Source: an optimization exercise on an open RTL-to-GDS flow (aim: small area, a short achievable clock period and few clock cycles). Production flows keep margins and buffers that such runs may drop. Only simulation tests tie the RTL to the original design; equivalence was not proved. The series may have gaps, and a smaller design here may also do less where the tests do not look.

==> flow/design.v <==
module inst_decoder #(
    parameter INST_W = 32
)(
    input  [INST_W-1:0] i_i_inst,
    output reg inst_type,
    output isBranch,
    output [4:0] s1,
    output [4:0] s2,
    output [4:0] s3,
    output signed [15:0] im,
    output [5:0] opcode
);
assign s1 = (inst_type) ? s3 : i_i_inst[15:11];
assign s2 = i_i_inst[25:21];
assign s3 = i_i_inst[20:16];
assign im = i_i_inst[15:0];
assign opcode = i_i_inst[31:26];
assign isBranch = (opcode[5:4] == 2'b01 || opcode[3:0] == 4'd10 || opcode[3:0] == 4'd11 || opcode[3:0] == 4'd15);
always @(*) begin
    case(opcode)
        6'd0, 6'd1, 6'd2, 6'd3, 6'd7, 6'd8, 6'd9, 6'd12, 6'd13, 6'd14: inst_type = 1'b0;  
        default: inst_type = 1'b1;
    endcase
end
endmodule
module registerFile #(
    parameter DATA_W = 32,
    parameter DEPTH  = 32
)(
    input i_clk,
	input i_rst_n,
    input we,  
    input [DATA_W-1:0] writeData_i,
    input [log2(DATA_W)-1:0] addr0,
    input [log2(DATA_W)-1:0] addr1,
    output [DATA_W-1:0] dataOut0,
    output [DATA_W-1:0] dataOut1
);
integer i;
reg [DATA_W-1:0] writeData;
reg [DATA_W-1:0] memory[0:DEPTH-1];
assign dataOut0 = (~we) ? memory[addr0] : 32'd0;
assign dataOut1 = (~we) ? memory[addr1] : 32'd0;
always @(*) begin
    if(we) begin  
        writeData = writeData_i;
    end else begin
        writeData = memory[addr0];
    end
end
always @(posedge i_clk or negedge i_rst_n) begin
    if(!i_rst_n) begin
        for(i = 0; i < DEPTH; i = i + 1) begin
            memory[i] <= 32'd0;
        end
    end else begin
        memory[addr0] <= writeData;
    end
end
function integer log2;
   input integer value;
   begin
     value = value-1;
     for (log2=0; value>0; log2=log2+1)
       value = value>>1;
   end
 endfunction
endmodule
module core #(                              
	parameter ADDR_W = 32,
	parameter INST_W = 32,
	parameter DATA_W = 32
)(
	input                   i_clk,
	input                   i_rst_n,
	output [ ADDR_W-1 : 0 ] o_i_addr,
	input  [ INST_W-1 : 0 ] i_i_inst,
	output                  o_d_we,
	output [ ADDR_W-1 : 0 ] o_d_addr,
	output [ DATA_W-1 : 0 ] o_d_wdata,
	input  [ DATA_W-1 : 0 ] i_d_rdata,
	output [        1 : 0 ] o_status,
	output                  o_status_valid
);
localparam IDLE     = 3'd0;
localparam FETCH    = 3'd1;
localparam EXEC     = 3'd2;
localparam DATA_MEM = 3'd3;
localparam PC_GEN   = 3'd4;
localparam NOP      = 3'd5;
localparam OP_ADD  = 6'd0;
localparam OP_SUB  = 6'd1;
localparam OP_ADDU = 6'd2;
localparam OP_SUBU = 6'd3;
localparam OP_ADDI = 6'd4;
localparam OP_LW   = 6'd5;
localparam OP_SW   = 6'd6;
localparam OP_AND  = 6'd7;
localparam OP_OR   = 6'd8;
localparam OP_XOR  = 6'd9;
localparam OP_BEQ  = 6'd10;
localparam OP_BNE  = 6'd11;
localparam OP_SLT  = 6'd12;
localparam OP_SLL  = 6'd13;
localparam OP_SRL  = 6'd14;
localparam OP_BLT  = 6'd15;
localparam OP_BGE  = 6'd16;
localparam OP_BLTU = 6'd17;
localparam OP_BGEU = 6'd18;
localparam OP_EOF  = 6'd19;
localparam R_TYPE_SUCCESS = 0;
localparam I_TYPE_SUCCESS = 1;
localparam MIPS_OVERFLOW  = 2;
localparam MIPS_END       = 3;
reg [2:0] ns, ps;
reg [1:0] cnt_r, cnt_w;
reg [ADDR_W-1:0] pc_w, pc_r;
wire inst_type;
wire isBranch;
wire [5:0] opcode;
wire [4:0] s1, s2, s3;
wire signed [15:0] im;
wire we;
wire [log2(DATA_W)-1:0] rf_addr0, rf_addr1;
wire [DATA_W-1:0] rf_writeData;
wire [DATA_W-1:0] rf_dataOut0, rf_dataOut1;
reg  we_w;
reg  [log2(DATA_W)-1:0] rf_addr0_w, rf_addr1_w;
reg  [DATA_W-1:0] rf_writeData_w;
reg  we_r;
reg  [log2(DATA_W)-1:0] rf_addr0_r, rf_addr1_r;
reg  [DATA_W-1:0] rf_writeData_r;
wire fetch_done;
wire exec_done;
wire jump_DM_state;
wire pc_gen_done;
wire eof_state;
wire branchJump;
wire [DATA_W-1:0] neg_add_in1;
wire signed [DATA_W:0] add_out;
reg  signed [DATA_W:0] add_in0_w, add_in1_w;
reg  signed [DATA_W:0] add_in0_r, add_in1_r;
wire compare_out;
wire equal;
reg  [DATA_W-1:0] compare_in0, compare_in1;
reg o_d_we_w;
reg [ADDR_W-1:0] o_d_addr_w;
reg [DATA_W-1:0] o_d_wdata_w;
reg [1:0] o_status_w;
reg o_status_valid_w;
wire overflow;
wire overflow_DM, overflow_IM;
reg  overflow_w, overflow_r;
inst_decoder #(
	.INST_W(INST_W)
)decoder (
	.i_i_inst(i_i_inst),
	.inst_type(inst_type),
	.s1(s1),
	.s2(s2),
	.s3(s3),
	.im(im),
	.opcode(opcode),
	.isBranch(isBranch)
);
registerFile #(
    .DATA_W(DATA_W),
    .DEPTH(32)
)RF(
	.i_clk(i_clk),
	.i_rst_n(i_rst_n),
	.we(we),  
	.addr0(rf_addr0),
	.addr1(rf_addr1),
	.writeData_i(rf_writeData),
	.dataOut0(rf_dataOut0),
	.dataOut1(rf_dataOut1)
);
assign we = we_r;
assign rf_addr0 = rf_addr0_r;
assign rf_addr1 = rf_addr1_r;
assign rf_writeData = rf_writeData_r;
assign fetch_done  = (cnt_r == 2'd1);
assign exec_done   = fetch_done;
assign pc_gen_done = fetch_done;
assign branchJump  = isBranch & fetch_done;
assign jump_DM_state = ((opcode == 6'd5 || opcode == 6'd6) && exec_done);
assign equal = (rf_dataOut0 == rf_dataOut1);
assign eof_state = (opcode == 6'd19);
assign o_d_addr  = o_d_addr_w;
assign o_d_wdata = o_d_wdata_w;
assign o_d_we    = o_d_we_w;
assign o_status  = o_status_w;
assign o_status_valid = o_status_valid_w;
assign overflow_DM = (|add_out[11:8])  | overflow_IM;
assign overflow_IM = |add_out[32:12];
assign overflow    = overflow_w | overflow_r;
always @(*) begin
	case(ps)
		IDLE: ns = FETCH;
		FETCH: begin
			case(1'b1)
				eof_state:  ns = NOP;
				branchJump: ns = PC_GEN;
				fetch_done: ns = EXEC;
				default:    ns = FETCH;
			endcase
		end
		EXEC: begin
			case(1'b1)
				jump_DM_state: ns = DATA_MEM;
				exec_done:     ns = PC_GEN;
				default:       ns = EXEC;
			endcase
		end
		DATA_MEM: ns = PC_GEN;
		PC_GEN:   begin
			case(1'b1)
				overflow:    ns = NOP;
				pc_gen_done: ns =FETCH;
				default:     ns = PC_GEN;
			endcase
		end
		NOP:      ns = NOP;
		default:  ns = IDLE;			
	endcase
end
always @(*) begin
	case(ps)
		FETCH, EXEC, PC_GEN:   cnt_w = (fetch_done) ? 2'd0 : cnt_r + 2'd1;
		default: cnt_w = 2'd0;
	endcase
end
assign o_i_addr = pc_r;
always @(*) begin
	if(ps == PC_GEN && pc_gen_done) begin
		pc_w = $unsigned(add_out[DATA_W-1:0]);
	end else begin
		pc_w = pc_r;
	end
end
always @(*) begin
	case(ps)
		FETCH: begin
			we_w = we_r;
			rf_writeData_w = rf_writeData_r;
			if(fetch_done) begin
				if(inst_type == 1'b1) begin  
					rf_addr0_w = s1;
					rf_addr1_w = s2;
				end else begin		    
						rf_addr0_w = s2;
						rf_addr1_w = s3;
				end
			end else begin
				rf_addr0_w = rf_addr0_r;
				rf_addr1_w = rf_addr0_r;
			end
		end
		EXEC: begin
			case(opcode)
				OP_ADD, OP_SUB, 
				OP_ADDU, OP_SUBU, OP_ADDI: rf_writeData_w = add_out[DATA_W-1:0];
				OP_AND:  rf_writeData_w = rf_dataOut0 & rf_dataOut1;
				OP_OR:   rf_writeData_w = rf_dataOut0 | rf_dataOut1;
				OP_XOR:  rf_writeData_w = rf_dataOut0 ^ rf_dataOut1;
				OP_SLL:  rf_writeData_w = rf_dataOut0 << rf_dataOut1;
				OP_SRL:  rf_writeData_w = rf_dataOut0 >> rf_dataOut1;
				OP_SLT:  rf_writeData_w = (compare_out) ? 32'd1 : 32'd0;
				default: rf_writeData_w = 32'd0;
			endcase
			rf_addr0_w = (exec_done) ? s1 : s2;
			rf_addr1_w = rf_addr1_r;
			if(exec_done && opcode != OP_SW && opcode != OP_LW && ~isBranch) begin
				we_w = 1'b1;
			end else begin
				we_w = 1'b0;
			end			
		end
		DATA_MEM: begin
			we_w = opcode[0];
			rf_addr0_w = s1;
			rf_addr1_w = rf_addr1_r;
			rf_writeData_w = i_d_rdata;
		end
		default: begin
			we_w = 1'b0;
			rf_addr0_w = rf_addr0_r;
			rf_addr1_w = rf_addr1_r;
			rf_writeData_w = rf_writeData_r;
		end
	endcase
end
assign neg_add_in1 = ~rf_dataOut1 + 1'b1;
assign add_out = $signed(add_in0_r) + $signed(add_in1_r);
always @(*) begin
	if(ps != PC_GEN) begin
		case(opcode)
			OP_ADD: begin
				add_in0_w = $signed(rf_dataOut0);
				add_in1_w = $signed(rf_dataOut1);
			end
			OP_SUB: begin
				add_in0_w = $signed(rf_dataOut0);
				add_in1_w = $signed(neg_add_in1);
			end
			OP_ADDU: begin
				add_in0_w = $signed({1'b0,rf_dataOut0});
				add_in1_w = $signed({1'b0,rf_dataOut1});
			end
			OP_SUBU: begin
				add_in0_w = $signed({1'b0,rf_dataOut0});
				add_in1_w = $signed({1'b0,neg_add_in1});
			end
			OP_ADDI, OP_LW, OP_SW: begin  
				add_in0_w = $signed(rf_dataOut1);
				add_in1_w = im;
			end
			default: begin
				add_in0_w = 32'd0;
				add_in1_w = 32'd0;
			end
		endcase
	end else begin
		case(opcode)
			OP_BEQ: begin
				add_in0_w = $signed({1'b0, pc_r});
				if(equal) begin
					add_in1_w = $signed({1'b0, im});
				end else begin
					add_in1_w = 32'sd4;
				end
			end
			OP_BNE: begin
				add_in0_w = $signed({1'b0, pc_r});
				if(equal) begin
					add_in1_w = 32'sd4;
				end else begin
					add_in1_w = $signed({1'b0, im});
				end
			end
			OP_BLT: begin
				add_in0_w = $signed(pc_r);
				if(compare_out) begin
					add_in1_w = $signed(im);
				end else begin
					add_in1_w = 32'sd4;
				end				
			end
			OP_BLTU: begin
				add_in0_w = $signed({1'b0, pc_r});
				if(compare_out) begin
					add_in1_w = $signed({1'b0, im});
				end else begin
					add_in1_w = 32'sd4;
				end		
			end
			OP_BGE: begin
				add_in0_w = $signed(pc_r);
				if(compare_out) begin
					add_in1_w = 32'sd4;
				end else begin
					add_in1_w = $signed(im);
				end							
			end
			OP_BGEU: begin
				add_in0_w = $signed({1'b0, pc_r});
				if(compare_out) begin
					add_in1_w = 32'sd4;
				end else begin
					add_in1_w = $signed({1'b0, im});
				end		
			end
			default: begin
				add_in0_w = $signed(pc_r);
				add_in1_w = 32'sd4;
			end
		endcase
	end
end
assign compare_out = ($signed(compare_in0) > $signed(compare_in1));
always @(*) begin
	compare_in0 = rf_dataOut1;
	compare_in1 = rf_dataOut0;
end
always @(*) begin
	o_d_we_w    = (ps == DATA_MEM && opcode == OP_SW) ? 1'b1 : 1'b0;
	o_d_addr_w  = add_out[DATA_W-1:0];
	o_d_wdata_w = rf_dataOut0;
end
always @(*) begin
	case(ps)
		PC_GEN: begin
			if(pc_gen_done) begin
				o_status_w = {1'b0, inst_type};
				o_status_valid_w = 1'b1;
			end else begin
				o_status_w = 2'd0;
				o_status_valid_w = 1'b0;
			end
		end
		NOP: begin
			o_status_valid_w = 1'b1;
			o_status_w = (overflow_r) ? 2'b10 : 2'b11;
		end
		default: begin
			o_status_w = 2'd0;
			o_status_valid_w = 1'b0;
		end
	endcase
end
always @(*) begin
	overflow_w = overflow_r;
	if(exec_done && ps == EXEC) begin
		case(opcode)
			OP_LW, OP_SW: overflow_w = overflow_DM;
			OP_ADD, OP_ADDI, OP_SUB: overflow_w = add_out[DATA_W] ^ add_out[DATA_W-1];
			OP_ADDU: overflow_w = add_out[DATA_W];
			OP_SUBU: overflow_w = ~add_out[DATA_W];
			default: overflow_w = overflow_r;
		endcase
	end else if(isBranch && ps == PC_GEN && pc_gen_done) begin
		overflow_w = overflow_IM;
	end 
end
always @(posedge i_clk or negedge i_rst_n) begin
	if(!i_rst_n) begin
		ps <= IDLE;
	end else begin
		ps <= ns;
	end
end
always @(posedge i_clk or negedge i_rst_n) begin
	if(!i_rst_n) begin
		cnt_r <= 2'd0;
	end else begin
		cnt_r <= cnt_w;
	end
end
always @(posedge i_clk or negedge i_rst_n) begin
	if(!i_rst_n) begin
		pc_r <= 32'd0;
	end else begin
		pc_r <= pc_w;
	end
end
always @(posedge i_clk or negedge i_rst_n) begin
	if(!i_rst_n) begin
		add_in0_r <= 33'd0;
		add_in1_r <= 33'd0;
	end else begin
		add_in0_r <= add_in0_w;
		add_in1_r <= add_in1_w;
	end
end
always @(posedge i_clk or negedge i_rst_n) begin
	if(!i_rst_n) begin
		we_r <= 1'b0;
		rf_addr0_r <= {log2(DATA_W){1'b0}};
		rf_addr1_r <= {log2(DATA_W){1'b0}};
		rf_writeData_r <= 32'd0;
	end else begin
		we_r <= we_w;
		rf_addr0_r <= rf_addr0_w;
		rf_addr1_r <= rf_addr1_w;
		rf_writeData_r <= rf_writeData_w;
	end
end
always @(posedge i_clk or negedge i_rst_n) begin
	if(!i_rst_n) begin
		overflow_r <= 1'b0;
	end else begin
		overflow_r <= overflow_w;
	end
end
function integer log2;
   input integer value;
   begin
     value = value-1;
     for (log2=0; value>0; log2=log2+1)
       value = value>>1;
   end
 endfunction
endmodule
==> flow/run.sh <==
#!/bin/bash
# synth_recipe.tcl (not shown) runs the flow's synth.tcl, then flattens the netlist and writes it again
# the make line also repeats each setting of config.mk as NAME=value (left out here)
make -C /OpenROAD-flow-scripts/flow DESIGN_CONFIG=/design/flow/config.mk WORK_HOME=/design/flow/orfs CLKGATE_MAP_FILE= SYNTH_SCRIPT=/design/flow/synth_recipe.tcl finish
==> flow/config.mk <==
export PLATFORM = sky130hd
export DESIGN_NAME = core
export DESIGN_NICKNAME = core
export VERILOG_FILES = /design/flow/design.v
export SDC_FILE = /design/flow/constraint.sdc
export NUM_CORES = 8
export LEC_CHECK = 0
export CAP_MARGIN = 20
export CORE_MARGIN = 2
export CORE_UTILIZATION = 35
export SLEW_MARGIN = 20
==> flow/constraint.sdc <==
create_clock -name core_clock -period 10.0 [get_ports {i_clk}]
set_input_delay 2.0000 -clock core_clock [delete_from_list [all_inputs] [get_ports {i_clk}]]
set_output_delay 2.0000 -clock core_clock [all_outputs]
set_load 0.01 [all_outputs]
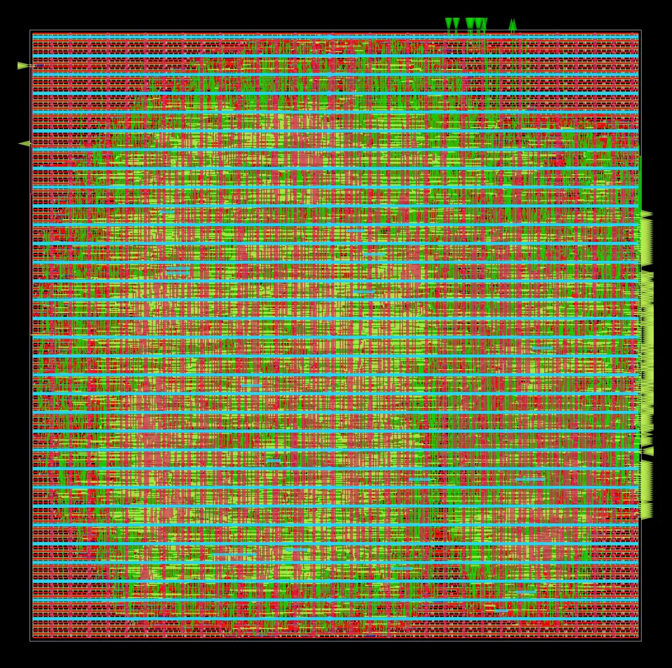
Fig. 1. Finished layout with every layer on (run 1).
final cell count without fillers: 10500
Layout Utilization: 0.403
FP Rows: 161
Die Width: 443 microns
Die Ht: 443 microns

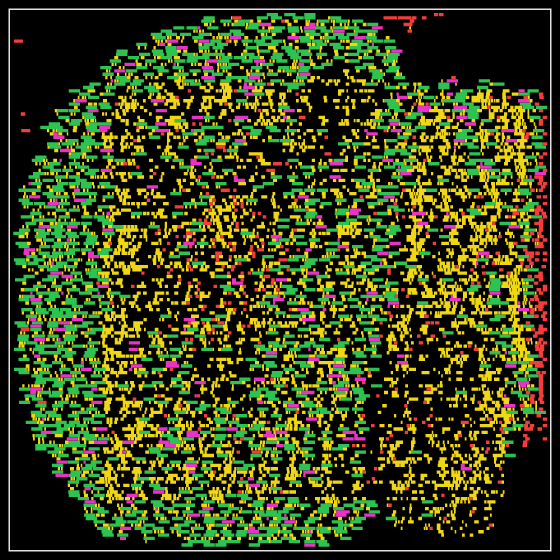
Fig. 2. Placed cells, one colour a class (run 1).
class	colour	cells	share of their area
sequential cells	green	1171	40%
combinational and other logic	yellow	6062	48%
remaining buffers and delay cells	red	473	5.6%
clock drivers and dummy loads	magenta	256	6.7%

==> impl_metrics.tcl, run 1 <==
set metrics [dict create \
    outcome "finished clean" \
    antenna_found_initial 38 \
    setup_viol 0 \
    synth_top_family_by_area "compound AO/OA/AOI/OAI gates" \
    start_util 0.351 \
    cts_root_buf "clkbuf_16" \
    wl_per_cell_microns 41.5 \
    yosys-top-cells-area "dfrtp_1, o21ai_0, nand2_1, and3_1, a21oi_1" \
    start_kind "flop" \
    grt_pass1_vias 67400 \
    grt_setup_unrepaired "false" \
    synth_edf_count 0 \
    synth_simple_gate_area_frac 0.220 \
    ys_ff_latch 1171 \
    path_cells "buf_4 -> nor2b_4 -> buf_4 -> and3_1 -> a2111oi_0 -> nand4_1 -> o31ai_4 -> inv_1 -> clkdlybuf4s50_1" \
    synth_area_per_cell_sq_um 8.43 \
    wl_mm 436 \
    coreArea_sq_um 192000 \
    synth-xor-area-share 0.00766 \
    period_share 0.864 \
    yosys_warnings 4 \
    synth_compound_area_frac 0.249 \
    vias 73300 \
    cp.buffers_inverters 4 \
    cpLargestDelayFamily "buffers and inverters" \
    cts.htree.levels 4 \
    fin_ws_ns 1.36 \
    crit_path_max_incr_delay_ns 1.05 \
    pin_count 166 \
    via_per_inst 6.98 \
]
Testbench counts for the RTL of run 1, summed over its fixed seeds: cycles 849,074.
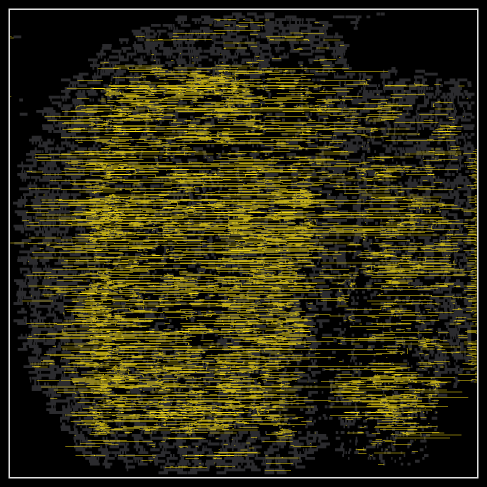
Fig. 3. Metal 3 (run 1).
Cells faint in the background.
wire length on this layer	61.0 mm
nets with wire on the layer	1585

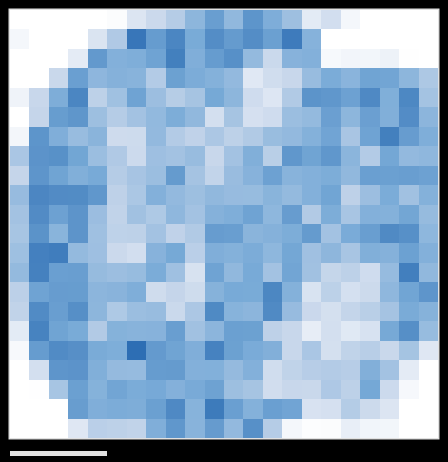
Fig. 4. Cell density map (run 1).
Bar = 100 microns. 22 x 22 tiles, from white (low) to dark blue (high), 0 to 100% covered.
tiles over 75% full	0.20%
nearly empty tiles	9.1%
mean over tiles	38%
fullest tile	75%

[run 1: cell usage in the layout, fill, tap and decap left out, types with 49 or more instances in the layout]
cell                n
dfrtp_1          1160
nand2_1           915
o21ai_0           746
nor2_1            714
a21oi_1           642
and3_1            540
a22oi_1           399
nand3_1           334
buf_4             294
nand4_1           170
clkdlybuf4s50_1   163
a2111oi_0         158
clkbuf_16         142
ha_1              127
inv_1             104
a221oi_1           78
mux2i_1            60
xnor2_1            52
nor3_1             49
a22o_1             49
[run 1: per-stage QoR]
stage | hold slack [ns]
after CTS | 0.465
final | 0.470
after global placement | 0.442
after detailed placement | 0.447
after global routing | 0.489
after floorplan | 0.426
[run 1: kinds of logic (layout without fill, tap and decap cells)]
kind of cell	count (synthesis)	in the layout
and+or+nand+nor	3078	3078
AOI/OAI and AO/OA	2607	2607
DFF	1171	1171
buffers and inverters	883	842
adders and majority gates	128	128
muxes	77	77
xor gates and xnor gates	59	59
other	0	24
[run 1: registers in the layout, summed over array words and instances (netlist names)]
name            flops
add_in0_r          33
RF.memory        1024
rf_addr0_r          5
we_r                1
rf_addr1_r          5
add_in1_r          33
cnt_r               2
pc_r               32
ps                  3
overflow_r          1
rf_writeData_r     32
[run 1: worst register-to-register path: stages (launching register included)]
cell and delay [ns]:
dfrtp_2 1.02, nand2_1 0.78, nor2_2 1.15, buf_4 0.41
a22oi_1 0.11, and4_1 0.24, nand4_1 0.11, o221ai_1 0.47
ha_1 0.62, nor3_1 0.32, nand3_1 0.16, or3_1 0.36
nor4_1 0.42, o21ai_0 0.19, nand3_1 0.18, a2111oi_2 0.09
a211oi_2 0.54, mux2_2 0.44, a31oi_4 0.41, o21ai_0 0.21
[run 1: per-layer routing]
metal | vias to the layer above | part of all wire | global-route usage
li1 | 29000 | - | -
met1 | 35800 | 0.36 | 0.534
met2 | 6585 | 0.40 | 0.609
met3 | 1871 | 0.14 | 0.164
met4 | 32 | 0.092 | 0.315
met5 | - | 0.00051 | 0
[run 1: area by class of cell]
class | count | area, sq um
fillers | 19300 | 115000
diodes | 24 | 60.1
repair buffers | 473 | 4120
multi-input cells | 5949 | 35300
clock buffers | 187 | 3960
well taps | 2526 | 3160
flip-flops and latches | 1171 | 29300
inverters | 113 | 424
clock inverters | 69 | 975
[run 1: path summary, 6_finish.rpt]
kind / start / endpoint / slack (ns) / depth (start not counted)
max: rf_addr0_r[4]$_DFFE_PN0P_ / o_d_wdata[16] / 1.36 / 9
min: cnt_r[0]$_DFF_PN0_ / cnt_r[0]$_DFF_PN0_ / 0.47 / 1
max reg2reg: rf_addr1_r[0]$_DFFE_PN0P_ / add_in1_r[21]$_DFF_PN0_ / 1.53 / 19
min reg2reg: cnt_r[0]$_DFF_PN0_ / cnt_r[0]$_DFF_PN0_ / 0.47 / 1
max in group asynchronous: i_rst_n / RF.memory[2][8]$_DFFE_PN0N_ / 6.48 / 3
min in group asynchronous: i_rst_n / RF.memory[23][15]$_DFFE_PN0N_ / 1.16 / 1
Fig. 5: run 1, metal layers overlaid
Only two layers are drawn.
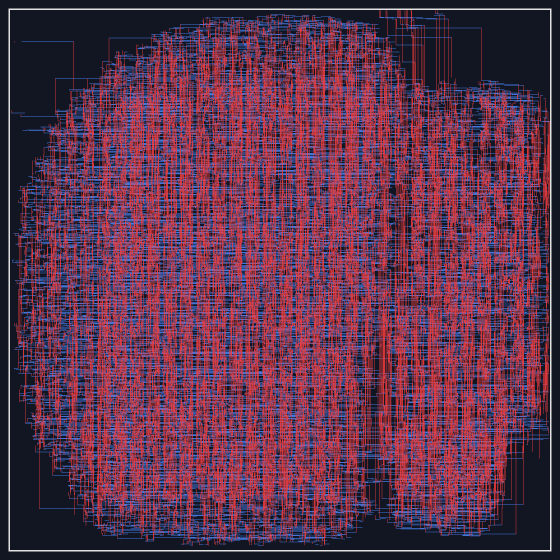

--- run 2 (changed files replaced; the others as in run 1) ---
removed: flow/run.sh
==> flow/design.v <==
module inst_decoder (
    input  [31:0] inst,
    output        is_r,       
    output        wr_reg,     
    output        use_imm,    
    output        sub,        
    output        ovf_s,      
    output        ovf_u,      
    output        ovf_su,     
    output        ovf_sub,    
    output        lw,
    output        sw,
    output [7:0]  res_sel,    
    output        br_eq,      
    output        br_ne,      
    output        br_gt,      
    output        br_le,      
    output        br_sext,    
    output        eof,
    output        use_rt      
);
wire [5:0] op = inst[31:26];
wire o_add  = (op == 6'd0);
wire o_sub  = (op == 6'd1);
wire o_addu = (op == 6'd2);
wire o_subu = (op == 6'd3);
wire o_addi = (op == 6'd4);
wire o_lw   = (op == 6'd5);
wire o_sw   = (op == 6'd6);
wire o_and  = (op == 6'd7);
wire o_or   = (op == 6'd8);
wire o_xor  = (op == 6'd9);
wire o_beq  = (op == 6'd10);
wire o_bne  = (op == 6'd11);
wire o_slt  = (op == 6'd12);
wire o_sll  = (op == 6'd13);
wire o_srl  = (op == 6'd14);
wire o_blt  = (op == 6'd15);
wire o_bge  = (op == 6'd16);
wire o_bltu = (op == 6'd17);
wire o_bgeu = (op == 6'd18);
wire o_eof  = (op == 6'd19);
assign is_r    = o_add | o_sub | o_addu | o_subu | o_and | o_or | o_xor | o_slt | o_sll | o_srl;
assign wr_reg  = is_r | o_addi;
assign use_imm = o_addi | o_lw | o_sw;
assign sub     = o_sub | o_subu | o_slt | o_blt | o_bge | o_bltu | o_bgeu;
assign ovf_s   = o_add | o_sub | o_addi;
assign ovf_u   = o_addu;
assign ovf_su  = o_subu;
assign ovf_sub = o_sub;
assign lw      = o_lw;
assign sw      = o_sw;
assign res_sel = {o_sw, o_srl, o_sll, o_slt, o_xor, o_or, o_and,
                  (o_add | o_sub | o_addu | o_subu | o_addi | o_lw)};
assign br_eq   = o_beq;
assign br_ne   = o_bne;
assign br_gt   = o_blt | o_bltu;
assign br_le   = o_bge | o_bgeu;
assign br_sext = o_blt | o_bge;
assign eof     = o_eof;
assign use_rt  = is_r | o_sw | o_beq | o_bne | o_blt | o_bge | o_bltu | o_bgeu;
endmodule
module registerFile (
    input             i_clk,
    input             i_rst_n,
    input             we,
    input      [4:0]  waddr,
    input      [31:0] wdata,
    input      [4:0]  raddr0,
    input             rden0,
    input      [4:0]  raddr1,
    input             rden1,
    output     [31:0] rdata0,
    output     [31:0] rdata1
);
reg  [31:0] vld;
wire [31:0] sel0, sel1;
wire [31:0] q [0:31];
genvar i;
generate
    for (i = 0; i < 32; i = i + 1) begin : g_reg
        reg [31:0] r;
        always @(posedge i_clk) begin
            if (we && waddr == i) r <= wdata;
        end
        assign q[i]    = r;
        assign sel0[i] = vld[i] & rden0 & (raddr0 == i);
        assign sel1[i] = vld[i] & rden1 & (raddr1 == i);
    end
endgenerate
always @(posedge i_clk or negedge i_rst_n) begin
    if (!i_rst_n)   vld <= 32'd0;
    else if (we)    vld[waddr] <= 1'b1;
end
reg [31:0] o0, o1;
integer k;
always @(*) begin
    o0 = 32'd0;
    o1 = 32'd0;
    for (k = 0; k < 32; k = k + 1) begin
        o0 = o0 | ({32{sel0[k]}} & q[k]);
        o1 = o1 | ({32{sel1[k]}} & q[k]);
    end
end
assign rdata0 = o0;
assign rdata1 = o1;
endmodule
module core #(
    parameter ADDR_W = 32,
    parameter INST_W = 32,
    parameter DATA_W = 32
)(
    input                   i_clk,
    input                   i_rst_n,
    output [ ADDR_W-1 : 0 ] o_i_addr,
    input  [ INST_W-1 : 0 ] i_i_inst,
    output                  o_d_we,
    output [ ADDR_W-1 : 0 ] o_d_addr,
    output [ DATA_W-1 : 0 ] o_d_wdata,
    input  [ DATA_W-1 : 0 ] i_d_rdata,
    output [        1 : 0 ] o_status,
    output                  o_status_valid
);
reg  [11:0] fa;          
reg  [11:0] pc_d;        
reg         vd;          
reg         ve;
reg  [31:0] a_d, b_d;    
reg  [15:0] imm_e;
reg  [4:0]  rd_e;
reg         is_r_e, wr_e, use_imm_e, sub_e, ovf_s_e, ovf_u_e, ovf_su_e, ovf_sub_e;
reg         lw_e, sw_e, eof_e;
reg  [7:0]  sel_e;
reg         br_eq_e, br_ne_e, br_gt_e, br_le_e;
reg  [11:0] tgt_e;
reg         ovf_t_e, ovf_nt_e;
reg         pref_e;      
reg         vm;          
reg         m_stop;      
reg         m_eof, m_ovf, m_is_r;
reg         m_we, m_ld;
reg  [4:0]  rd_m;
reg  [31:0] res_m;       
reg         d_we;
reg  [7:0]  d_addr;
reg         w_we, w_ld;
reg  [4:0]  rd_w;
reg  [31:0] res_w;
reg         halted;
reg         sv;
reg  [1:0]  st;
reg  [1:0]  fin_st;
wire [31:0] inst = i_i_inst;
wire [4:0]  rs = inst[25:21];
wire [4:0]  rt = inst[20:16];
wire [4:0]  rd = inst[15:11];
wire [15:0] im = inst[15:0];
wire d_is_r, d_wr, d_use_imm, d_sub, d_ovf_s, d_ovf_u, d_ovf_su, d_ovf_sub;
wire d_lw, d_sw, d_br_eq, d_br_ne, d_br_gt, d_br_le, d_br_sext, d_eof, d_use_rt;
wire [7:0] d_sel;
inst_decoder dec (
    .inst    (inst),
    .is_r    (d_is_r),
    .wr_reg  (d_wr),
    .use_imm (d_use_imm),
    .sub     (d_sub),
    .ovf_s   (d_ovf_s),
    .ovf_u   (d_ovf_u),
    .ovf_su  (d_ovf_su),
    .ovf_sub (d_ovf_sub),
    .lw      (d_lw),
    .sw      (d_sw),
    .res_sel (d_sel),
    .br_eq   (d_br_eq),
    .br_ne   (d_br_ne),
    .br_gt   (d_br_gt),
    .br_le   (d_br_le),
    .br_sext (d_br_sext),
    .eof     (d_eof),
    .use_rt  (d_use_rt)
);
wire [4:0] d_dst = d_is_r ? rd : rt;
wire        rf_we = w_we | w_ld;
wire [31:0] rf_wdata = w_ld ? i_d_rdata : res_w;
wire [31:0] rf_a, rf_b;
registerFile RF (
    .i_clk  (i_clk),
    .i_rst_n(i_rst_n),
    .we     (rf_we),
    .waddr  (rd_w),
    .wdata  (rf_wdata),
    .raddr0 (rs),
    .rden0  (1'b1),
    .raddr1 (rt),
    .rden1  (1'b1),
    .rdata0 (rf_a),
    .rdata1 (rf_b)
);
wire [31:0] alu_e;
wire        dae = ve & wr_e & (rd_e == rs);
wire        dbe = ve & wr_e & (rd_e == rt);
wire        dam = m_we & (rd_m == rs);
wire        dbm = m_we & (rd_m == rt);
wire        daw = rf_we & (rd_w == rs);
wire        dbw = rf_we & (rd_w == rt);
wire [31:0] a_mw = dam ? res_m : (daw ? rf_wdata : rf_a);
wire [31:0] b_mw = dbm ? res_m : (dbw ? rf_wdata : rf_b);
wire [31:0] a_rd = dae ? alu_e : a_mw;
wire [31:0] b_rd = dbe ? alu_e : b_mw;
wire hz_e = ve & lw_e & ((rd_e == rs) | (d_use_rt & (rd_e == rt)));
wire hz_m = m_ld & ((rd_m == rs) | (d_use_rt & (rd_m == rt)));
wire hz   = vd & (hz_e | hz_m);
wire [11:0] d_tgt;
wire        d_c12;
tgt_add tadd (.pc(pc_d), .off(im[11:0]), .tgt(d_tgt), .c12(d_c12));
wire        d_ovf_t = (d_br_sext & im[15]) ? ~(&im[15:12] & d_c12) : ((|im[15:12]) | d_c12);
wire        d_ovf_nt = &pc_d[11:2];
wire [31:0] a_e = a_d;
wire [31:0] b_e = b_d;
wire [31:0] imm_x = {{16{imm_e[15]}}, imm_e};
wire [31:0] y = use_imm_e ? imm_x : (sub_e ? ~b_e : b_e);
wire [31:0] s;
wire [31:0] cv;          
wire        c32;
ks_add #(.W(32)) adder (.a(a_e), .b(y), .cin(sub_e), .s(s), .c(cv), .cout(c32));
wire        b_zero = (b_e == 32'd0);
wire        b_min  = (b_e == 32'h80000000);
wire        ov_s = cv[31] ^ c32;
wire        ov_sub = b_min ? a_e[31] : ov_s;
wire [23:0] hx = a_e[31:8];
wire [23:0] hy = imm_x[31:8];
wire [23:0] hcin = {hx[22:0] | hy[22:0], cv[8]};
wire        mem_ovf = ~&((hx ^ hy) ~^ hcin);
wire        eq = (a_e == b_e);
wire        lt = s[31] ^ ov_s;
wire        gt = ~lt & ~eq;
wire        sh_big = |b_e[31:5];
reg  [31:0] a_rev, sh_rev;
integer j;
always @(*) begin
    for (j = 0; j < 32; j = j + 1) a_rev[j] = a_e[31-j];
end
wire [31:0] sh_in = sel_e[5] ? a_rev : a_e;
wire [31:0] sh    = sh_in >> b_e[4:0];
always @(*) begin
    for (j = 0; j < 32; j = j + 1) sh_rev[j] = sh[31-j];
end
wire [31:0] sll_r = sh_big ? 32'd0 : sh_rev;
wire [31:0] srl_r = sh_big ? 32'd0 : sh;
assign      alu_e = ({32{sel_e[0]}} & s)
                  | ({32{sel_e[1]}} & (a_e & b_e))
                  | ({32{sel_e[2]}} & (a_e | b_e))
                  | ({32{sel_e[3]}} & (a_e ^ b_e))
                  | ({32{sel_e[4]}} & {31'd0, lt})
                  | ({32{sel_e[5]}} & sll_r)
                  | ({32{sel_e[6]}} & srl_r)
                  | ({32{sel_e[7]}} & b_e);
wire ovf_e = (ovf_s_e & ~ovf_sub_e & ov_s)
           | (ovf_sub_e & ov_sub)
           | (ovf_u_e & c32)
           | (ovf_su_e & (~c32 | b_zero))
           | ((lw_e | sw_e) & mem_ovf);
wire is_br    = br_eq_e | br_ne_e | br_gt_e | br_le_e;
wire taken    = (br_eq_e & eq) | (br_ne_e & ~eq) | (br_gt_e & gt) | (br_le_e & ~gt);
wire br_ovf   = is_br & (taken ? ovf_t_e : ovf_nt_e);
wire e_br     = ve & is_br;
wire e_tk     = e_br & taken;
wire kill_e   = halted | (vm & m_stop);   
wire e_next   = vd & ~hz & ~e_tk;        
wire d_br     = d_br_eq | d_br_ne | d_br_gt | d_br_le;
wire d_pref   = vd & d_br & ~e_br;       
reg  [11:0] fa_n;
reg         vd_n;
always @(*) begin
    if (e_br & pref_e) begin
        if (taken) begin
            fa_n = fa + 12'd4;
            vd_n = 1'b1;
        end else begin
            fa_n = hz ? pc_d : pc_d + 12'd4;
            vd_n = 1'b0;
        end
    end else if (e_tk) begin
        fa_n = tgt_e;
        vd_n = 1'b0;
    end else if (hz) begin
        fa_n = pc_d;
        vd_n = 1'b0;
    end else if (d_pref) begin
        fa_n = d_tgt;
        vd_n = 1'b1;
    end else begin
        fa_n = fa + 12'd4;
        vd_n = 1'b1;
    end
end
assign o_i_addr  = {20'd0, fa};
assign o_d_we    = d_we;
assign o_d_addr  = {24'd0, d_addr};
assign o_d_wdata = res_m;
assign o_status  = st;
assign o_status_valid = sv;
always @(posedge i_clk or negedge i_rst_n) begin
    if (!i_rst_n) begin
        fa     <= 12'd0;
        vd     <= 1'b0;
        ve     <= 1'b0;
        vm     <= 1'b0;
        m_we   <= 1'b0;
        m_ld   <= 1'b0;
        w_we   <= 1'b0;
        w_ld   <= 1'b0;
        d_we   <= 1'b0;
        halted <= 1'b0;
        sv     <= 1'b0;
        st     <= 2'd0;
        fin_st <= 2'd0;
    end else begin
        fa   <= fa_n;
        vd   <= vd_n;
        ve   <= e_next;
        vm   <= ve & ~kill_e;
        m_we <= ve & wr_e;
        m_ld <= ve & lw_e;
        w_we <= m_we;
        w_ld <= m_ld;
        d_we <= ve & ~kill_e & sw_e & ~mem_ovf;
        halted <= kill_e;
        if (!halted) begin
            sv     <= vm;
            st     <= m_eof ? 2'd3 : (m_ovf ? 2'd2 : {1'b0, ~m_is_r});
            fin_st <= m_eof ? 2'd3 : 2'd2;
        end else begin
            sv     <= 1'b1;
            st     <= fin_st;
        end
    end
end
always @(posedge i_clk) begin
    pc_d      <= fa;
    a_d       <= a_rd;
    b_d       <= b_rd;
    imm_e     <= im;
    rd_e      <= d_dst;
    is_r_e    <= d_is_r;
    wr_e      <= d_wr;
    use_imm_e <= d_use_imm;
    sub_e     <= d_sub;
    ovf_s_e   <= d_ovf_s;
    ovf_u_e   <= d_ovf_u;
    ovf_su_e  <= d_ovf_su;
    ovf_sub_e <= d_ovf_sub;
    lw_e      <= d_lw;
    sw_e      <= d_sw;
    eof_e     <= d_eof;
    sel_e     <= d_sel;
    br_eq_e   <= d_br_eq;
    br_ne_e   <= d_br_ne;
    br_gt_e   <= d_br_gt;
    br_le_e   <= d_br_le;
    tgt_e     <= d_tgt;
    ovf_t_e   <= d_ovf_t;
    ovf_nt_e  <= d_ovf_nt;
    pref_e    <= d_pref;
    rd_m      <= rd_e;
    m_stop    <= eof_e | ovf_e | br_ovf;
    m_eof     <= eof_e;
    m_ovf     <= ovf_e;
    m_is_r    <= is_r_e;
    res_m     <= alu_e;
    d_addr    <= s[7:0];
    rd_w      <= rd_m;
    res_w     <= res_m;
end
endmodule
module ks_add #(
    parameter W = 32
)(
    input  [W-1:0] a,
    input  [W-1:0] b,
    input          cin,
    output [W-1:0] s,
    output [W-1:0] c,
    output         cout
);
wire [W-1:0] p0 = a ^ b;
wire [W-1:0] g0 = a & b;
reg  [W-1:0] g, p;
integer i, d;
always @(*) begin
    g = g0;
    p = p0;
    g[0] = g0[0] | (p0[0] & cin);
    for (d = 1; d < W; d = d * 2) begin
        for (i = W - 1; i >= d; i = i - 1) begin
            g[i] = g[i] | (p[i] & g[i - d]);
            p[i] = p[i] & p[i - d];
        end
    end
end
assign c    = {g[W-2:0], cin};
assign s    = p0 ^ c;
assign cout = g[W-1];
endmodule
module tgt_add (
    input  [11:0] pc,
    input  [11:0] off,
    output [11:0] tgt,
    output        c12
);
ks_add #(.W(12)) add (.a(pc), .b(off), .cin(1'b0), .s(tgt), .c(), .cout(c12));
endmodule
==> flow/flow/run.sh <==
#!/bin/bash
# Layout: the standard flow (standard.sh) with these changes:
#  - repair_timing aims at a setup slack of 7 ns on the 10 ns clock (a 3 ns
#    period), working on the worst path only (TNS_END_PERCENT 0), so the
#    achieved period is pushed down without upsizing every path;
#  - synthesis leaves adders to abc instead of mapping them to full/half
#    adder cells (ADDER_MAP_FILE empty);
#  - the branch-target adder module tgt_add is kept as its own module through
#    abc (then flattened as usual), so abc maps it for its own critical path
#    (it sits on a path from the i_i_inst input).
# Registers, their names and types are those of the standard synthesis.
cd "$(dirname "$0")/.."
export SETUP_SLACK_MARGIN=7
export TNS_END_PERCENT=0
export ADDER_MAP_FILE=
export SYNTH_KEEP_MODULES=tgt_add
bash standard.sh > standard.log 2>&1
==> flow/standard.sh <==
#!/bin/bash
# synth_recipe.tcl (not shown) runs the flow's synth.tcl, then flattens the netlist and writes it again
# the make line also repeats each setting of config.mk as NAME=value (left out here)
make -C /OpenROAD-flow-scripts/flow DESIGN_CONFIG=/design/flow/config.mk WORK_HOME=/design/flow/orfs CLKGATE_MAP_FILE= SYNTH_SCRIPT=/design/flow/synth_recipe.tcl "${@:-finish}"
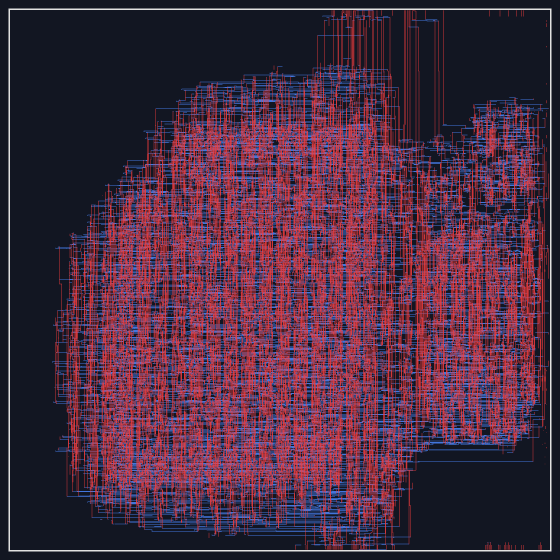
Fig. 6. Metal layers overlaid (run 2).
Only two layers are drawn.
layer	colour	wire length
metal 2	red	122 mm
metal 1	blue	101 mm

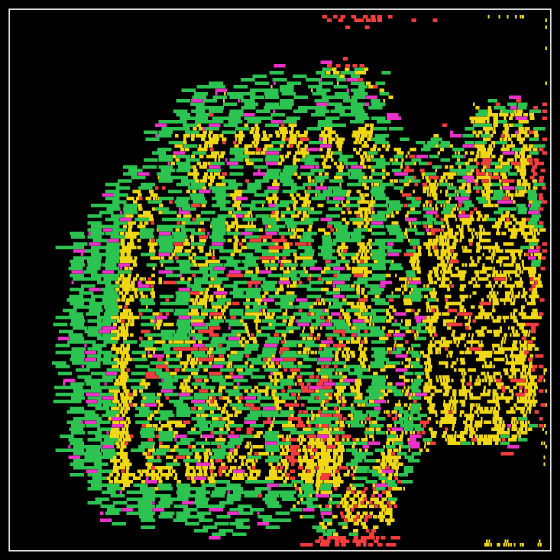
Fig. 7. Placed cells, one colour a class (run 2).
class	colour	cells	share of their area
combinational and other logic	yellow	3181	34%
remaining buffers and delay cells	red	491	7.6%
clock drivers and dummy loads	magenta	250	6.4%
sequential cells	green	1302	52%

==> run 2 against run 1 <==
- register-to-register slack better by 4.5 ns
- synthesized cell count down 39%
- setup slack gained 4.5 ns
- maximum frequency increased by 110%
- sequential cell count up 131
- non-clock buffer count increased by 18
- critical endpoint is now b_d[17]$_DFF_P_
- largest cell class is now sequential cells
- highest routed layer unchanged
==> impl_metrics.tcl, run 2 <==
set metrics [dict create \
    outcome "finished clean" \
    worst-r2r-setup-slack_ns 6.04 \
    grt_setup_unrepaired "true" \
    via_per_inst 7.23 \
    layout_common_cells "edfxtp_1, a22o_1, a22oi_1, nand2_1, buf_4" \
    rows 152 \
    yosys_warnings 4 \
    ys_ff_latch 1302 \
    cp-endpoint "b_d[17]$_DFF_P_" \
    yosys-top-cells-area "edfxtp_1, dfxtp_1, a221oi_1, a22o_1, a22oi_1" \
    start_kind "input pin" \
    startpoint "i_i_inst[18]" \
    reg2reg_from "sub_e$_DFF_P_" \
    grt_pass1_vias 49900 \
    worst_r2r_path_depth 14 \
    setup_viol 0 \
    synth_edf_count 1024 \
    period_share 0.417 \
    top_register "RF.g.r" \
    cts.htree.levels 4 \
    r2r_end "a_d[25]$_DFF_P_" \
    coreArea_sq_um 172000 \
    wl_per_cell_microns 41.4 \
    wl_mm 313 \
    vias 54600 \
]
Testbench counts for the RTL of run 2, summed over its fixed seeds: cycles 164,830.
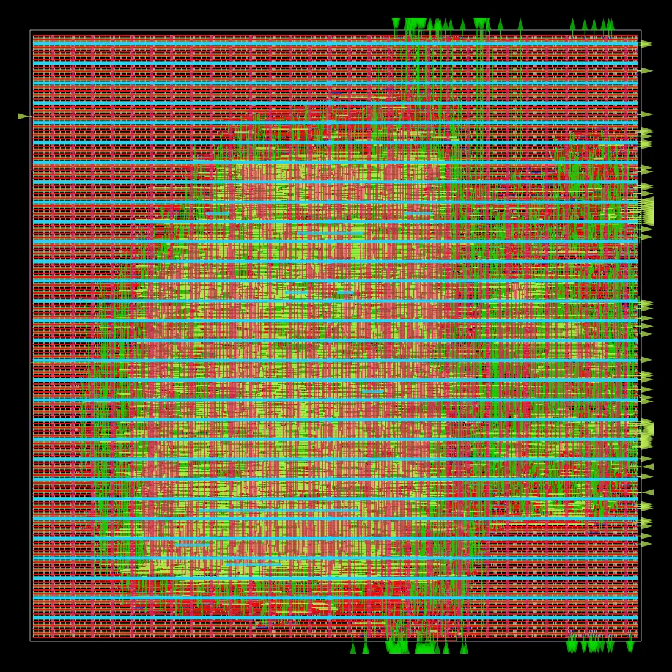
Fig. 8. Finished layout with every layer on (run 2).
Final Cell Area: 73900 sq um
Die Width: 420 microns
Die ar.: 176000 sq um
final cell count without fillers: 7552

## run 2: layout make-up
class                           instances  area [sq um]
Inverter                               85           332
Antenna cell                           18          45.0
Tap cell                             2310          2890
Clock inverter                         72           805
Clock buffer                          178          3760
Sequential cell                      1302         36600
Fill cell                           15400         97800
Timing Repair Buffer                  491          5390
Multi-Input combinational cell       3096         24100
## run 2: worst min-delay path by stage
| stage | from | endpoint | slack (ns) | cells after the start |
|---|---|---|---|---|
| 6_report | eof_e$_DFF_P_ | m_eof$_DFF_P_ | 0.37 | 0 |
| 5_1_grt | eof_e$_DFF_P_ | m_eof$_DFF_P_ | 0.38 | 0 |
| 4_1_cts | eof_e$_DFF_P_ | m_eof$_DFF_P_ | 0.37 | 0 |
| 3_5_place_dp | eof_e$_DFF_P_ | m_eof$_DFF_P_ | 0.36 | 0 |
| 3_3_place_gp | eof_e$_DFF_P_ | m_eof$_DFF_P_ | 0.34 | 0 |
| 2_1_floorplan | is_r_e$_DFF_P_ | m_is_r$_DFF_P_ | 0.31 | 0 |
## run 2: metal layers
metal | routed length [microns] | GRT usage | part of all wire | vias up
met5 | 274 | 0 | 0.00088 | -
met1 | 101000 | 0.400 | 0.32 | 25900
met3 | 55200 | 0.164 | 0.18 | 2236
li1 | - | - | - | 20100
met2 | 122000 | 0.476 | 0.39 | 6262
met4 | 34800 | 0.241 | 0.11 | 18
## run 2: logic make-up (layout without fill, tap and decap cells)
logic type,Yosys count,in the layout,share of synthesized area
AOI/OAI and AO/OA,1586,1586,0.202
DFF,1302,1302,0.604
and+or+nand+nor,1071,1075,0.0884
buffers and inverters,565,826,0.0392
xor gates and xnor gates,194,194,0.0292
muxes,176,176,0.0335
adders and majority gates,21,21,0.00359
other,1,62,0.0000619
## run 2: modules after synthesis, one instance, submodules excluded
module	area [sq um]	cells inside
core	60100	4847
tgt_add	483	69
## run 2: timing repair
item / CTS / global route
gates resized for setup: 439 / 165
setup endpoints to repair: 1578 / 1622
setup buffers: 76 / 91
cloned: 12 / 11
pin swaps: 48 / 81
## run 2: per-stage QoR
step,worst slack [ns],util,hold WS (ns),instances
detailed placement,3.61,0.378,0.362,7093
finish,5.83,0.430,0.365,7552
global placement,3.72,0.378,0.344,7092
CTS,6.06,0.420,0.372,7431
global route,5.89,0.430,0.381,7538
floorplan,5.93,-,0.310,4959
## run 2: critical path: stages
cell      delay, ns
buf_6          0.14
nor3_1         0.40
and3_4         0.51
buf_6          0.50
a22o_1         0.23
a221oi_1       0.05
nand4_1        0.19
nor4_2         0.07
a211oi_1       0.48
a211oi_1       0.11
a21oi_1        0.16
Fig. 9: run 2, metal 3
Cells faint in the background.
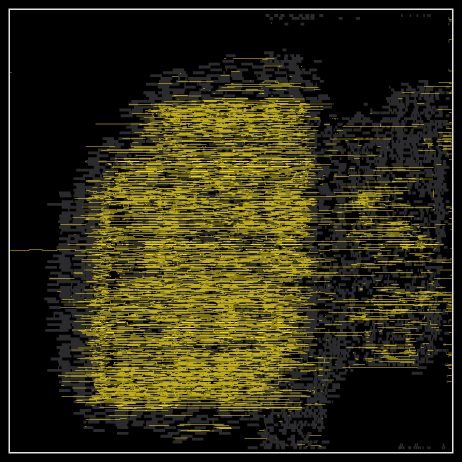

--- run 3 (diff from run 2) ---
--- a/flow/design.v
+++ b/flow/design.v
@@ -45,3 +45,3 @@
 assign use_imm = o_addi | o_lw | o_sw;
-assign sub     = o_sub | o_subu | o_slt | o_blt | o_bge | o_bltu | o_bgeu;
+assign sub     = o_sub | o_subu;
 assign ovf_s   = o_add | o_sub | o_addi;
@@ -234,17 +234,9 @@
 wire        eq = (a_e == b_e);
-wire        lt = s[31] ^ ov_s;
-wire        gt = ~lt & ~eq;
+wire        gt;
+ks_add #(.W(32)) cmp (.a({~a_e[31], a_e[30:0]}), .b({b_e[31], ~b_e[30:0]}), .cin(1'b0),
+                      .s(), .c(), .cout(gt));
+wire        lt = ~gt & ~eq;
 wire        sh_big = |b_e[31:5];
-reg  [31:0] a_rev, sh_rev;
-integer j;
-always @(*) begin
-    for (j = 0; j < 32; j = j + 1) a_rev[j] = a_e[31-j];
-end
-wire [31:0] sh_in = sel_e[5] ? a_rev : a_e;
-wire [31:0] sh    = sh_in >> b_e[4:0];
-always @(*) begin
-    for (j = 0; j < 32; j = j + 1) sh_rev[j] = sh[31-j];
-end
-wire [31:0] sll_r = sh_big ? 32'd0 : sh_rev;
-wire [31:0] srl_r = sh_big ? 32'd0 : sh;
+wire [31:0] sll_r = sh_big ? 32'd0 : (a_e << b_e[4:0]);
+wire [31:0] srl_r = sh_big ? 32'd0 : (a_e >> b_e[4:0]);
 assign      alu_e = ({32{sel_e[0]}} & s)
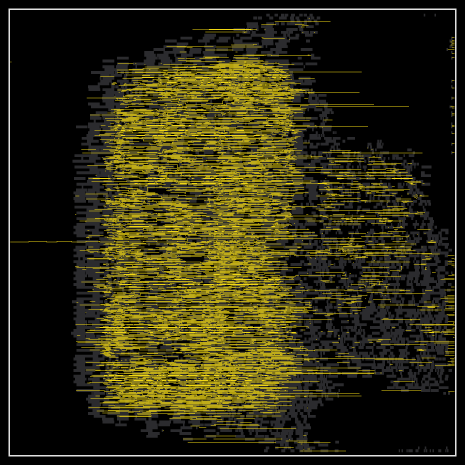
Fig. 10. Metal 3 (run 3).
Cells faint in the background.
nets with wire on the layer	1063
share of all routed wire	18%
main direction	horizontal
wire length on this layer	57.7 mm

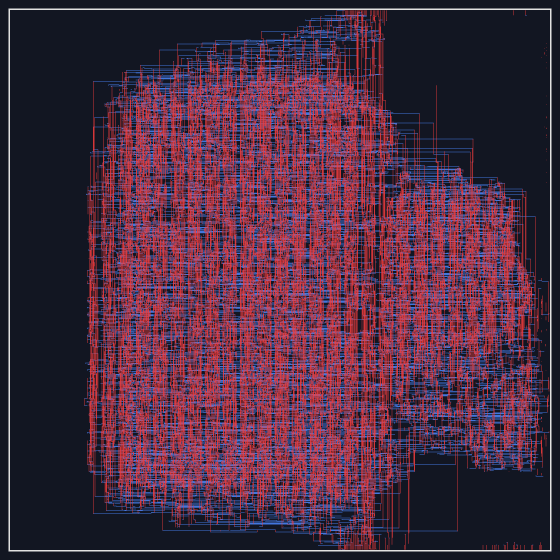
Fig. 11. Metal layers overlaid (run 3).
Only two layers are drawn.
layer	colour	wire length
metal 2	red	125 mm
metal 1	blue	103 mm

==> run 3 against run 2 <==
- first-iteration DRC count increased by 0.23%
- count of clock-buffer cells in the layout stayed put
- register-to-register slack gained 0.17 ns
- clock skew down 0.018 ns
- worst hold slack got worse by 0.039 ns
- largest cell class unchanged
==> impl_metrics.tcl, run 3 <==
set metrics [dict create \
    grt_setup_unrepaired "true" \
    synth_top_family_by_area "compound AO/OA/AOI/OAI gates" \
    start_util 0.353 \
    pin_count 166 \
    synthMuxAreaShare 0.0283 \
    yosys_warnings 4 \
    cts.htree.levels 4 \
    synthAdderAreaFrac 0.00782 \
    die_area_sq_um 178000 \
    die_h_microns 422 \
    crit_path_max_incr_delay_ns 0.42 \
    rows 153 \
    slowest_stage "nor3_1" \
    setup_viol 0 \
    vias 55700 \
    cts_root_buf "clkbuf_16" \
    grt_pass1_vias 50300 \
    path_cells "buf_6 -> and3_2 -> and3_4 -> buf_12 -> a22o_1 -> a221oi_1 -> nand4_1 -> nor3_1 -> a211oi_1 -> a21oi_1 -> o21ai_0" \
    start_kind "input pin" \
    via_per_inst 7.36 \
    reg2reg_from "a_d[21]$_DFF_P_" \
    hold_slack_ns 0.326 \
    synth_compound_area_frac 0.218 \
    die_w_microns 422 \
    largest_reg_flops 1024 \
    place_inst 7107 \
    synth-xor-area-share 0.0281 \
    cts_tree "built" \
    coreArea_sq_um 174000 \
    synth_edf_count 1024 \
    cp.depth 11 \
    cp.buffers_inverters 2 \
    layout_common_cells "edfxtp_1, a22o_1, a221oi_1, a21oi_1, buf_4" \
    antenna_found_initial 23 \
    worstHoldStart "is_r_e$_DFF_P_" \
    tns_ns 0 \
    worstHoldPathCells 0 \
    wl_mm 325 \
    synth_simple_gate_area_frac 0.0801 \
    cpLargestDelayFamily "simple AND/OR/NAND/NOR gates" \
    ys_ff_latch 1302 \
    wl_per_cell_microns 42.9 \
    worst_r2r_path_depth 11 \
    period_share 0.391 \
    layout_commonest_cell "edfxtp_1" \
    startpoint "i_i_inst[16]" \
    yosys-top-cells-area "edfxtp_1, a221oi_1, a22o_1, dfxtp_1, clkbuf_1" \
    synth_area_per_cell_sq_um 12.3 \
    outcome "finished clean" \
    stdcell_count 7568 \
    drc 0 \
    top_register "RF.g.r" \
]
Testbench counts for the RTL of run 3, summed over its fixed seeds: cycles 164,830.
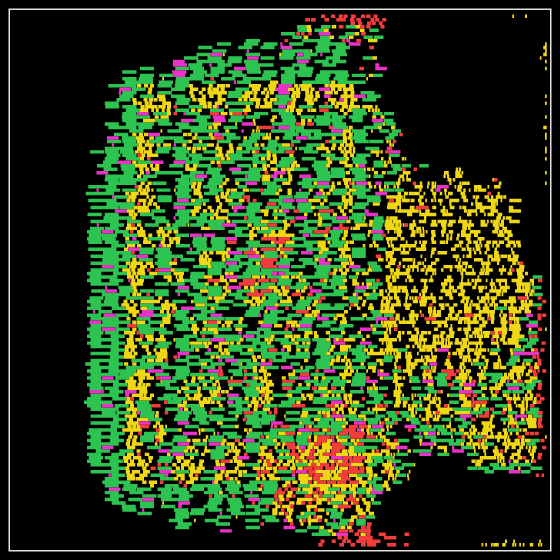
Fig. 12. Placed cells, one colour a class (run 3).
class	colour	cells	share of their area
clock drivers and dummy loads	magenta	249	6.4%
combinational and other logic	yellow	3222	35%
sequential cells	green	1302	52%
remaining buffers and delay cells	red	453	7.3%

-- run 3: cell count changes in the layout (fill, tap and decap cells not counted), moves of 47 or more --
cell             before  now
nand2_1             279  192
a22o_1              303  503
clkdlybuf4s50_1     104   42
nor2_1              132  179
nand3_1             112   31
a221oi_1            248  467
a22oi_1             296   25
a222oi_1             63    0
dlygate4sd2_1         3   62
o21ai_0              72  125
-- run 3: layout make-up --
class                           instances  area (sq um)
Timing Repair Buffer                  453          5210
Inverter                               94           360
Clock buffer                          178          3800
Tap cell                             2325          2910
Fill cell                           15800         99900
Multi-Input combinational cell       3127         24200
Sequential cell                      1302         36700
Clock inverter                         71           757
Timing Repair inverter                  1          5.00
Antenna cell                           17          42.5
-- run 3: cells by family (layout without fill, tap and decap cells) --
family	after synthesis	in the layout
AOI/OAI and AO/OA	1722	1722
DFF	1302	1302
and+or+nand+nor	964	972
buffers and inverters	603	797
xor gates and xnor gates	192	192
muxes	150	150
adders and majority gates	47	47
other	1	61
-- run 3: repair_timing --
action | 4_1_cts | 5_1_grt
pin swaps | 93 | 86
cloned | 19 | 9
buffers inserted | 113 | 54
gates resized for setup | 549 | 136
setup endpoints to repair | 1860 | 1982
-- run 3: Yosys stat by module (local to each module, per instance) --
module / cells / flip-flops and latches / copies in the design / area, sq um
core: 4912 / 1302 / 1 / 60800
tgt_add: 69 / 0 / 1 / 483
-- run 3: per-stage QoR --
step / instance area, sq um / setup WS, ns / utilization
finish: 74000 / 6.09 / 0.426
global route: 73900 / 6.14 / 0.425
CTS: 72600 / 6.35 / 0.418
detailed placement: 65000 / 3.79 / 0.374
global placement: 65000 / 3.79 / 0.374
floorplan: 61600 / 5.95 / -
-- run 3: final timing paths --
check,endpoint,slack (ns)
worst max-delay path,b_d[14]$_DFF_P_,6.09
worst min-delay path,m_is_r$_DFF_P_,0.33
worst max register to register,b_d[0]$_DFF_P_,6.21
worst min register to register,m_is_r$_DFF_P_,0.33
max in group asynchronous,w_ld$_DFF_PN0_,8.01
min in group asynchronous,fa[1]$_DFFE_PN0P_,1.38
-- run 3: per-layer routing --
layer	vias up	track usage	part of all wire
li1	20300	-	-
met1	26600	0.397	0.32
met2	6452	0.475	0.39
met3	2302	0.183	0.18
met4	32	0.277	0.12
met5	-	0.0113	0.0019
Fig. 13: run 3, finished layout with every layer on
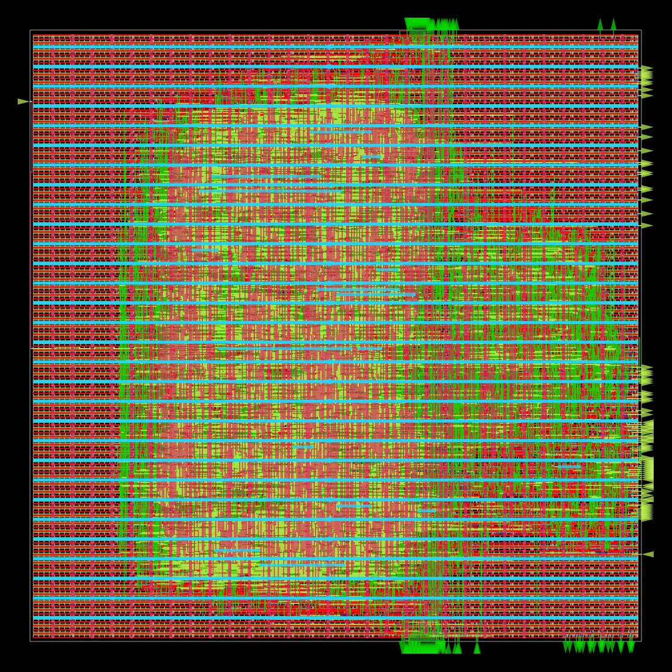

--- run 4 (diff from run 3) ---
--- a/flow/flow/run.sh
+++ b/flow/flow/run.sh
@@ -9,3 +9,5 @@
 #    abc (then flattened as usual), so abc maps it for its own critical path
-#    (it sits on a path from the i_i_inst input).
+#    (it sits on a path from the i_i_inst input);
+#  - every port still gets its buffer, but a buf_4 instead of the delay cell
+#    buffer_ports picks by default.
 # Registers, their names and types are those of the standard synthesis.
@@ -16,2 +18,3 @@
 export SYNTH_KEEP_MODULES=tgt_add
+export BUFFER_PORTS_ARGS="-buffer_cell sky130_fd_sc_hd__buf_4"
 bash standard.sh > standard.log 2>&1
--- a/flow/config.mk
+++ b/flow/config.mk
@@ -9,3 +9,3 @@
 export CORE_MARGIN = 2
-export CORE_UTILIZATION = 35
+export CORE_UTILIZATION = 40
 export SLEW_MARGIN = 20
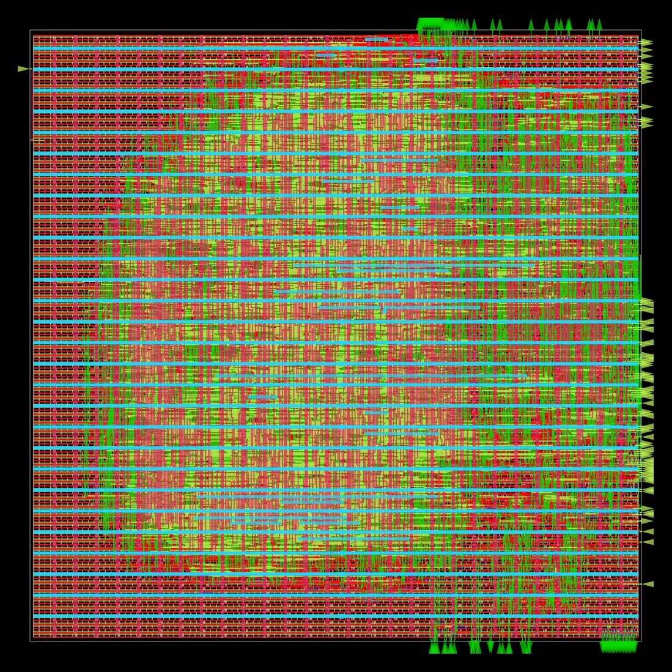
Fig. 14. Finished layout with every layer on (run 4).
I/O Pins: 166
final cell count without fillers: 7344
aggregate routed wire length: 328 mm
Final Cell Area: 74800 sq um

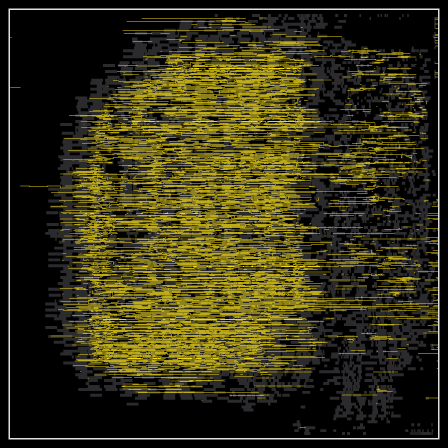
Fig. 15. Metal 3 (run 4).
Cells faint in the background.
wire length on this layer	58.4 mm
share of all routed wire	18%
longest straight run	241 microns
nets with wire on the layer	1131
main direction	horizontal

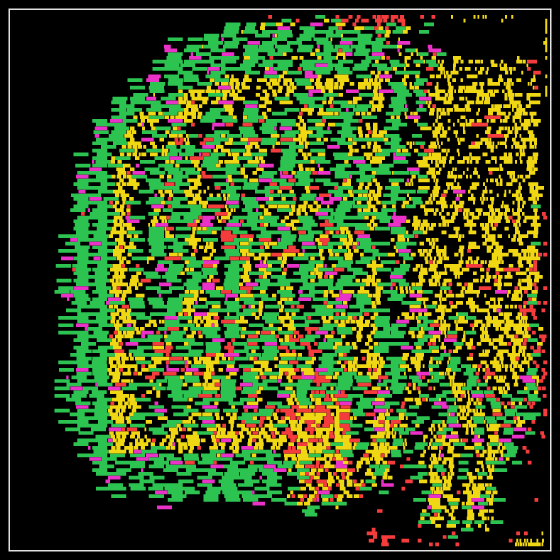
Fig. 16. Placed cells, one colour a class (run 4).
class	colour	cells	share of their area
remaining buffers and delay cells	red	523	8.0%
sequential cells	green	1302	51%
combinational and other logic	yellow	3217	35%
clock drivers and dummy loads	magenta	254	6.3%

==> run 4 against run 3 <==
- still clean on timing, DRC and antenna
- setup slack improved by 0.13 ns
- worst hold slack improved by 0.0059 ns
- count of clock-buffer cells in the layout fell by 3
- design area rose by 1.1%
- synthesized cell count did not move
- first-iteration DRC count rose by 3.7%
- non-clock buffer count rose by 70
- wire length rose by 1.1%
- die area fell by 12%
- critical path type unchanged
- critical endpoint is now b_d[25]$_DFF_P_
==> impl_metrics.tcl, run 4 <==
set metrics [dict create \
    outcome "finished clean" \
    reg2reg_from "a_d[21]$_DFF_P_" \
    worstHoldPathCells 0 \
    synth_area_per_cell_sq_um 12.3 \
    cts_root_buf "clkbuf_16" \
    synth_simple_gate_area_frac 0.0801 \
    layout_common_cells "edfxtp_1, a22o_1, a221oi_1, buf_4, a21oi_1" \
    hold_slack_ns 0.332 \
    tns_ns 0 \
    die_w_microns 395 \
    synthMuxAreaShare 0.0283 \
    worst-r2r-setup-slack_ns 6.22 \
    grt_setup_unrepaired "true" \
    start_kind "input pin" \
    rows 143 \
    start_util 0.403 \
    drc 0 \
    multiInputGateArea_sq_um 24800 \
    seqCellArea_sq_um 36700 \
    antenna_found_initial 16 \
    fin_util 0.492 \
    r2r_end "b_d[0]$_DFF_P_" \
    layout_commonest_cell "edfxtp_1" \
    cts_tree "built" \
    die_h_microns 395 \
    place_ws_ns 4.50 \
    worstHoldEndpoint "m_is_r$_DFF_P_" \
    synthAdderAreaFrac 0.00782 \
]
-- run 4: changes by cell type in the layout (fill, tap and decap cells not counted), moves of 11 or more --
cell / change
buf_4: +154
dlygate4sd2_1: -62
clkdlybuf4s50_1: -42
a221oi_1: -39
a221oi_2: +37
dfxtp_1: +19
dfxtp_4: -16
buf_8: +14
nor3_1: -12
and3_2: -11
-- run 4: through the flow --
stage / instances
global placement: 6832
finish: 7344
detailed placement: 6832
floorplan: 5024
global route: 7329
CTS: 7255
-- run 4: worst max path at each step --
stage,start,cells after the start,end
floorplan,i_i_inst[4],12,fa[8]$_DFF_PN0_
global placement,i_i_inst[25],11,a_d[8]$_DFF_P_
detailed placement,i_i_inst[25],11,a_d[8]$_DFF_P_
CTS,i_i_inst[17],13,b_d[29]$_DFF_P_
global route,i_i_inst[16],11,b_d[9]$_DFF_P_
finish,i_i_inst[16],11,b_d[25]$_DFF_P_
-- run 4: cell type report --
class                      count  area share
antenna                       18    0.000603
clock buffer                 175      0.0500
clock inverter                79      0.0112
inverter                      94     0.00485
multi-input combinational   3123       0.332
sequential                  1302       0.490
tap                         2030      0.0340
timing repair buffer         523      0.0768
-- run 4: critical path, stage by stage --
cell and delay [ns]:
buf_8 0.18, nor3b_4 0.30, and3_4 0.45, buf_6 0.42
a22o_1 0.22, a221oi_1 0.05, nand4_1 0.16, nor3_2 0.06
a211oi_2 0.37, a211oi_1 0.10, a21oi_1 0.15
-- run 4: kinds of logic (layout without fill, tap and decap cells) --
| logic type | Yosys count | in the layout |
|---|---|---|
| XOR/XNOR | 192 | 192 |
| other | 1 | 62 |
| AO/OA/AOI/OAI | 1722 | 1722 |
| adder cells (fa/ha/maj) | 47 | 47 |
| multiplexers | 150 | 150 |
| flip-flops | 1302 | 1302 |
| buffers and inverters | 603 | 871 |
| AND/OR/NAND/NOR | 964 | 968 |
-- run 4: timing repair --
action	in CTS	in global routing
gates cloned	12	11
gates resized for setup	446	229
setup buffers	157	60
pin swaps	114	114
endpoints found under the setup margin	546	1292
-- run 4: modules after synthesis (local to each module, per instance) --
module / cells / flops+latches
tgt_add: 69 / 0
core: 4912 / 1302
-- run 4: metal layers --
| metal | track usage | vias up | routed length (microns) |
|---|---|---|---|
| met1 | 0.459 | 26900 | 103000 |
| met2 | 0.552 | 6527 | 128000 |
| met5 | 0.0200 | - | 1260 |
| li1 | - | 20500 | - |
| met3 | 0.210 | 2362 | 58400 |
| met4 | 0.316 | 44 | 37400 |
Fig. 17: run 4, cell density map
Bar = 100 microns. 40 x 40 tiles, from white (low) to dark blue (high), 0 to 100% covered.
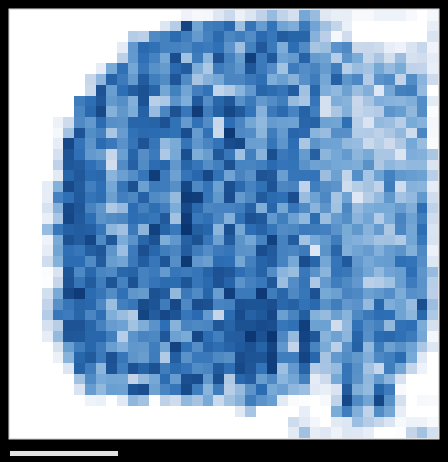

--- run 5 (diff from run 4) ---
--- a/flow/flow/run.sh
+++ b/flow/flow/run.sh
@@ -11,4 +11,3 @@
 #  - every port still gets its buffer, but a buf_4 instead of the delay cell
-#    buffer_ports picks by default.
-# Registers, their names and types are those of the standard synthesis.
+#    buffer_ports picks by default;
 cd "$(dirname "$0")/.."
--- a/flow/config.mk
+++ b/flow/config.mk
@@ -9,3 +9,4 @@
 export CORE_MARGIN = 2
-export CORE_UTILIZATION = 40
+export CORE_UTILIZATION = 45
+export CTS_BUF_LIST = sky130_fd_sc_hd__clkbuf_8
 export SLEW_MARGIN = 20
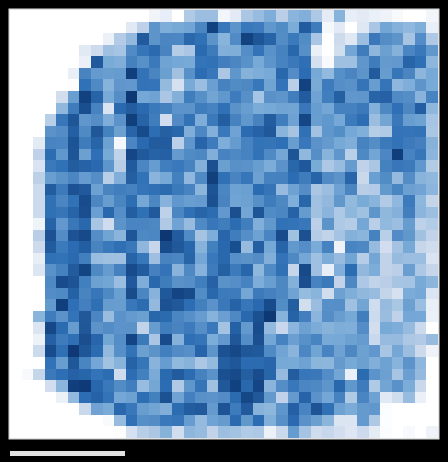
Fig. 18. Cell density map (run 5).
Bar = 100 microns. 37 x 37 tiles, from white (low) to dark blue (high), 0 to 100% covered.
emptiest ninth of the die	north-west
tiles over 75% full	16%
nearly empty tiles	12%

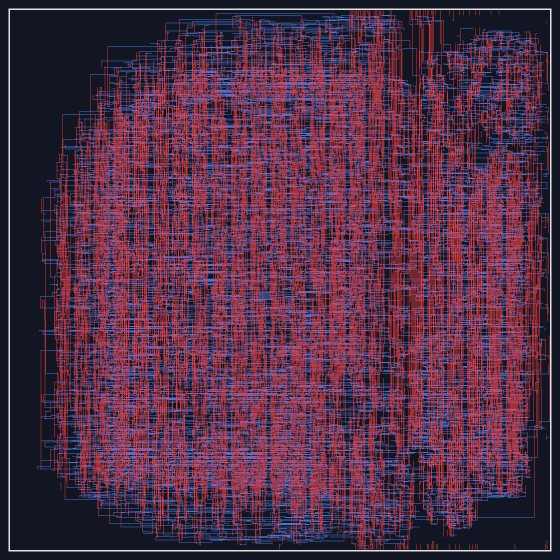
Fig. 19. Metal layers overlaid (run 5).
Only two layers are drawn.
layer	colour	wire length
metal 2	red	125 mm
metal 1	blue	99.7 mm

==> run 5 against run 4 <==
- still clean
- sequential cell count unchanged
- setup slack got worse by 0.097 ns
- area after synthesis unchanged
- clock skew increased by 0.021 ns
- maximum frequency decreased by 2.5%
- register-to-register slack about the same
- sequential share of layout area increased by 1.8 points
- synthesized cell count unchanged
- critical path depth unchanged
==> impl_metrics.tcl, run 5 <==
set metrics [dict create \
    outcome "finished clean" \
    vias 55000 \
    tns_ns 0 \
    synthCells 4981 \
    top_register "RF.g.r" \
    dr.pass1.iters 21 \
    synth_cell_type_count 92 \
    cts_tree "built" \
    rows 135 \
    drc 0 \
    synth_edf_count 1024 \
    ys_ff_latch 1302 \
    multiInputGateArea_sq_um 24300 \
    via_per_inst 7.71 \
    layout_commonest_cell "edfxtp_1" \
    cts.htree.levels 4 \
    start_kind "input pin" \
    syn_to_final_growth_pct 17.6 \
    yosys-top-cells-area "edfxtp_1, a221oi_1, a22o_1, dfxtp_1, clkbuf_1" \
    coreArea_sq_um 135000 \
    yosys_warnings 4 \
    seqCellArea_sq_um 36700 \
    wl_mm 312 \
    period_share 0.388 \
    wl_per_cell_microns 43.8 \
    die_area_sq_um 139000 \
    start_util 0.453 \
    largest_reg_flops 1024 \
    fin_ws_ns 6.12 \
    grt_usage 0.429 \
    setup_viol 0 \
    grt_pass1_vias 50600 \
    die_h_microns 373 \
    cp_max_fo 24 \
    fillCellCount 11300 \
    clkLatencyLatePin_ns 1.05 \
    die_w_microns 373 \
    synth_area_per_cell_sq_um 12.3 \
    antenna_found_initial 9 \
    layout_common_cells "edfxtp_1, a22o_1, a221oi_1, buf_4, a21oi_1" \
    final-hold-violation-count 0 \
    grt_setup_unrepaired "true" \
    hold_slack_ns 0.336 \
    async_flop_share 0.0445 \
    stdcell_count 7128 \
    cts_root_buf "clkbuf_8" \
    place_inst 6569 \
    critPathCaptureType "flop" \
    pin_count 166 \
    place_ws_ns 4.47 \
]
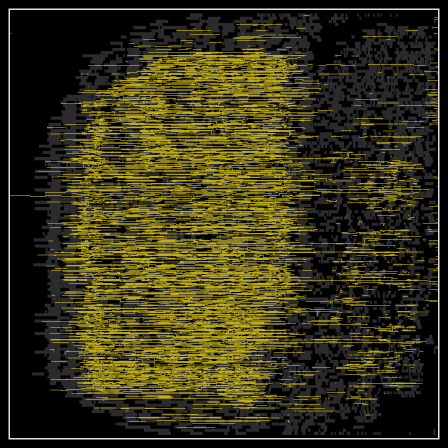
Fig. 20. Metal 3 (run 5).
Cells faint in the background.
main direction	horizontal
share of all routed wire	17%
longest straight run	197 microns
wire length on this layer	54.6 mm

run 5: cell counts after synthesis:
Identical to the previous run, type by type.
run 5: stage by stage:
| step | cell area [sq um] | utilization |
|---|---|---|
| floorplan | 61600 | - |
| global placement | 64000 | 0.473 |
| global route | 72000 | 0.532 |
| finish | 72000 | 0.533 |
| detailed placement | 64000 | 0.473 |
| CTS | 70000 | 0.517 |
run 5: worst max-delay path, stage by stage:
cell      delay, ns
buf_4          0.20
nor3b_2        0.36
and3_2         0.54
buf_8          0.44
a22o_1         0.21
a221oi_1       0.05
nand4_1        0.15
nor3_2         0.07
a211oi_2       0.47
a211oi_1       0.11
a21oi_1        0.16
run 5: worst paths after layout:
check / start / end / slack, ns / cells past startpoint
max: i_i_inst[23] / a_d[8]$_DFF_P_ / 6.12 / 11
min: is_r_e$_DFF_P_ / m_is_r$_DFF_P_ / 0.34 / 0
max reg2reg: w_ld$_DFF_PN0_ / RF.g_reg[22].r[26]$_DFFE_PP_ / 6.21 / 3
min reg2reg: is_r_e$_DFF_P_ / m_is_r$_DFF_P_ / 0.34 / 0
max in group asynchronous: i_rst_n / fa[10]$_DFF_PN0_ / 8.10 / 2
min in group asynchronous: i_rst_n / RF.vld[13]$_DFFE_PN0N_ / 0.83 / 1
run 5: final cells by class:
type                       count  share of cell area
tap                         1781              0.0309
timing repair buffer         429              0.0582
antenna                        9            0.000313
sequential                  1302               0.509
clock inverter               171              0.0175
inverter                      94             0.00509
clock buffer                 221              0.0422
multi-input combinational   3121               0.337
run 5: metal layers:
metal,GRT usage,share of wire,up-vias
met1,0.498,0.32,26200
met5,0.00210,0.00060,-
met2,0.613,0.40,6167
li1,-,-,20400
met4,0.304,0.11,16
met3,0.215,0.17,2158
run 5: cells by family after synthesis:
logic type	share of synthesized area
other	0.0000612
and+or+nand+nor	0.0801
AOI/OAI and AO/OA	0.218
DFF	0.597
muxes	0.0283
adders and majority gates	0.00782
xor gates and xnor gates	0.0281
buffers and inverters	0.0407
run 5: what timing repair did:
action / 4_1_cts / 5_1_grt
setup buffers: 55 / 92
pin swaps: 30 / 87
cloned: 3 / 8
resized for setup: 254 / 246
setup endpoints to repair: 1528 / 1576
hold buffers: 0 / 0
run 5: Yosys stat by module, one instance, submodules excluded:
module | area [sq um] | cells inside | flops+latches
core | 60800 | 4912 | 1302
tgt_add | 483 | 69 | 0
Fig. 21: run 5, placed cells, one colour a class
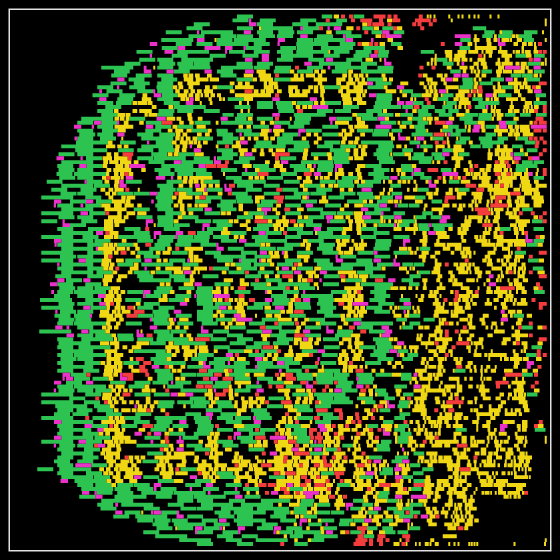

--- run 6 (diff from run 5) ---
--- a/flow/config.mk
+++ b/flow/config.mk
@@ -9,3 +9,3 @@
 export CORE_MARGIN = 2
-export CORE_UTILIZATION = 45
+export CORE_UTILIZATION = 40
 export CTS_BUF_LIST = sky130_fd_sc_hd__clkbuf_8
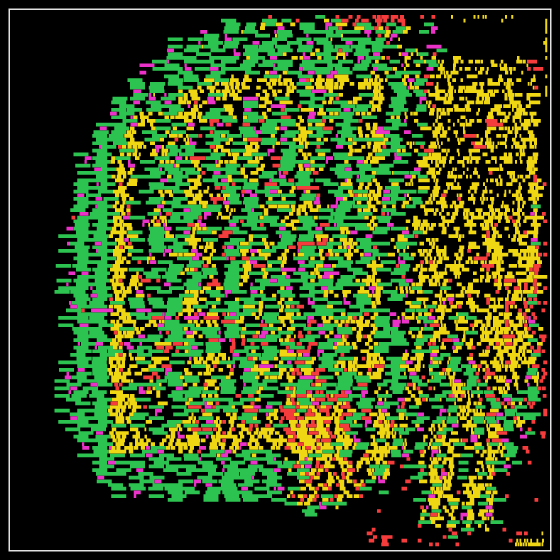
Fig. 22. Placed cells, one colour a class (run 6).
class	colour	cells	share of their area
clock drivers and dummy loads	magenta	383	5.9%
combinational and other logic	yellow	3216	35%
sequential cells	green	1302	52%
remaining buffers and delay cells	red	514	7.3%

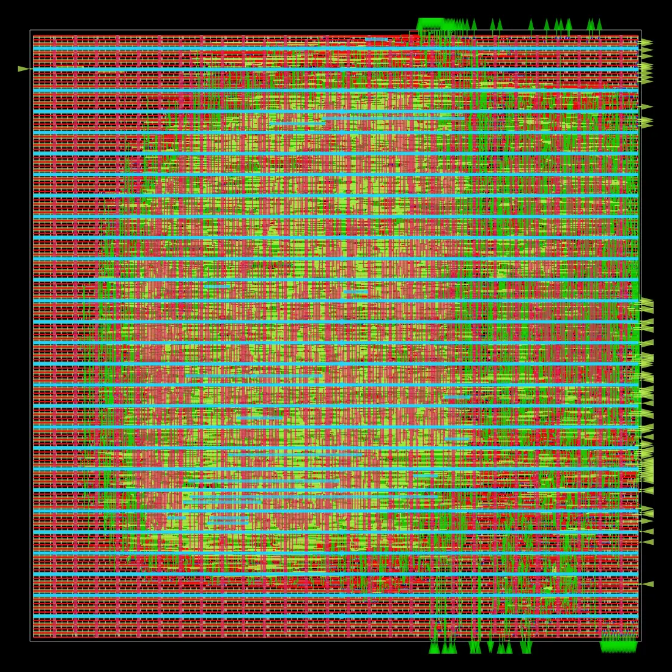
Fig. 23. Finished layout with every layer on (run 6).
final cell count without fillers: 7458
Final Cell Area: 73600 sq um

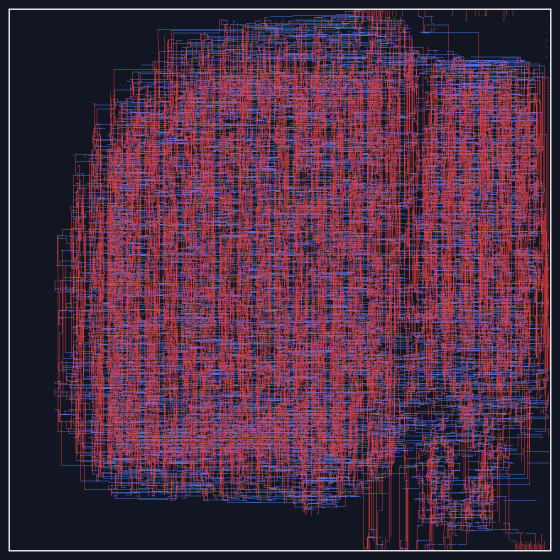
Fig. 24. Metal layers overlaid (run 6).
Only two layers are drawn.
layer	colour	wire length
metal 1	blue	103 mm
metal 2	red	126 mm

==> run 6 against run 5 <==
- still clean
- sequential cell count is the same
- global-route usage shrank 3.5 points
==> impl_metrics.tcl, run 6 <==
set metrics [dict create \
    yosys-top-cells-area "edfxtp_1, a221oi_1, a22o_1, dfxtp_1, clkbuf_1" \
    synth_cell_type_count 92 \
    fillCellCount 13300 \
    synth_edf_count 1024 \
    yosys_warnings 4 \
    pin_count 166 \
    layout_commonest_cell "edfxtp_1" \
    synth_top_family_by_area "compound AO/OA/AOI/OAI gates" \
    clkLatencyLatePin_ns 1.01 \
    die_area_sq_um 156000 \
    slowest_stage "and4_4" \
    setup_viol 0 \
    via_per_inst 7.54 \
    place_ws_ns 4.50 \
    largest_reg_flops 1024 \
    synth_compound_area_frac 0.218 \
    synth-xor-area-share 0.0281 \
    cpLargestDelayFamily "simple AND/OR/NAND/NOR gates" \
    critPathCaptureType "flop" \
    grt_pass1_vias 51200 \
    antenna_found_initial 18 \
    outcome "finished clean" \
    cts_tree "built" \
    drc 0 \
    wl_per_cell_microns 43.3 \
    cp_max_fo 8 \
    start_util 0.403 \
    dr.pass1.iters 17 \
    synth_area_per_cell_sq_um 12.3 \
    rows 143 \
    fin_ws_ns 6.30 \
    synthAdderAreaFrac 0.00782 \
    die_h_microns 395 \
    ys_ff_latch 1302 \
    hold_buffers 0 \
    cp_common_cell "buf_4" \
    grt_usage 0.393 \
    cts.htree.levels 4 \
    async_flop_share 0.0445 \
    path_cells "buf_6 -> nor2b_4 -> and4_4 -> buf_4 -> buf_4 -> a22o_1 -> a221oi_1 -> nand4_1 -> nor3_2 -> a211oi_1 -> a211oi_2 -> a21oi_1" \
]
-- run 6: stage by stage --
step	cells	cell area (sq um)	hold WS (ns)
floorplan	5024	61600	0.310
CTS	7299	70600	0.332
global route	7449	73600	0.342
global placement	6832	64500	0.318
detailed placement	6832	64500	0.317
finish	7458	73600	0.332
-- run 6: area by class of cell --
class	instances	area, sq um	area share
inverter	94	363	0.00493
tap	2030	2540	0.0345
clock inverter	162	1120	0.0152
sequential	1302	36700	0.499
clock buffer	221	3040	0.0413
timing repair buffer	514	5220	0.0708
antenna	13	32.5	0.000442
multi-input combinational	3122	24600	0.334
-- run 6: timing repair --
action,4_1_cts,5_1_grt
setup endpoints to repair,814,1469
pin swaps,47,125
hold endpoints to repair,0,0
gates resized for setup,317,346
setup buffers,80,133
cloned,4,12
-- run 6: cell families after synthesis --
group,after synthesis
AOI/OAI and AO/OA,1722
xor gates and xnor gates,192
adders and majority gates,47
buffers and inverters,603
DFF,1302
muxes,150
other,1
and+or+nand+nor,964
-- run 6: worst paths after layout --
kind / from / to / slack [ns] / cells after the start
max reg2reg: b_d[2]$_DFF_P_ / b_d[0]$_DFF_P_ / 6.35 / 11
min reg2reg: is_r_e$_DFF_P_ / m_is_r$_DFF_P_ / 0.33 / 0
min in group asynchronous: i_rst_n / fa[3]$_DFF_PN0_ / 1.09 / 1
max: i_i_inst[20] / b_d[21]$_DFF_P_ / 6.30 / 12
max in group asynchronous: i_rst_n / w_ld$_DFF_PN0_ / 8.28 / 1
min: is_r_e$_DFF_P_ / m_is_r$_DFF_P_ / 0.33 / 0
-- run 6: per-layer routing --
layer  global-route usage  part of all wire  vias to the layer above
met4                0.287              0.11                       35
met5                    0            0.0024                        -
li1                     -                 -                    20600
met3                0.206              0.18                     2261
met1                0.460              0.32                    26800
met2                0.548              0.39                     6545
-- run 6: worst register-to-register path: cells and delay by family (launching register included) --
family	cells	cell delay (ns)
buffers and inverters	3	0.48
and+or+nand+nor	2	0.56
adders and majority gates	2	0.89
AOI/OAI and AO/OA	4	1.21
DFF	1	0.43
-- run 6: Yosys stat by module, one instance, submodules excluded --
module / area, sq um / copies in the design / flops+latches / cells inside
tgt_add: 483 / 1 / 0 / 69
core: 60800 / 1 / 1302 / 4912
Fig. 25: run 6, cell density map
Bar = 100 microns. 40 x 40 tiles, from white (low) to dark blue (high), 0 to 100% covered.
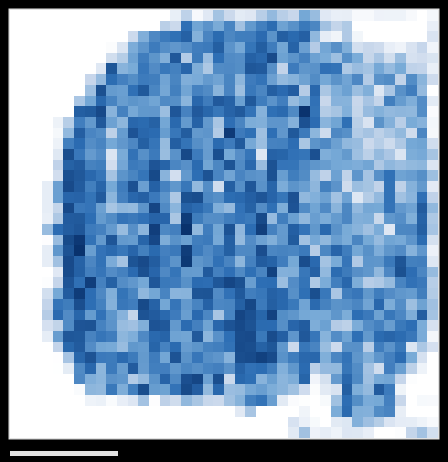

--- run 7 (diff from run 6) ---
--- a/flow/design.v
+++ b/flow/design.v
@@ -138,4 +138,5 @@
 reg         vm;          
-reg         m_stop;      
-reg         m_eof, m_ovf, m_is_r;
+reg         m_eof, m_is_r, m_brovf;
+reg         m_fs, m_fsub, m_fu, m_fsu, m_fmem;
+reg         m_ovs, m_c32, m_bmin, m_bzero, m_a31, m_memovf;
 reg         m_we, m_ld;
@@ -205,6 +206,12 @@
 wire        dbw = rf_we & (rd_w == rt);
-wire [31:0] a_mw = dam ? res_m : (daw ? rf_wdata : rf_a);
-wire [31:0] b_mw = dbm ? res_m : (dbw ? rf_wdata : rf_b);
-wire [31:0] a_rd = dae ? alu_e : a_mw;
-wire [31:0] b_rd = dbe ? alu_e : b_mw;
+wire        sa_m = ~dae & dam;
+wire        sa_w = ~dae & ~dam & daw;
+wire        sa_r = ~dae & ~dam & ~daw;
+wire        sb_m = ~dbe & dbm;
+wire        sb_w = ~dbe & ~dbm & dbw;
+wire        sb_r = ~dbe & ~dbm & ~dbw;
+wire [31:0] a_rd = ({32{dae}} & alu_e) | ({32{sa_m}} & res_m) | ({32{sa_w}} & rf_wdata)
+                 | ({32{sa_r}} & rf_a);
+wire [31:0] b_rd = ({32{dbe}} & alu_e) | ({32{sb_m}} & res_m) | ({32{sb_w}} & rf_wdata)
+                 | ({32{sb_r}} & rf_b);
 wire hz_e = ve & lw_e & ((rd_e == rs) | (d_use_rt & (rd_e == rt)));
@@ -228,3 +235,2 @@
 wire        ov_s = cv[31] ^ c32;
-wire        ov_sub = b_min ? a_e[31] : ov_s;
 wire [23:0] hx = a_e[31:8];
@@ -249,7 +255,2 @@
                   | ({32{sel_e[7]}} & b_e);
-wire ovf_e = (ovf_s_e & ~ovf_sub_e & ov_s)
-           | (ovf_sub_e & ov_sub)
-           | (ovf_u_e & c32)
-           | (ovf_su_e & (~c32 | b_zero))
-           | ((lw_e | sw_e) & mem_ovf);
 wire is_br    = br_eq_e | br_ne_e | br_gt_e | br_le_e;
@@ -259,2 +260,8 @@
 wire e_tk     = e_br & taken;
+wire m_ovf    = (m_fs & m_ovs)
+              | (m_fsub & (m_bmin ? m_a31 : m_ovs))
+              | (m_fu & m_c32)
+              | (m_fsu & (~m_c32 | m_bzero))
+              | (m_fmem & m_memovf);
+wire m_stop   = m_eof | m_ovf | m_brovf;
 wire kill_e   = halted | (vm & m_stop);   
@@ -357,5 +364,15 @@
     rd_m      <= rd_e;
-    m_stop    <= eof_e | ovf_e | br_ovf;
     m_eof     <= eof_e;
-    m_ovf     <= ovf_e;
+    m_brovf   <= br_ovf;
+    m_fs      <= ovf_s_e & ~ovf_sub_e;
+    m_fsub    <= ovf_sub_e;
+    m_fu      <= ovf_u_e;
+    m_fsu     <= ovf_su_e;
+    m_fmem    <= lw_e | sw_e;
+    m_ovs     <= ov_s;
+    m_c32     <= c32;
+    m_bmin    <= b_min;
+    m_bzero   <= b_zero;
+    m_a31     <= a_e[31];
+    m_memovf  <= mem_ovf;
     m_is_r    <= is_r_e;
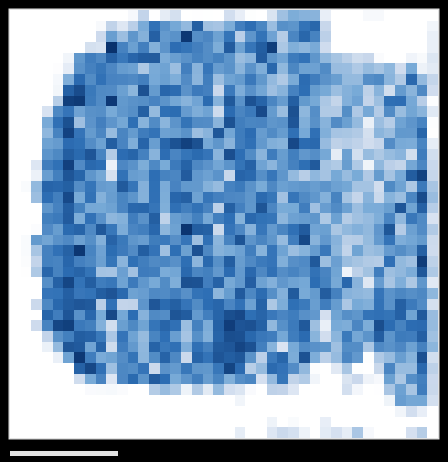
Fig. 26. Cell density map (run 7).
Bar = 100 microns. 40 x 40 tiles, from white (low) to dark blue (high), 0 to 100% covered.
densest ninth of the die	centre
fullest tile	99%
emptiest ninth of the die	south-west
mean over tiles	44%
nearly empty tiles	21%
tiles over 75% full	14%

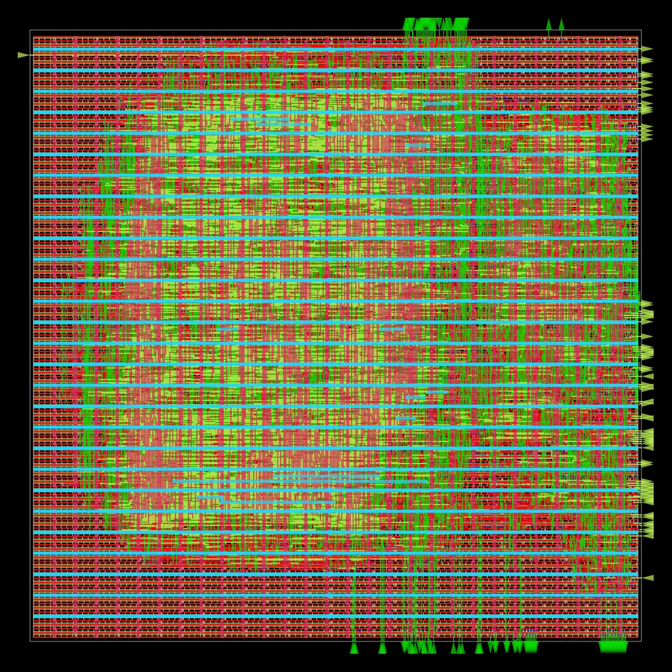
Fig. 27. Finished layout with every layer on (run 7).
aggregate routed wire length: 299 mm
Final Cell Area: 71500 sq um
FP Rows: 143
Die Width: 396 microns
Die ar.: 157000 sq um

==> run 7 against run 6 <==
- sequential share of layout area up 1.7 points
- wire length down 7.5%
- still clean
- critical path depth down 1
- final cell count down 1.4%
- clock skew up 0.024 ns
- design area shrank 2.8%
- die area increased by 0.34%
- highest routed layer unchanged
- critical path type unchanged
==> impl_metrics.tcl, run 7 <==
set metrics [dict create \
    outcome "finished clean" \
    period_share 0.378 \
    antenna_found_initial 13 \
    place_ws_ns 4.76 \
    worstHoldStart "ovf_u_e$_DFF_P_" \
    fillCellCount 13500 \
    cts.htree.levels 4 \
    final-hold-violation-count 0 \
    yosys_warnings 4 \
    pin_count 166 \
    grt_setup_unrepaired "true" \
    cts_tree "built" \
    critPathCaptureType "flop" \
    start_util 0.404 \
    coreArea_sq_um 152000 \
    layout_common_cells "edfxtp_1, a22oi_1, a22o_1, a221oi_1, buf_4" \
    reg2reg_from "a_d[18]$_DFF_P_" \
    dr.pass1.iters 15 \
    largest_reg_flops 1024 \
    async_flop_share 0.0442 \
    synthCells 5053 \
    start_kind "input pin" \
    layout_commonest_cell "edfxtp_1" \
    via_per_inst 7.37 \
    clkLatencyLatePin_ns 0.97 \
    grt_usage 0.364 \
    vias 54200 \
    synth_edf_count 1024 \
    startpoint "i_i_inst[22]" \
    seqCellArea_sq_um 36900 \
    cp_max_fo 32 \
]
Testbench counts for the RTL of run 7, summed over its fixed seeds: cycles 164,830.
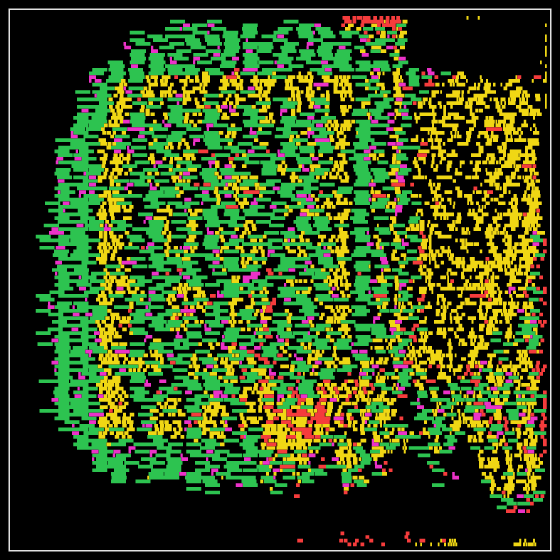
Fig. 28. Placed cells, one colour a class (run 7).
class	colour	cells	share of their area
combinational and other logic	yellow	3286	36%
sequential cells	green	1312	54%
clock drivers and dummy loads	magenta	380	5.9%
remaining buffers and delay cells	red	340	4.9%

-- run 7: area by class of cell --
cell class / count / area share
Multi-Input combinational cell: 3203 / 0.339
Antenna cell: 9 / 0.000315
Timing Repair Buffer: 340 / 0.0476
Inverter: 82 / 0.00439
Clock buffer: 217 / 0.0417
Clock inverter: 163 / 0.0156
Sequential cell: 1312 / 0.516
Timing Repair inverter: 1 / 0.000105
Tap cell: 2030 / 0.0355
-- run 7: routing by layer --
layer	part of all wire	global-route usage
met1	0.33	0.436
met2	0.41	0.523
met3	0.17	0.166
met4	0.094	0.237
met5	0.0016	0.00924
-- run 7: Yosys stat by module (local to each module, per instance) --
module | cell area, sq um | cells | flip-flops and latches
core | 61000 | 4984 | 1312
tgt_add | 483 | 69 | 0
-- run 7: final timing paths --
| path | end | slack (ns) | cells after the start |
|---|---|---|---|
| max in group asynchronous | w_ld$_DFF_PN0_ | 8.23 | 1 |
| setup / recovery | a_d[29]$_DFF_P_ | 6.22 | 11 |
| hold reg to reg | m_fu$_DFF_P_ | 0.33 | 0 |
| hold / removal | m_fu$_DFF_P_ | 0.33 | 0 |
| min in group asynchronous | fa[8]$_DFF_PN0_ | 1.14 | 1 |
| setup reg to reg | fa[0]$_DFFE_PN0P_ | 6.41 | 12 |
-- run 7: critical path: stages --
cell and delay [ns]:
buf_4 0.17, and3b_1 0.27, and3_2 0.26, buf_12 0.20
a22o_1 0.25, a221oi_1 0.25, nand3_1 0.21, nor3_4 0.49
nor2_1 0.10, a211oi_2 0.21, o21ai_1 0.09
-- run 7: through the flow --
step	instance area [sq um]	cells	hold WS (ns)	util
final	71500	7357	0.327	0.470
after global routing	71500	7351	0.326	0.470
after CTS	70200	7309	0.317	0.461
after detailed placement	64500	6889	0.312	0.423
after global placement	64500	6889	0.314	0.423
after floorplan	61700	5096	0.310	-
-- run 7: timing repair --
item	in CTS	in global routing
cloned	6	4
buffers inserted	34	31
gates resized for setup	310	201
pin swaps	30	63
setup endpoints to repair	1196	1220
-- run 7: kinds of logic after synthesis --
kind of cell / count (synthesis) / synth area share
simple gates: 1082 / 0.0894
other cells: 1 / 0.0000610
buf+inv: 586 / 0.0398
compound gates: 1674 / 0.205
xor+xnor: 191 / 0.0272
flops: 1312 / 0.599
mux: 169 / 0.0334
fa+ha+maj: 38 / 0.00629
Fig. 29: run 7, metal layers overlaid
Only two layers are drawn.
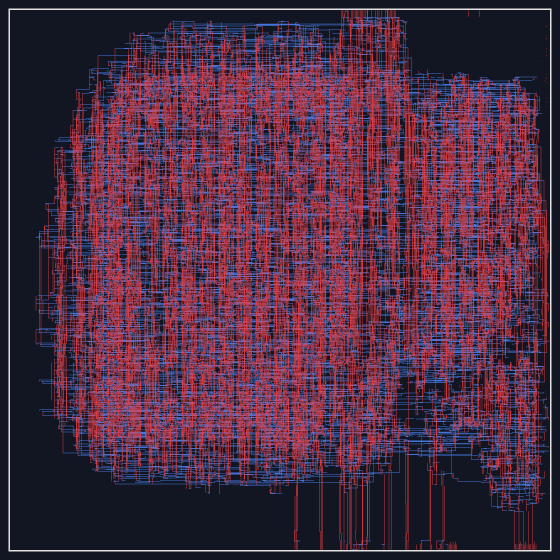

--- run 8 (diff from run 7) ---
--- a/flow/config.mk
+++ b/flow/config.mk
@@ -11,2 +11,3 @@
 export CTS_BUF_LIST = sky130_fd_sc_hd__clkbuf_8
+export PLACE_DENSITY = 0.7
 export SLEW_MARGIN = 20
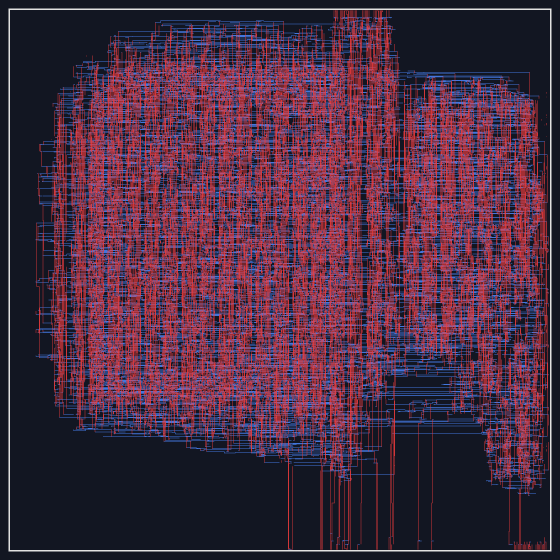
Fig. 30. Metal layers overlaid (run 8).
Only two layers are drawn.
layer	colour	wire length
metal 2	red	115 mm
metal 1	blue	93.6 mm

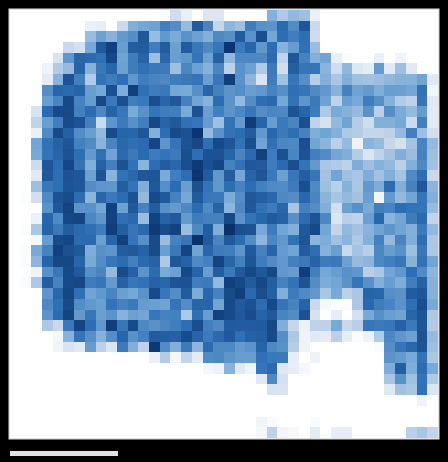
Fig. 31. Cell density map (run 8).
Bar = 100 microns. 40 x 40 tiles, from white (low) to dark blue (high), 0 to 100% covered.
emptiest ninth of the die	south-west
nearly empty tiles	27%
tiles over 75% full	21%
mean over tiles	44%
fullest tile	99%
densest ninth of the die	centre

==> run 8 against run 7 <==
- non-clock buffer count shrank 6
- maximum frequency grew 1.1%
- worst hold slack gained 0.0021 ns
- die area is the same
- critical endpoint is now a_d[27]$_DFF_P_
==> impl_metrics.tcl, run 8 <==
set metrics [dict create \
    period_share 0.374 \
    final-hold-violation-count 0 \
    cts_root_buf "clkbuf_8" \
    stdcell_count 7345 \
    via_per_inst 7.45 \
    place_inst 6885 \
    antenna_found_initial 19 \
    die_w_microns 396 \
    hold_buffers 0 \
    slowest_stage "and3_4" \
    fin_ws_ns 6.26 \
    synth_compound_area_frac 0.205 \
    top_register "RF.g.r" \
    worstHoldEndpoint "m_fsu$_DFF_P_" \
    crit_path_max_incr_delay_ns 0.64 \
    critPathCaptureType "flop" \
    async_flop_share 0.0442 \
    coreArea_sq_um 152000 \
    die_h_microns 396 \
    fillCellCount 13300 \
    cp_max_fo 17 \
    worst-r2r-setup-slack_ns 6.36 \
    cp.buffers_inverters 2 \
    multiInputGateArea_sq_um 24100 \
    ys_ff_latch 1312 \
    cts.htree.levels 4 \
    grt_pass1_vias 49700 \
    cp_common_cell "buf_4" \
    wl_per_cell_microns 39.7 \
    place_ws_ns 4.60 \
    synth_simple_gate_area_frac 0.0894 \
    die_area_sq_um 157000 \
    layout_common_cells "edfxtp_1, a22oi_1, a22o_1, a221oi_1, buf_4" \
    startpoint "i_i_inst[21]" \
    outcome "finished clean" \
    largest_reg_flops 1024 \
    synth_edf_count 1024 \
    yosys-top-cells-area "edfxtp_1, dfxtp_1, a22oi_1, a221oi_1, a22o_1" \
    cpLargestDelayFamily "simple AND/OR/NAND/NOR gates" \
    synth_top_family_by_area "compound AO/OA/AOI/OAI gates" \
    pin_count 166 \
    yosys_warnings 4 \
    setup_viol 0 \
    synthMuxAreaShare 0.0334 \
    r2r_end "fa[0]$_DFFE_PN0P_" \
    synth_cell_type_count 91 \
    vias 54700 \
    grt_setup_unrepaired "true" \
    drc 0 \
]
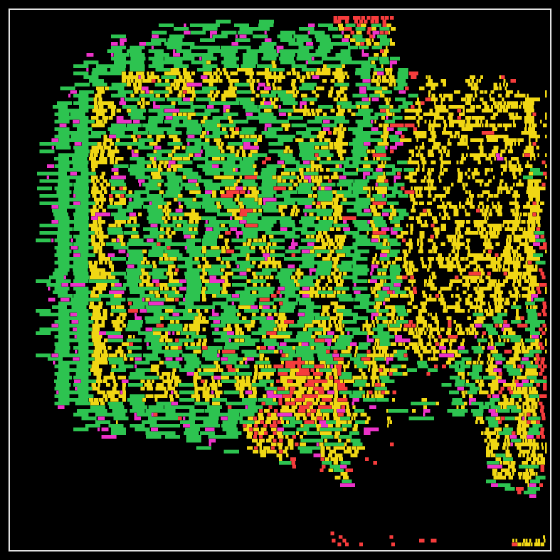
Fig. 32. Placed cells, one colour a class (run 8).
class	colour	cells	share of their area
clock drivers and dummy loads	magenta	367	6.0%
remaining buffers and delay cells	red	334	4.9%
combinational and other logic	yellow	3282	35%
sequential cells	green	1312	54%

## run 8: how the worst max path moves through the flow
| stage | end | slack (ns) | cells after the start |
|---|---|---|---|
| global placement | b_d[24]$_DFF_P_ | 4.63 | 11 |
| global route | fa[0]$_DFFE_PN0P_ | 6.29 | 11 |
| floorplan | fa[8]$_DFF_PN0_ | 5.96 | 12 |
| detailed placement | b_d[24]$_DFF_P_ | 4.60 | 11 |
| CTS | o_status[1] | 6.43 | 1 |
| finish | a_d[27]$_DFF_P_ | 6.26 | 10 |
## run 8: kinds of logic after synthesis
group           after synthesis
simple gates               1082
mux                         169
buf+inv                     586
other cells                   1
compound gates             1674
fa+ha+maj                    38
flops                      1312
xor+xnor                    191
## run 8: layer usage
layer	part of all wire	track usage	up-vias
li1	-	-	20400
met4	0.098	0.212	31
met5	0.0017	0.0102	-
met1	0.32	0.418	25900
met2	0.40	0.499	6340
met3	0.18	0.187	2087
## run 8: worst reg2reg max path: cells and delay by family (launching register included)
kind                      cells  cell delay (ns)
and+or+nand+nor               6             1.77
muxes                         2             0.67
AOI/OAI and AO/OA             2             0.43
DFF                           1             0.40
xor gates and xnor gates      1             0.23
## run 8: repair_timing
action / in CTS / in global routing
setup buffers: 25 / 34
resized for setup: 287 / 188
endpoints found under the setup margin: 316 / 363
gates cloned: 1 / 9
pin swaps: 17 / 58
## run 8: through the flow
stage / cell area, sq um / util / hold slack (ns)
after CTS: 70000 / 0.459 / 0.318
after floorplan: 61700 / - / 0.310
after global placement: 64400 / 0.423 / 0.312
after detailed placement: 64400 / 0.423 / 0.312
after global routing: 71400 / 0.469 / 0.319
final: 71400 / 0.469 / 0.329
## run 8: per-module statistics from Yosys (local to each module, per instance)
module   cells inside  times used  flops+latches
tgt_add            69           1              0
core             4984           1           1312
## run 8: final cells by class
| class | count | share of cell area |
|---|---|---|
| well taps | 2030 | 0.0356 |
| inverters | 82 | 0.00443 |
| diodes | 20 | 0.000701 |
| clock inverters | 154 | 0.0171 |
| multi-input cells | 3200 | 0.338 |
| clock buffers | 213 | 0.0410 |
| repair buffers | 334 | 0.0471 |
| flip-flops and latches | 1312 | 0.517 |
Fig. 33: run 8, metal 3
Cells faint in the background.
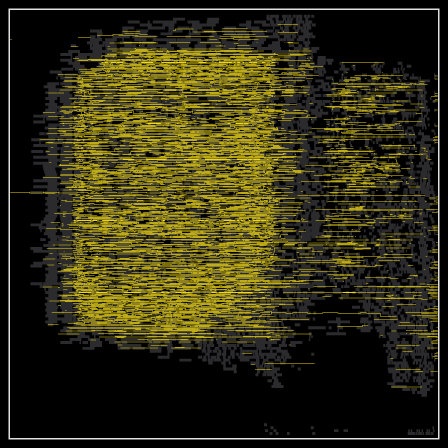

--- run 9 (diff from run 8) ---
--- a/flow/design.v
+++ b/flow/design.v
@@ -69,5 +69,3 @@
     input      [4:0]  raddr0,
-    input             rden0,
     input      [4:0]  raddr1,
-    input             rden1,
     output     [31:0] rdata0,
@@ -76,3 +74,2 @@
 reg  [31:0] vld;
-wire [31:0] sel0, sel1;
 wire [31:0] q [0:31];
@@ -85,5 +82,3 @@
         end
-        assign q[i]    = r;
-        assign sel0[i] = vld[i] & rden0 & (raddr0 == i);
-        assign sel1[i] = vld[i] & rden1 & (raddr1 == i);
+        assign q[i] = r;
     end
@@ -94,14 +89,15 @@
 end
-reg [31:0] o0, o1;
+reg [31:0] lo0, hi0, lo1, hi1;
 integer k;
 always @(*) begin
-    o0 = 32'd0;
-    o1 = 32'd0;
-    for (k = 0; k < 32; k = k + 1) begin
-        o0 = o0 | ({32{sel0[k]}} & q[k]);
-        o1 = o1 | ({32{sel1[k]}} & q[k]);
+    lo0 = 32'd0; hi0 = 32'd0; lo1 = 32'd0; hi1 = 32'd0;
+    for (k = 0; k < 16; k = k + 1) begin
+        lo0 = lo0 | ({32{vld[k]    & (raddr0[3:0] == k)}} & q[k]);
+        hi0 = hi0 | ({32{vld[k+16] & (raddr0[3:0] == k)}} & q[k+16]);
+        lo1 = lo1 | ({32{vld[k]    & (raddr1[3:0] == k)}} & q[k]);
+        hi1 = hi1 | ({32{vld[k+16] & (raddr1[3:0] == k)}} & q[k+16]);
     end
 end
-assign rdata0 = o0;
-assign rdata1 = o1;
+assign rdata0 = raddr0[4] ? hi0 : lo0;
+assign rdata1 = raddr1[4] ? hi1 : lo1;
 endmodule
@@ -193,5 +189,3 @@
     .raddr0 (rs),
-    .rden0  (1'b1),
     .raddr1 (rt),
-    .rden1  (1'b1),
     .rdata0 (rf_a),
--- a/flow/config.mk
+++ b/flow/config.mk
@@ -11,3 +11,2 @@
 export CTS_BUF_LIST = sky130_fd_sc_hd__clkbuf_8
-export PLACE_DENSITY = 0.7
 export SLEW_MARGIN = 20
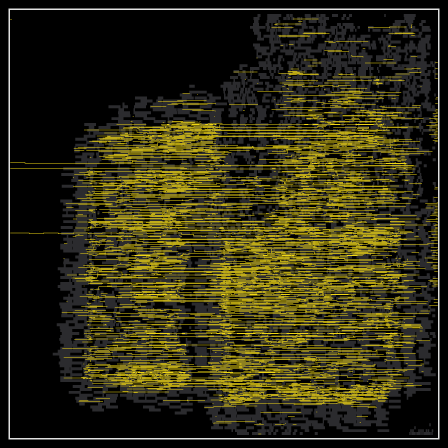
Fig. 34. Metal 3 (run 9).
Cells faint in the background.
wire length on this layer	50.4 mm
share of all routed wire	18%
main direction	horizontal

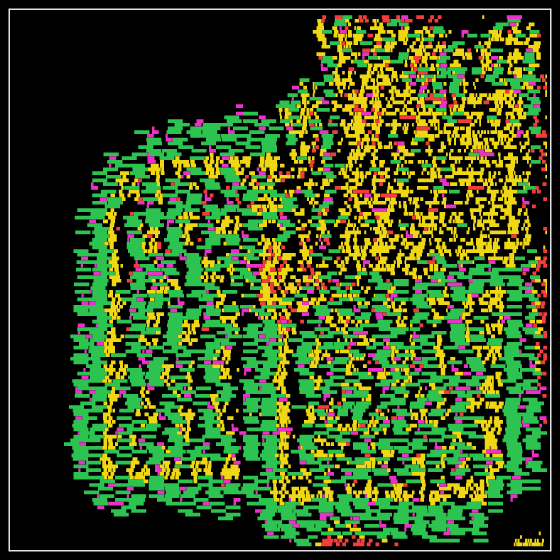
Fig. 35. Placed cells, one colour a class (run 9).
class	colour	cells	share of their area
clock drivers and dummy loads	magenta	389	6.3%
remaining buffers and delay cells	red	318	4.1%
sequential cells	green	1312	55%
combinational and other logic	yellow	3213	35%

==> run 9 against run 8 <==
- still clean
- via count down 4.2%
- maximum frequency is 4.6% lower
- utilization down 0.90 points
- final cell count is 0.84% lower
- wire length down 4.1%
- setup slack worse by 0.18 ns
- sequential cell count unchanged
- area after synthesis fell by 0.30%
- count of clock-buffer cells in the layout increased by 9
- first-iteration DRC count is 4.2% lower
- clock skew is 0.0076 ns lower
- non-clock buffer count shrank 16
- highest routed layer unchanged
==> impl_metrics.tcl, run 9 <==
set metrics [dict create \
    yosys_warnings 4 \
    coreArea_sq_um 152000 \
    largest_reg_flops 1024 \
    die_h_microns 395 \
    worstHoldPathCells 0 \
    rows 143 \
    hold_buffers 0 \
    wl_mm 280 \
    worstHoldEndpoint "m_fu$_DFF_P_" \
    async_flop_share 0.0442 \
    outcome "finished clean" \
    tns_ns 0 \
    place_ws_ns 4.81 \
    reg2reg_from "b_d[27]$_DFF_P_" \
    grt_pass1_vias 49000 \
    ys_ff_latch 1312 \
    grt_usage 0.345 \
    critPathCaptureType "flop" \
    vias 52400 \
    wl_per_cell_microns 38.4 \
    cts.htree.levels 4 \
    synthCells 5001 \
    layout_commonest_cell "edfxtp_1" \
    drc 0 \
    synth_edf_count 1024 \
    start_kind "input pin" \
    period_share 0.392 \
    fin_ws_ns 6.08 \
    final-hold-violation-count 0 \
    synth_cell_type_count 94 \
    cts_root_buf "clkbuf_8" \
    yosys-top-cells-area "edfxtp_1, dfxtp_1, a22oi_1, a221oi_1, a222oi_1" \
    antenna_found_initial 27 \
    start_util 0.403 \
    layout_common_cells "edfxtp_1, a22oi_1, buf_4, clkbuf_8, nor2_1" \
    synth_area_per_cell_sq_um 12.3 \
    syn_to_final_growth_pct 14.2 \
    die_area_sq_um 156000 \
    clkLatencyLatePin_ns 1.01 \
    top_register "RF.g.r" \
    dr.pass1.iters 13 \
    worst_r2r_path_depth 10 \
    cp_max_fo 18 \
    worstHoldStart "ovf_u_e$_DFF_P_" \
    die_w_microns 395 \
    grt_setup_unrepaired "true" \
]
Testbench counts for the RTL of run 9, summed over its fixed seeds: cycles 164,830.
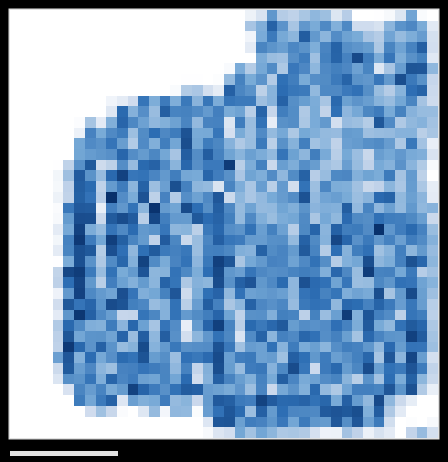
Fig. 36. Cell density map (run 9).
Bar = 100 microns. 40 x 40 tiles, from white (low) to dark blue (high), 0 to 100% covered.
tiles over 75% full	13%
emptiest ninth of the die	north-west
mean over tiles	43%
fullest tile	100%

-- run 9: metal layers --
metal  up-vias  routed length [microns]  track usage
met5         -                      219      0.00154
met4        30                    20600        0.192
met3      1403                    50400        0.174
met2      5456                   113000        0.484
met1     25300                    95600        0.429
li1      20200                        -            -
-- run 9: cell families after synthesis --
| kind of cell | count (synthesis) | share of synthesized area |
|---|---|---|
| compound gates | 1582 | 0.197 |
| xor+xnor | 201 | 0.0295 |
| fa+ha+maj | 49 | 0.00825 |
| buf+inv | 597 | 0.0407 |
| flops | 1312 | 0.600 |
| mux | 164 | 0.0327 |
| other cells | 1 | 0.0000612 |
| simple gates | 1095 | 0.0918 |
-- run 9: worst max-delay path by stage --
stage | slack, ns | to | cells past startpoint | start
3_3_place_gp | 4.81 | a_d[8]$_DFF_P_ | 9 | i_i_inst[21]
3_5_place_dp | 4.81 | a_d[8]$_DFF_P_ | 11 | i_i_inst[23]
2_1_floorplan | 6.06 | fa[8]$_DFF_PN0_ | 9 | i_i_inst[4]
6_report | 6.08 | a_d[1]$_DFF_P_ | 10 | i_i_inst[21]
5_1_grt | 6.13 | a_d[31]$_DFF_P_ | 13 | sub_e$_DFF_P_
4_1_cts | 6.34 | a_d[31]$_DFF_P_ | 13 | sub_e$_DFF_P_
-- run 9: final cells by class --
cell class / count / area, sq um
fill: 13600 / 82100
sequential: 1312 / 36900
multi-input combinational: 3137 / 23200
clock buffer: 222 / 3060
timing repair buffer: 318 / 2750
tap: 2030 / 2540
clock inverter: 167 / 1160
inverter: 76 / 293
antenna: 21 / 52.6
-- run 9: modules after synthesis, one instance, submodules excluded --
module | area [sq um] | flops+latches | cells inside | copies in the design
core | 60800 | 1312 | 4932 | 1
tgt_add | 483 | 0 | 69 | 1
-- run 9: stage by stage --
step	utilization	hold WS, ns	area (sq um)	cells
2_1_floorplan	-	0.310	61600	5044
3_3_place_gp	0.423	0.314	64300	6829
3_5_place_dp	0.423	0.312	64300	6830
4_1_cts	0.459	0.327	69800	7258
5_1_grt	0.460	0.326	70000	7266
6_report	0.460	0.325	70000	7283
-- run 9: what timing repair did --
| action | 4_1_cts | 5_1_grt |
|---|---|---|
| gates cloned | 6 | 1 |
| pin swaps | 34 | 4 |
| gates resized for setup | 229 | 24 |
| setup endpoints to repair | 669 | 677 |
| setup buffers | 33 | 3 |
-- run 9: critical path: stages --
cell      delay, ns
buf_4          0.19
nor2b_2        0.43
and3_4         0.51
buf_4          0.46
a22o_1         0.19
a221oi_1       0.05
and3_1         0.18
nand3_1        0.20
o21ai_0        0.19
o221ai_1       0.29
Fig. 37: run 9, finished layout with every layer on
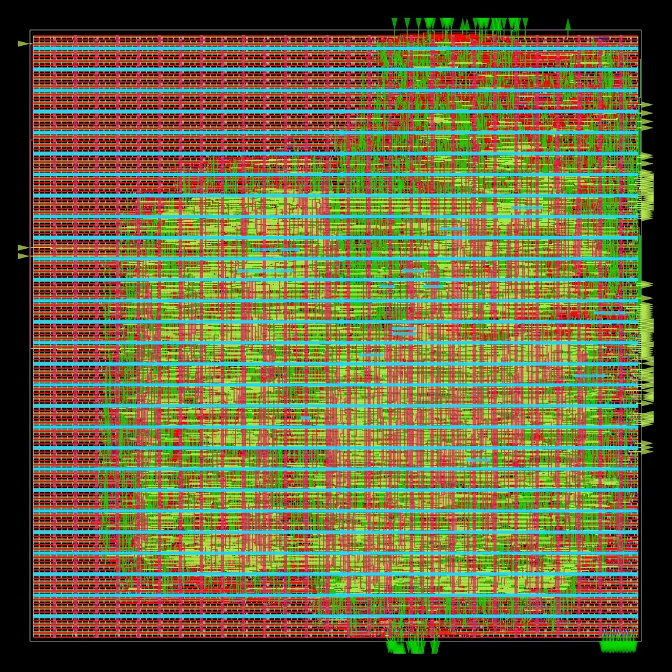

--- run 10 (diff from run 9) ---
--- a/flow/config.mk
+++ b/flow/config.mk
@@ -11,2 +11,3 @@
 export CTS_BUF_LIST = sky130_fd_sc_hd__clkbuf_8
+export PLACE_DENSITY = 0.7
 export SLEW_MARGIN = 20
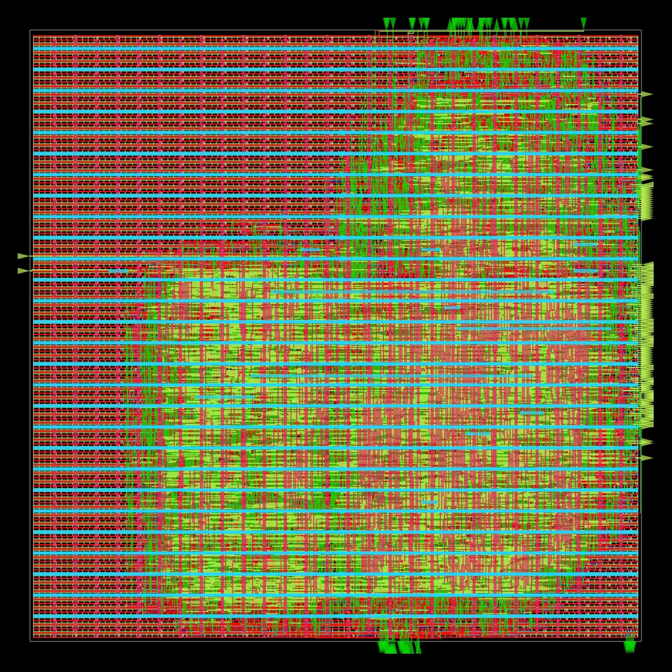
Fig. 38. Finished layout with every layer on (run 10).
Die Ht: 395 microns
Die ar.: 156000 sq um

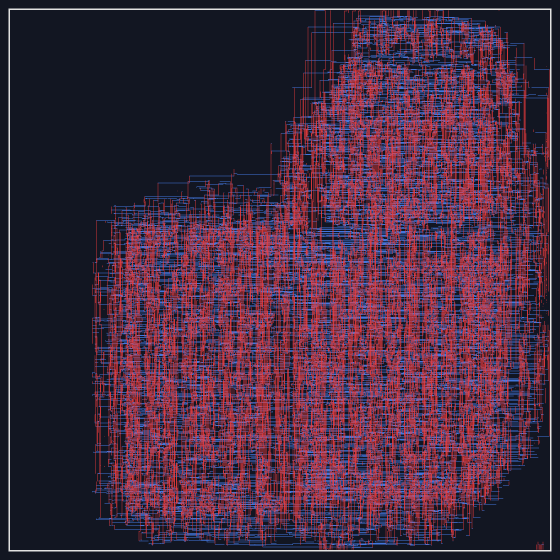
Fig. 39. Metal layers overlaid (run 10).
Only two layers are drawn.
layer	colour	wire length
metal 1	blue	87.2 mm
metal 2	red	106 mm

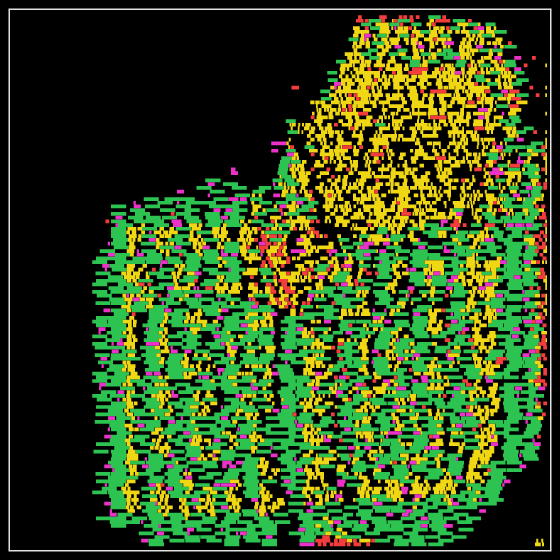
Fig. 40. Placed cells, one colour a class (run 10).
class	colour	cells	share of their area
sequential cells	green	1312	55%
remaining buffers and delay cells	red	321	4.2%
clock drivers and dummy loads	magenta	372	5.8%
combinational and other logic	yellow	3212	35%

==> run 10 against run 9 <==
- still clean
- critical path depth stayed put
- synthesized cell count stayed put
- register-to-register slack worse by 0.07 ns
- count of clock-buffer cells in the layout is 6 lower
- utilization is 0.19 points lower
- critical path type is now flop to flop
- critical endpoint is now b_d[2]$_DFF_P_
==> impl_metrics.tcl, run 10 <==
set metrics [dict create \
    outcome "finished clean" \
    cpLargestDelayFamily "simple AND/OR/NAND/NOR gates" \
    grt_pass1_vias 49600 \
    worstHoldPathCells 0 \
    ys_ff_latch 1312 \
    antenna_found_initial 21 \
    synth_cell_type_count 94 \
    synthCells 5001 \
    slowest_stage "dfxtp_1" \
    vias 52700 \
    synth_edf_count 1024 \
    dr.pass1.iters 22 \
    drc 0 \
    synth_compound_area_frac 0.197 \
    synth_area_per_cell_sq_um 12.3 \
    crit_path_max_incr_delay_ns 0.80 \
    layout_commonest_cell "edfxtp_1" \
    worst_r2r_path_depth 10 \
    tns_ns 0 \
    critPathCaptureType "flop" \
    coreArea_sq_um 152000 \
    path_cells "nor4_1 -> nand4_1 -> nor3_1 -> and2_1 -> buf_4 -> nand2b_1 -> inv_1 -> a221o_1 -> a21oi_1 -> o221ai_1" \
    setup_viol 0 \
    period_share 0.398 \
    wl_mm 269 \
    cts_root_buf "clkbuf_8" \
    synthAdderAreaFrac 0.00825 \
    cp.depth 10 \
    yosys-top-cells-area "edfxtp_1, dfxtp_1, a22oi_1, a221oi_1, a222oi_1" \
    synth-xor-area-share 0.0295 \
]
[run 10: cell types whose count changed in the layout (fill, tap and decap cells not counted), sizes merged, moves of 2 or more]
cell / change
buf: +4
bufbuf: -2
bufinv: -10
clkbuf: -5
clkinv: +5
clkinvlp: -7
diode: -4
[run 10: path summary, 6_finish.rpt]
path / endpoint / from / slack, ns
max in group asynchronous: w_ld$_DFF_PN0_ / i_rst_n / 8.06
min in group asynchronous: fa[11]$_DFF_PN0_ / i_rst_n / 1.17
worst min-delay path: m_eof$_DFF_P_ / eof_e$_DFF_P_ / 0.33
worst max-delay path: b_d[2]$_DFF_P_ / b_d[30]$_DFF_P_ / 6.02
worst max register to register: b_d[2]$_DFF_P_ / b_d[30]$_DFF_P_ / 6.02
worst min register to register: m_eof$_DFF_P_ / eof_e$_DFF_P_ / 0.33
[run 10: modules after synthesis (local to each module, per instance)]
module / cells / area [sq um]
core: 4932 / 60800
tgt_add: 69 / 483
[run 10: cell families after synthesis]
group,Yosys count
buf+inv,597
mux,164
compound gates,1582
xor+xnor,201
other cells,1
simple gates,1095
flops,1312
fa+ha+maj,49
[run 10: layout make-up]
class,count,area [sq um],share of cell area
diodes,17,42.5,0.000610
repair buffers,321,2820,0.0404
well taps,2030,2540,0.0364
flip-flops and latches,1312,36900,0.529
clock buffers,216,2970,0.0426
clock inverters,156,898,0.0129
multi-input cells,3136,23200,0.334
inverters,76,299,0.00429
[run 10: layer usage]
metal | global-route usage | wire, microns
met1 | 0.398 | 87200
met2 | 0.456 | 106000
met3 | 0.175 | 52000
met4 | 0.213 | 23100
met5 | 0.0231 | 595
[run 10: timing repair]
action,CTS,global route
pin swaps,29,18
setup buffers,34,9
setup endpoints to repair,784,891
cloned,6,0
gates resized for setup,195,40
[run 10: per-stage QoR]
step | worst slack, ns | cell area [sq um] | hold WS [ns] | util
4_1_cts | 6.34 | 69400 | 0.327 | 0.457
3_5_place_dp | 4.69 | 64300 | 0.313 | 0.423
2_1_floorplan | 6.06 | 61600 | 0.310 | -
3_3_place_gp | 4.83 | 64300 | 0.312 | 0.423
6_report | 6.02 | 69700 | 0.327 | 0.458
5_1_grt | 6.14 | 69700 | 0.334 | 0.458

-- what the ideal ports hide --
The results above use ideal ports. As a check the final layouts listed here were re-extracted and re-timed, cells and wires unchanged. Step 1 sets driving cells, clkbuf_16 on the clock port and buf_2 on the other inputs (assumed; they add their load-dependent delay and slew). Step 2 moves the port delays by t, midway between the first and last clock arrival at a register: inputs arrive t later, outputs are due t later. That takes back most of the time a late clock gives input paths. Three values: no drivers, after step 1, after step 2; two values: the first two.
| run | shift t [ns] | setup WS [ns] | worst hold slack (ns) | worst setup path at the end | pins driven straight from the clock port |
|---|---|---|---|---|---|
| run 1 | 0.925 | 1.355 / 1.268 / 1.530 | 0.470 / 0.470 / 0.470 | register to register | 1 |
| run 2 | 0.881 | 5.828 / 5.871 / 4.990 | 0.365 / 0.365 / 0.365 | input to register | 1 |
| run 3 | 0.897 | 6.087 / 6.128 / 5.231 | 0.326 / 0.326 / 0.326 | input to register | 1 |
| run 4 | 0.912 | 6.218 / 6.223 / 5.326 | 0.332 / 0.332 / 0.332 | input to register | 1 |
| run 5 | 1.087 | 6.121 / 6.172 / 5.085 | 0.336 / 0.336 / 0.336 | input to register | 1 |
| run 6 | 1.067 | 6.303 / 6.340 / 5.283 | 0.332 / 0.332 / 0.332 | input to register | 1 |
| run 7 | 1.011 | 6.223 / 6.242 / 5.230 | 0.327 / 0.327 / 0.327 | input to register | 1 |
| run 8 | 1.048 | 6.265 / 6.281 / 5.233 | 0.329 / 0.329 / 0.329 | input to register | 1 |
| run 9 | 1.058 | 6.084 / 6.043 / 4.986 | 0.325 / 0.325 / 0.325 | input to register | 1 |
| run 10 | 1.010 | 6.019 / 5.975 / 4.966 | 0.327 / 0.327 / 0.327 | input to register | 1 |
After both steps setup and hold are still met in every run listed. For run 9, which loses most, drivers alone change the setup slack by -0.041 ns; drivers and shift together by -1.098 ns.
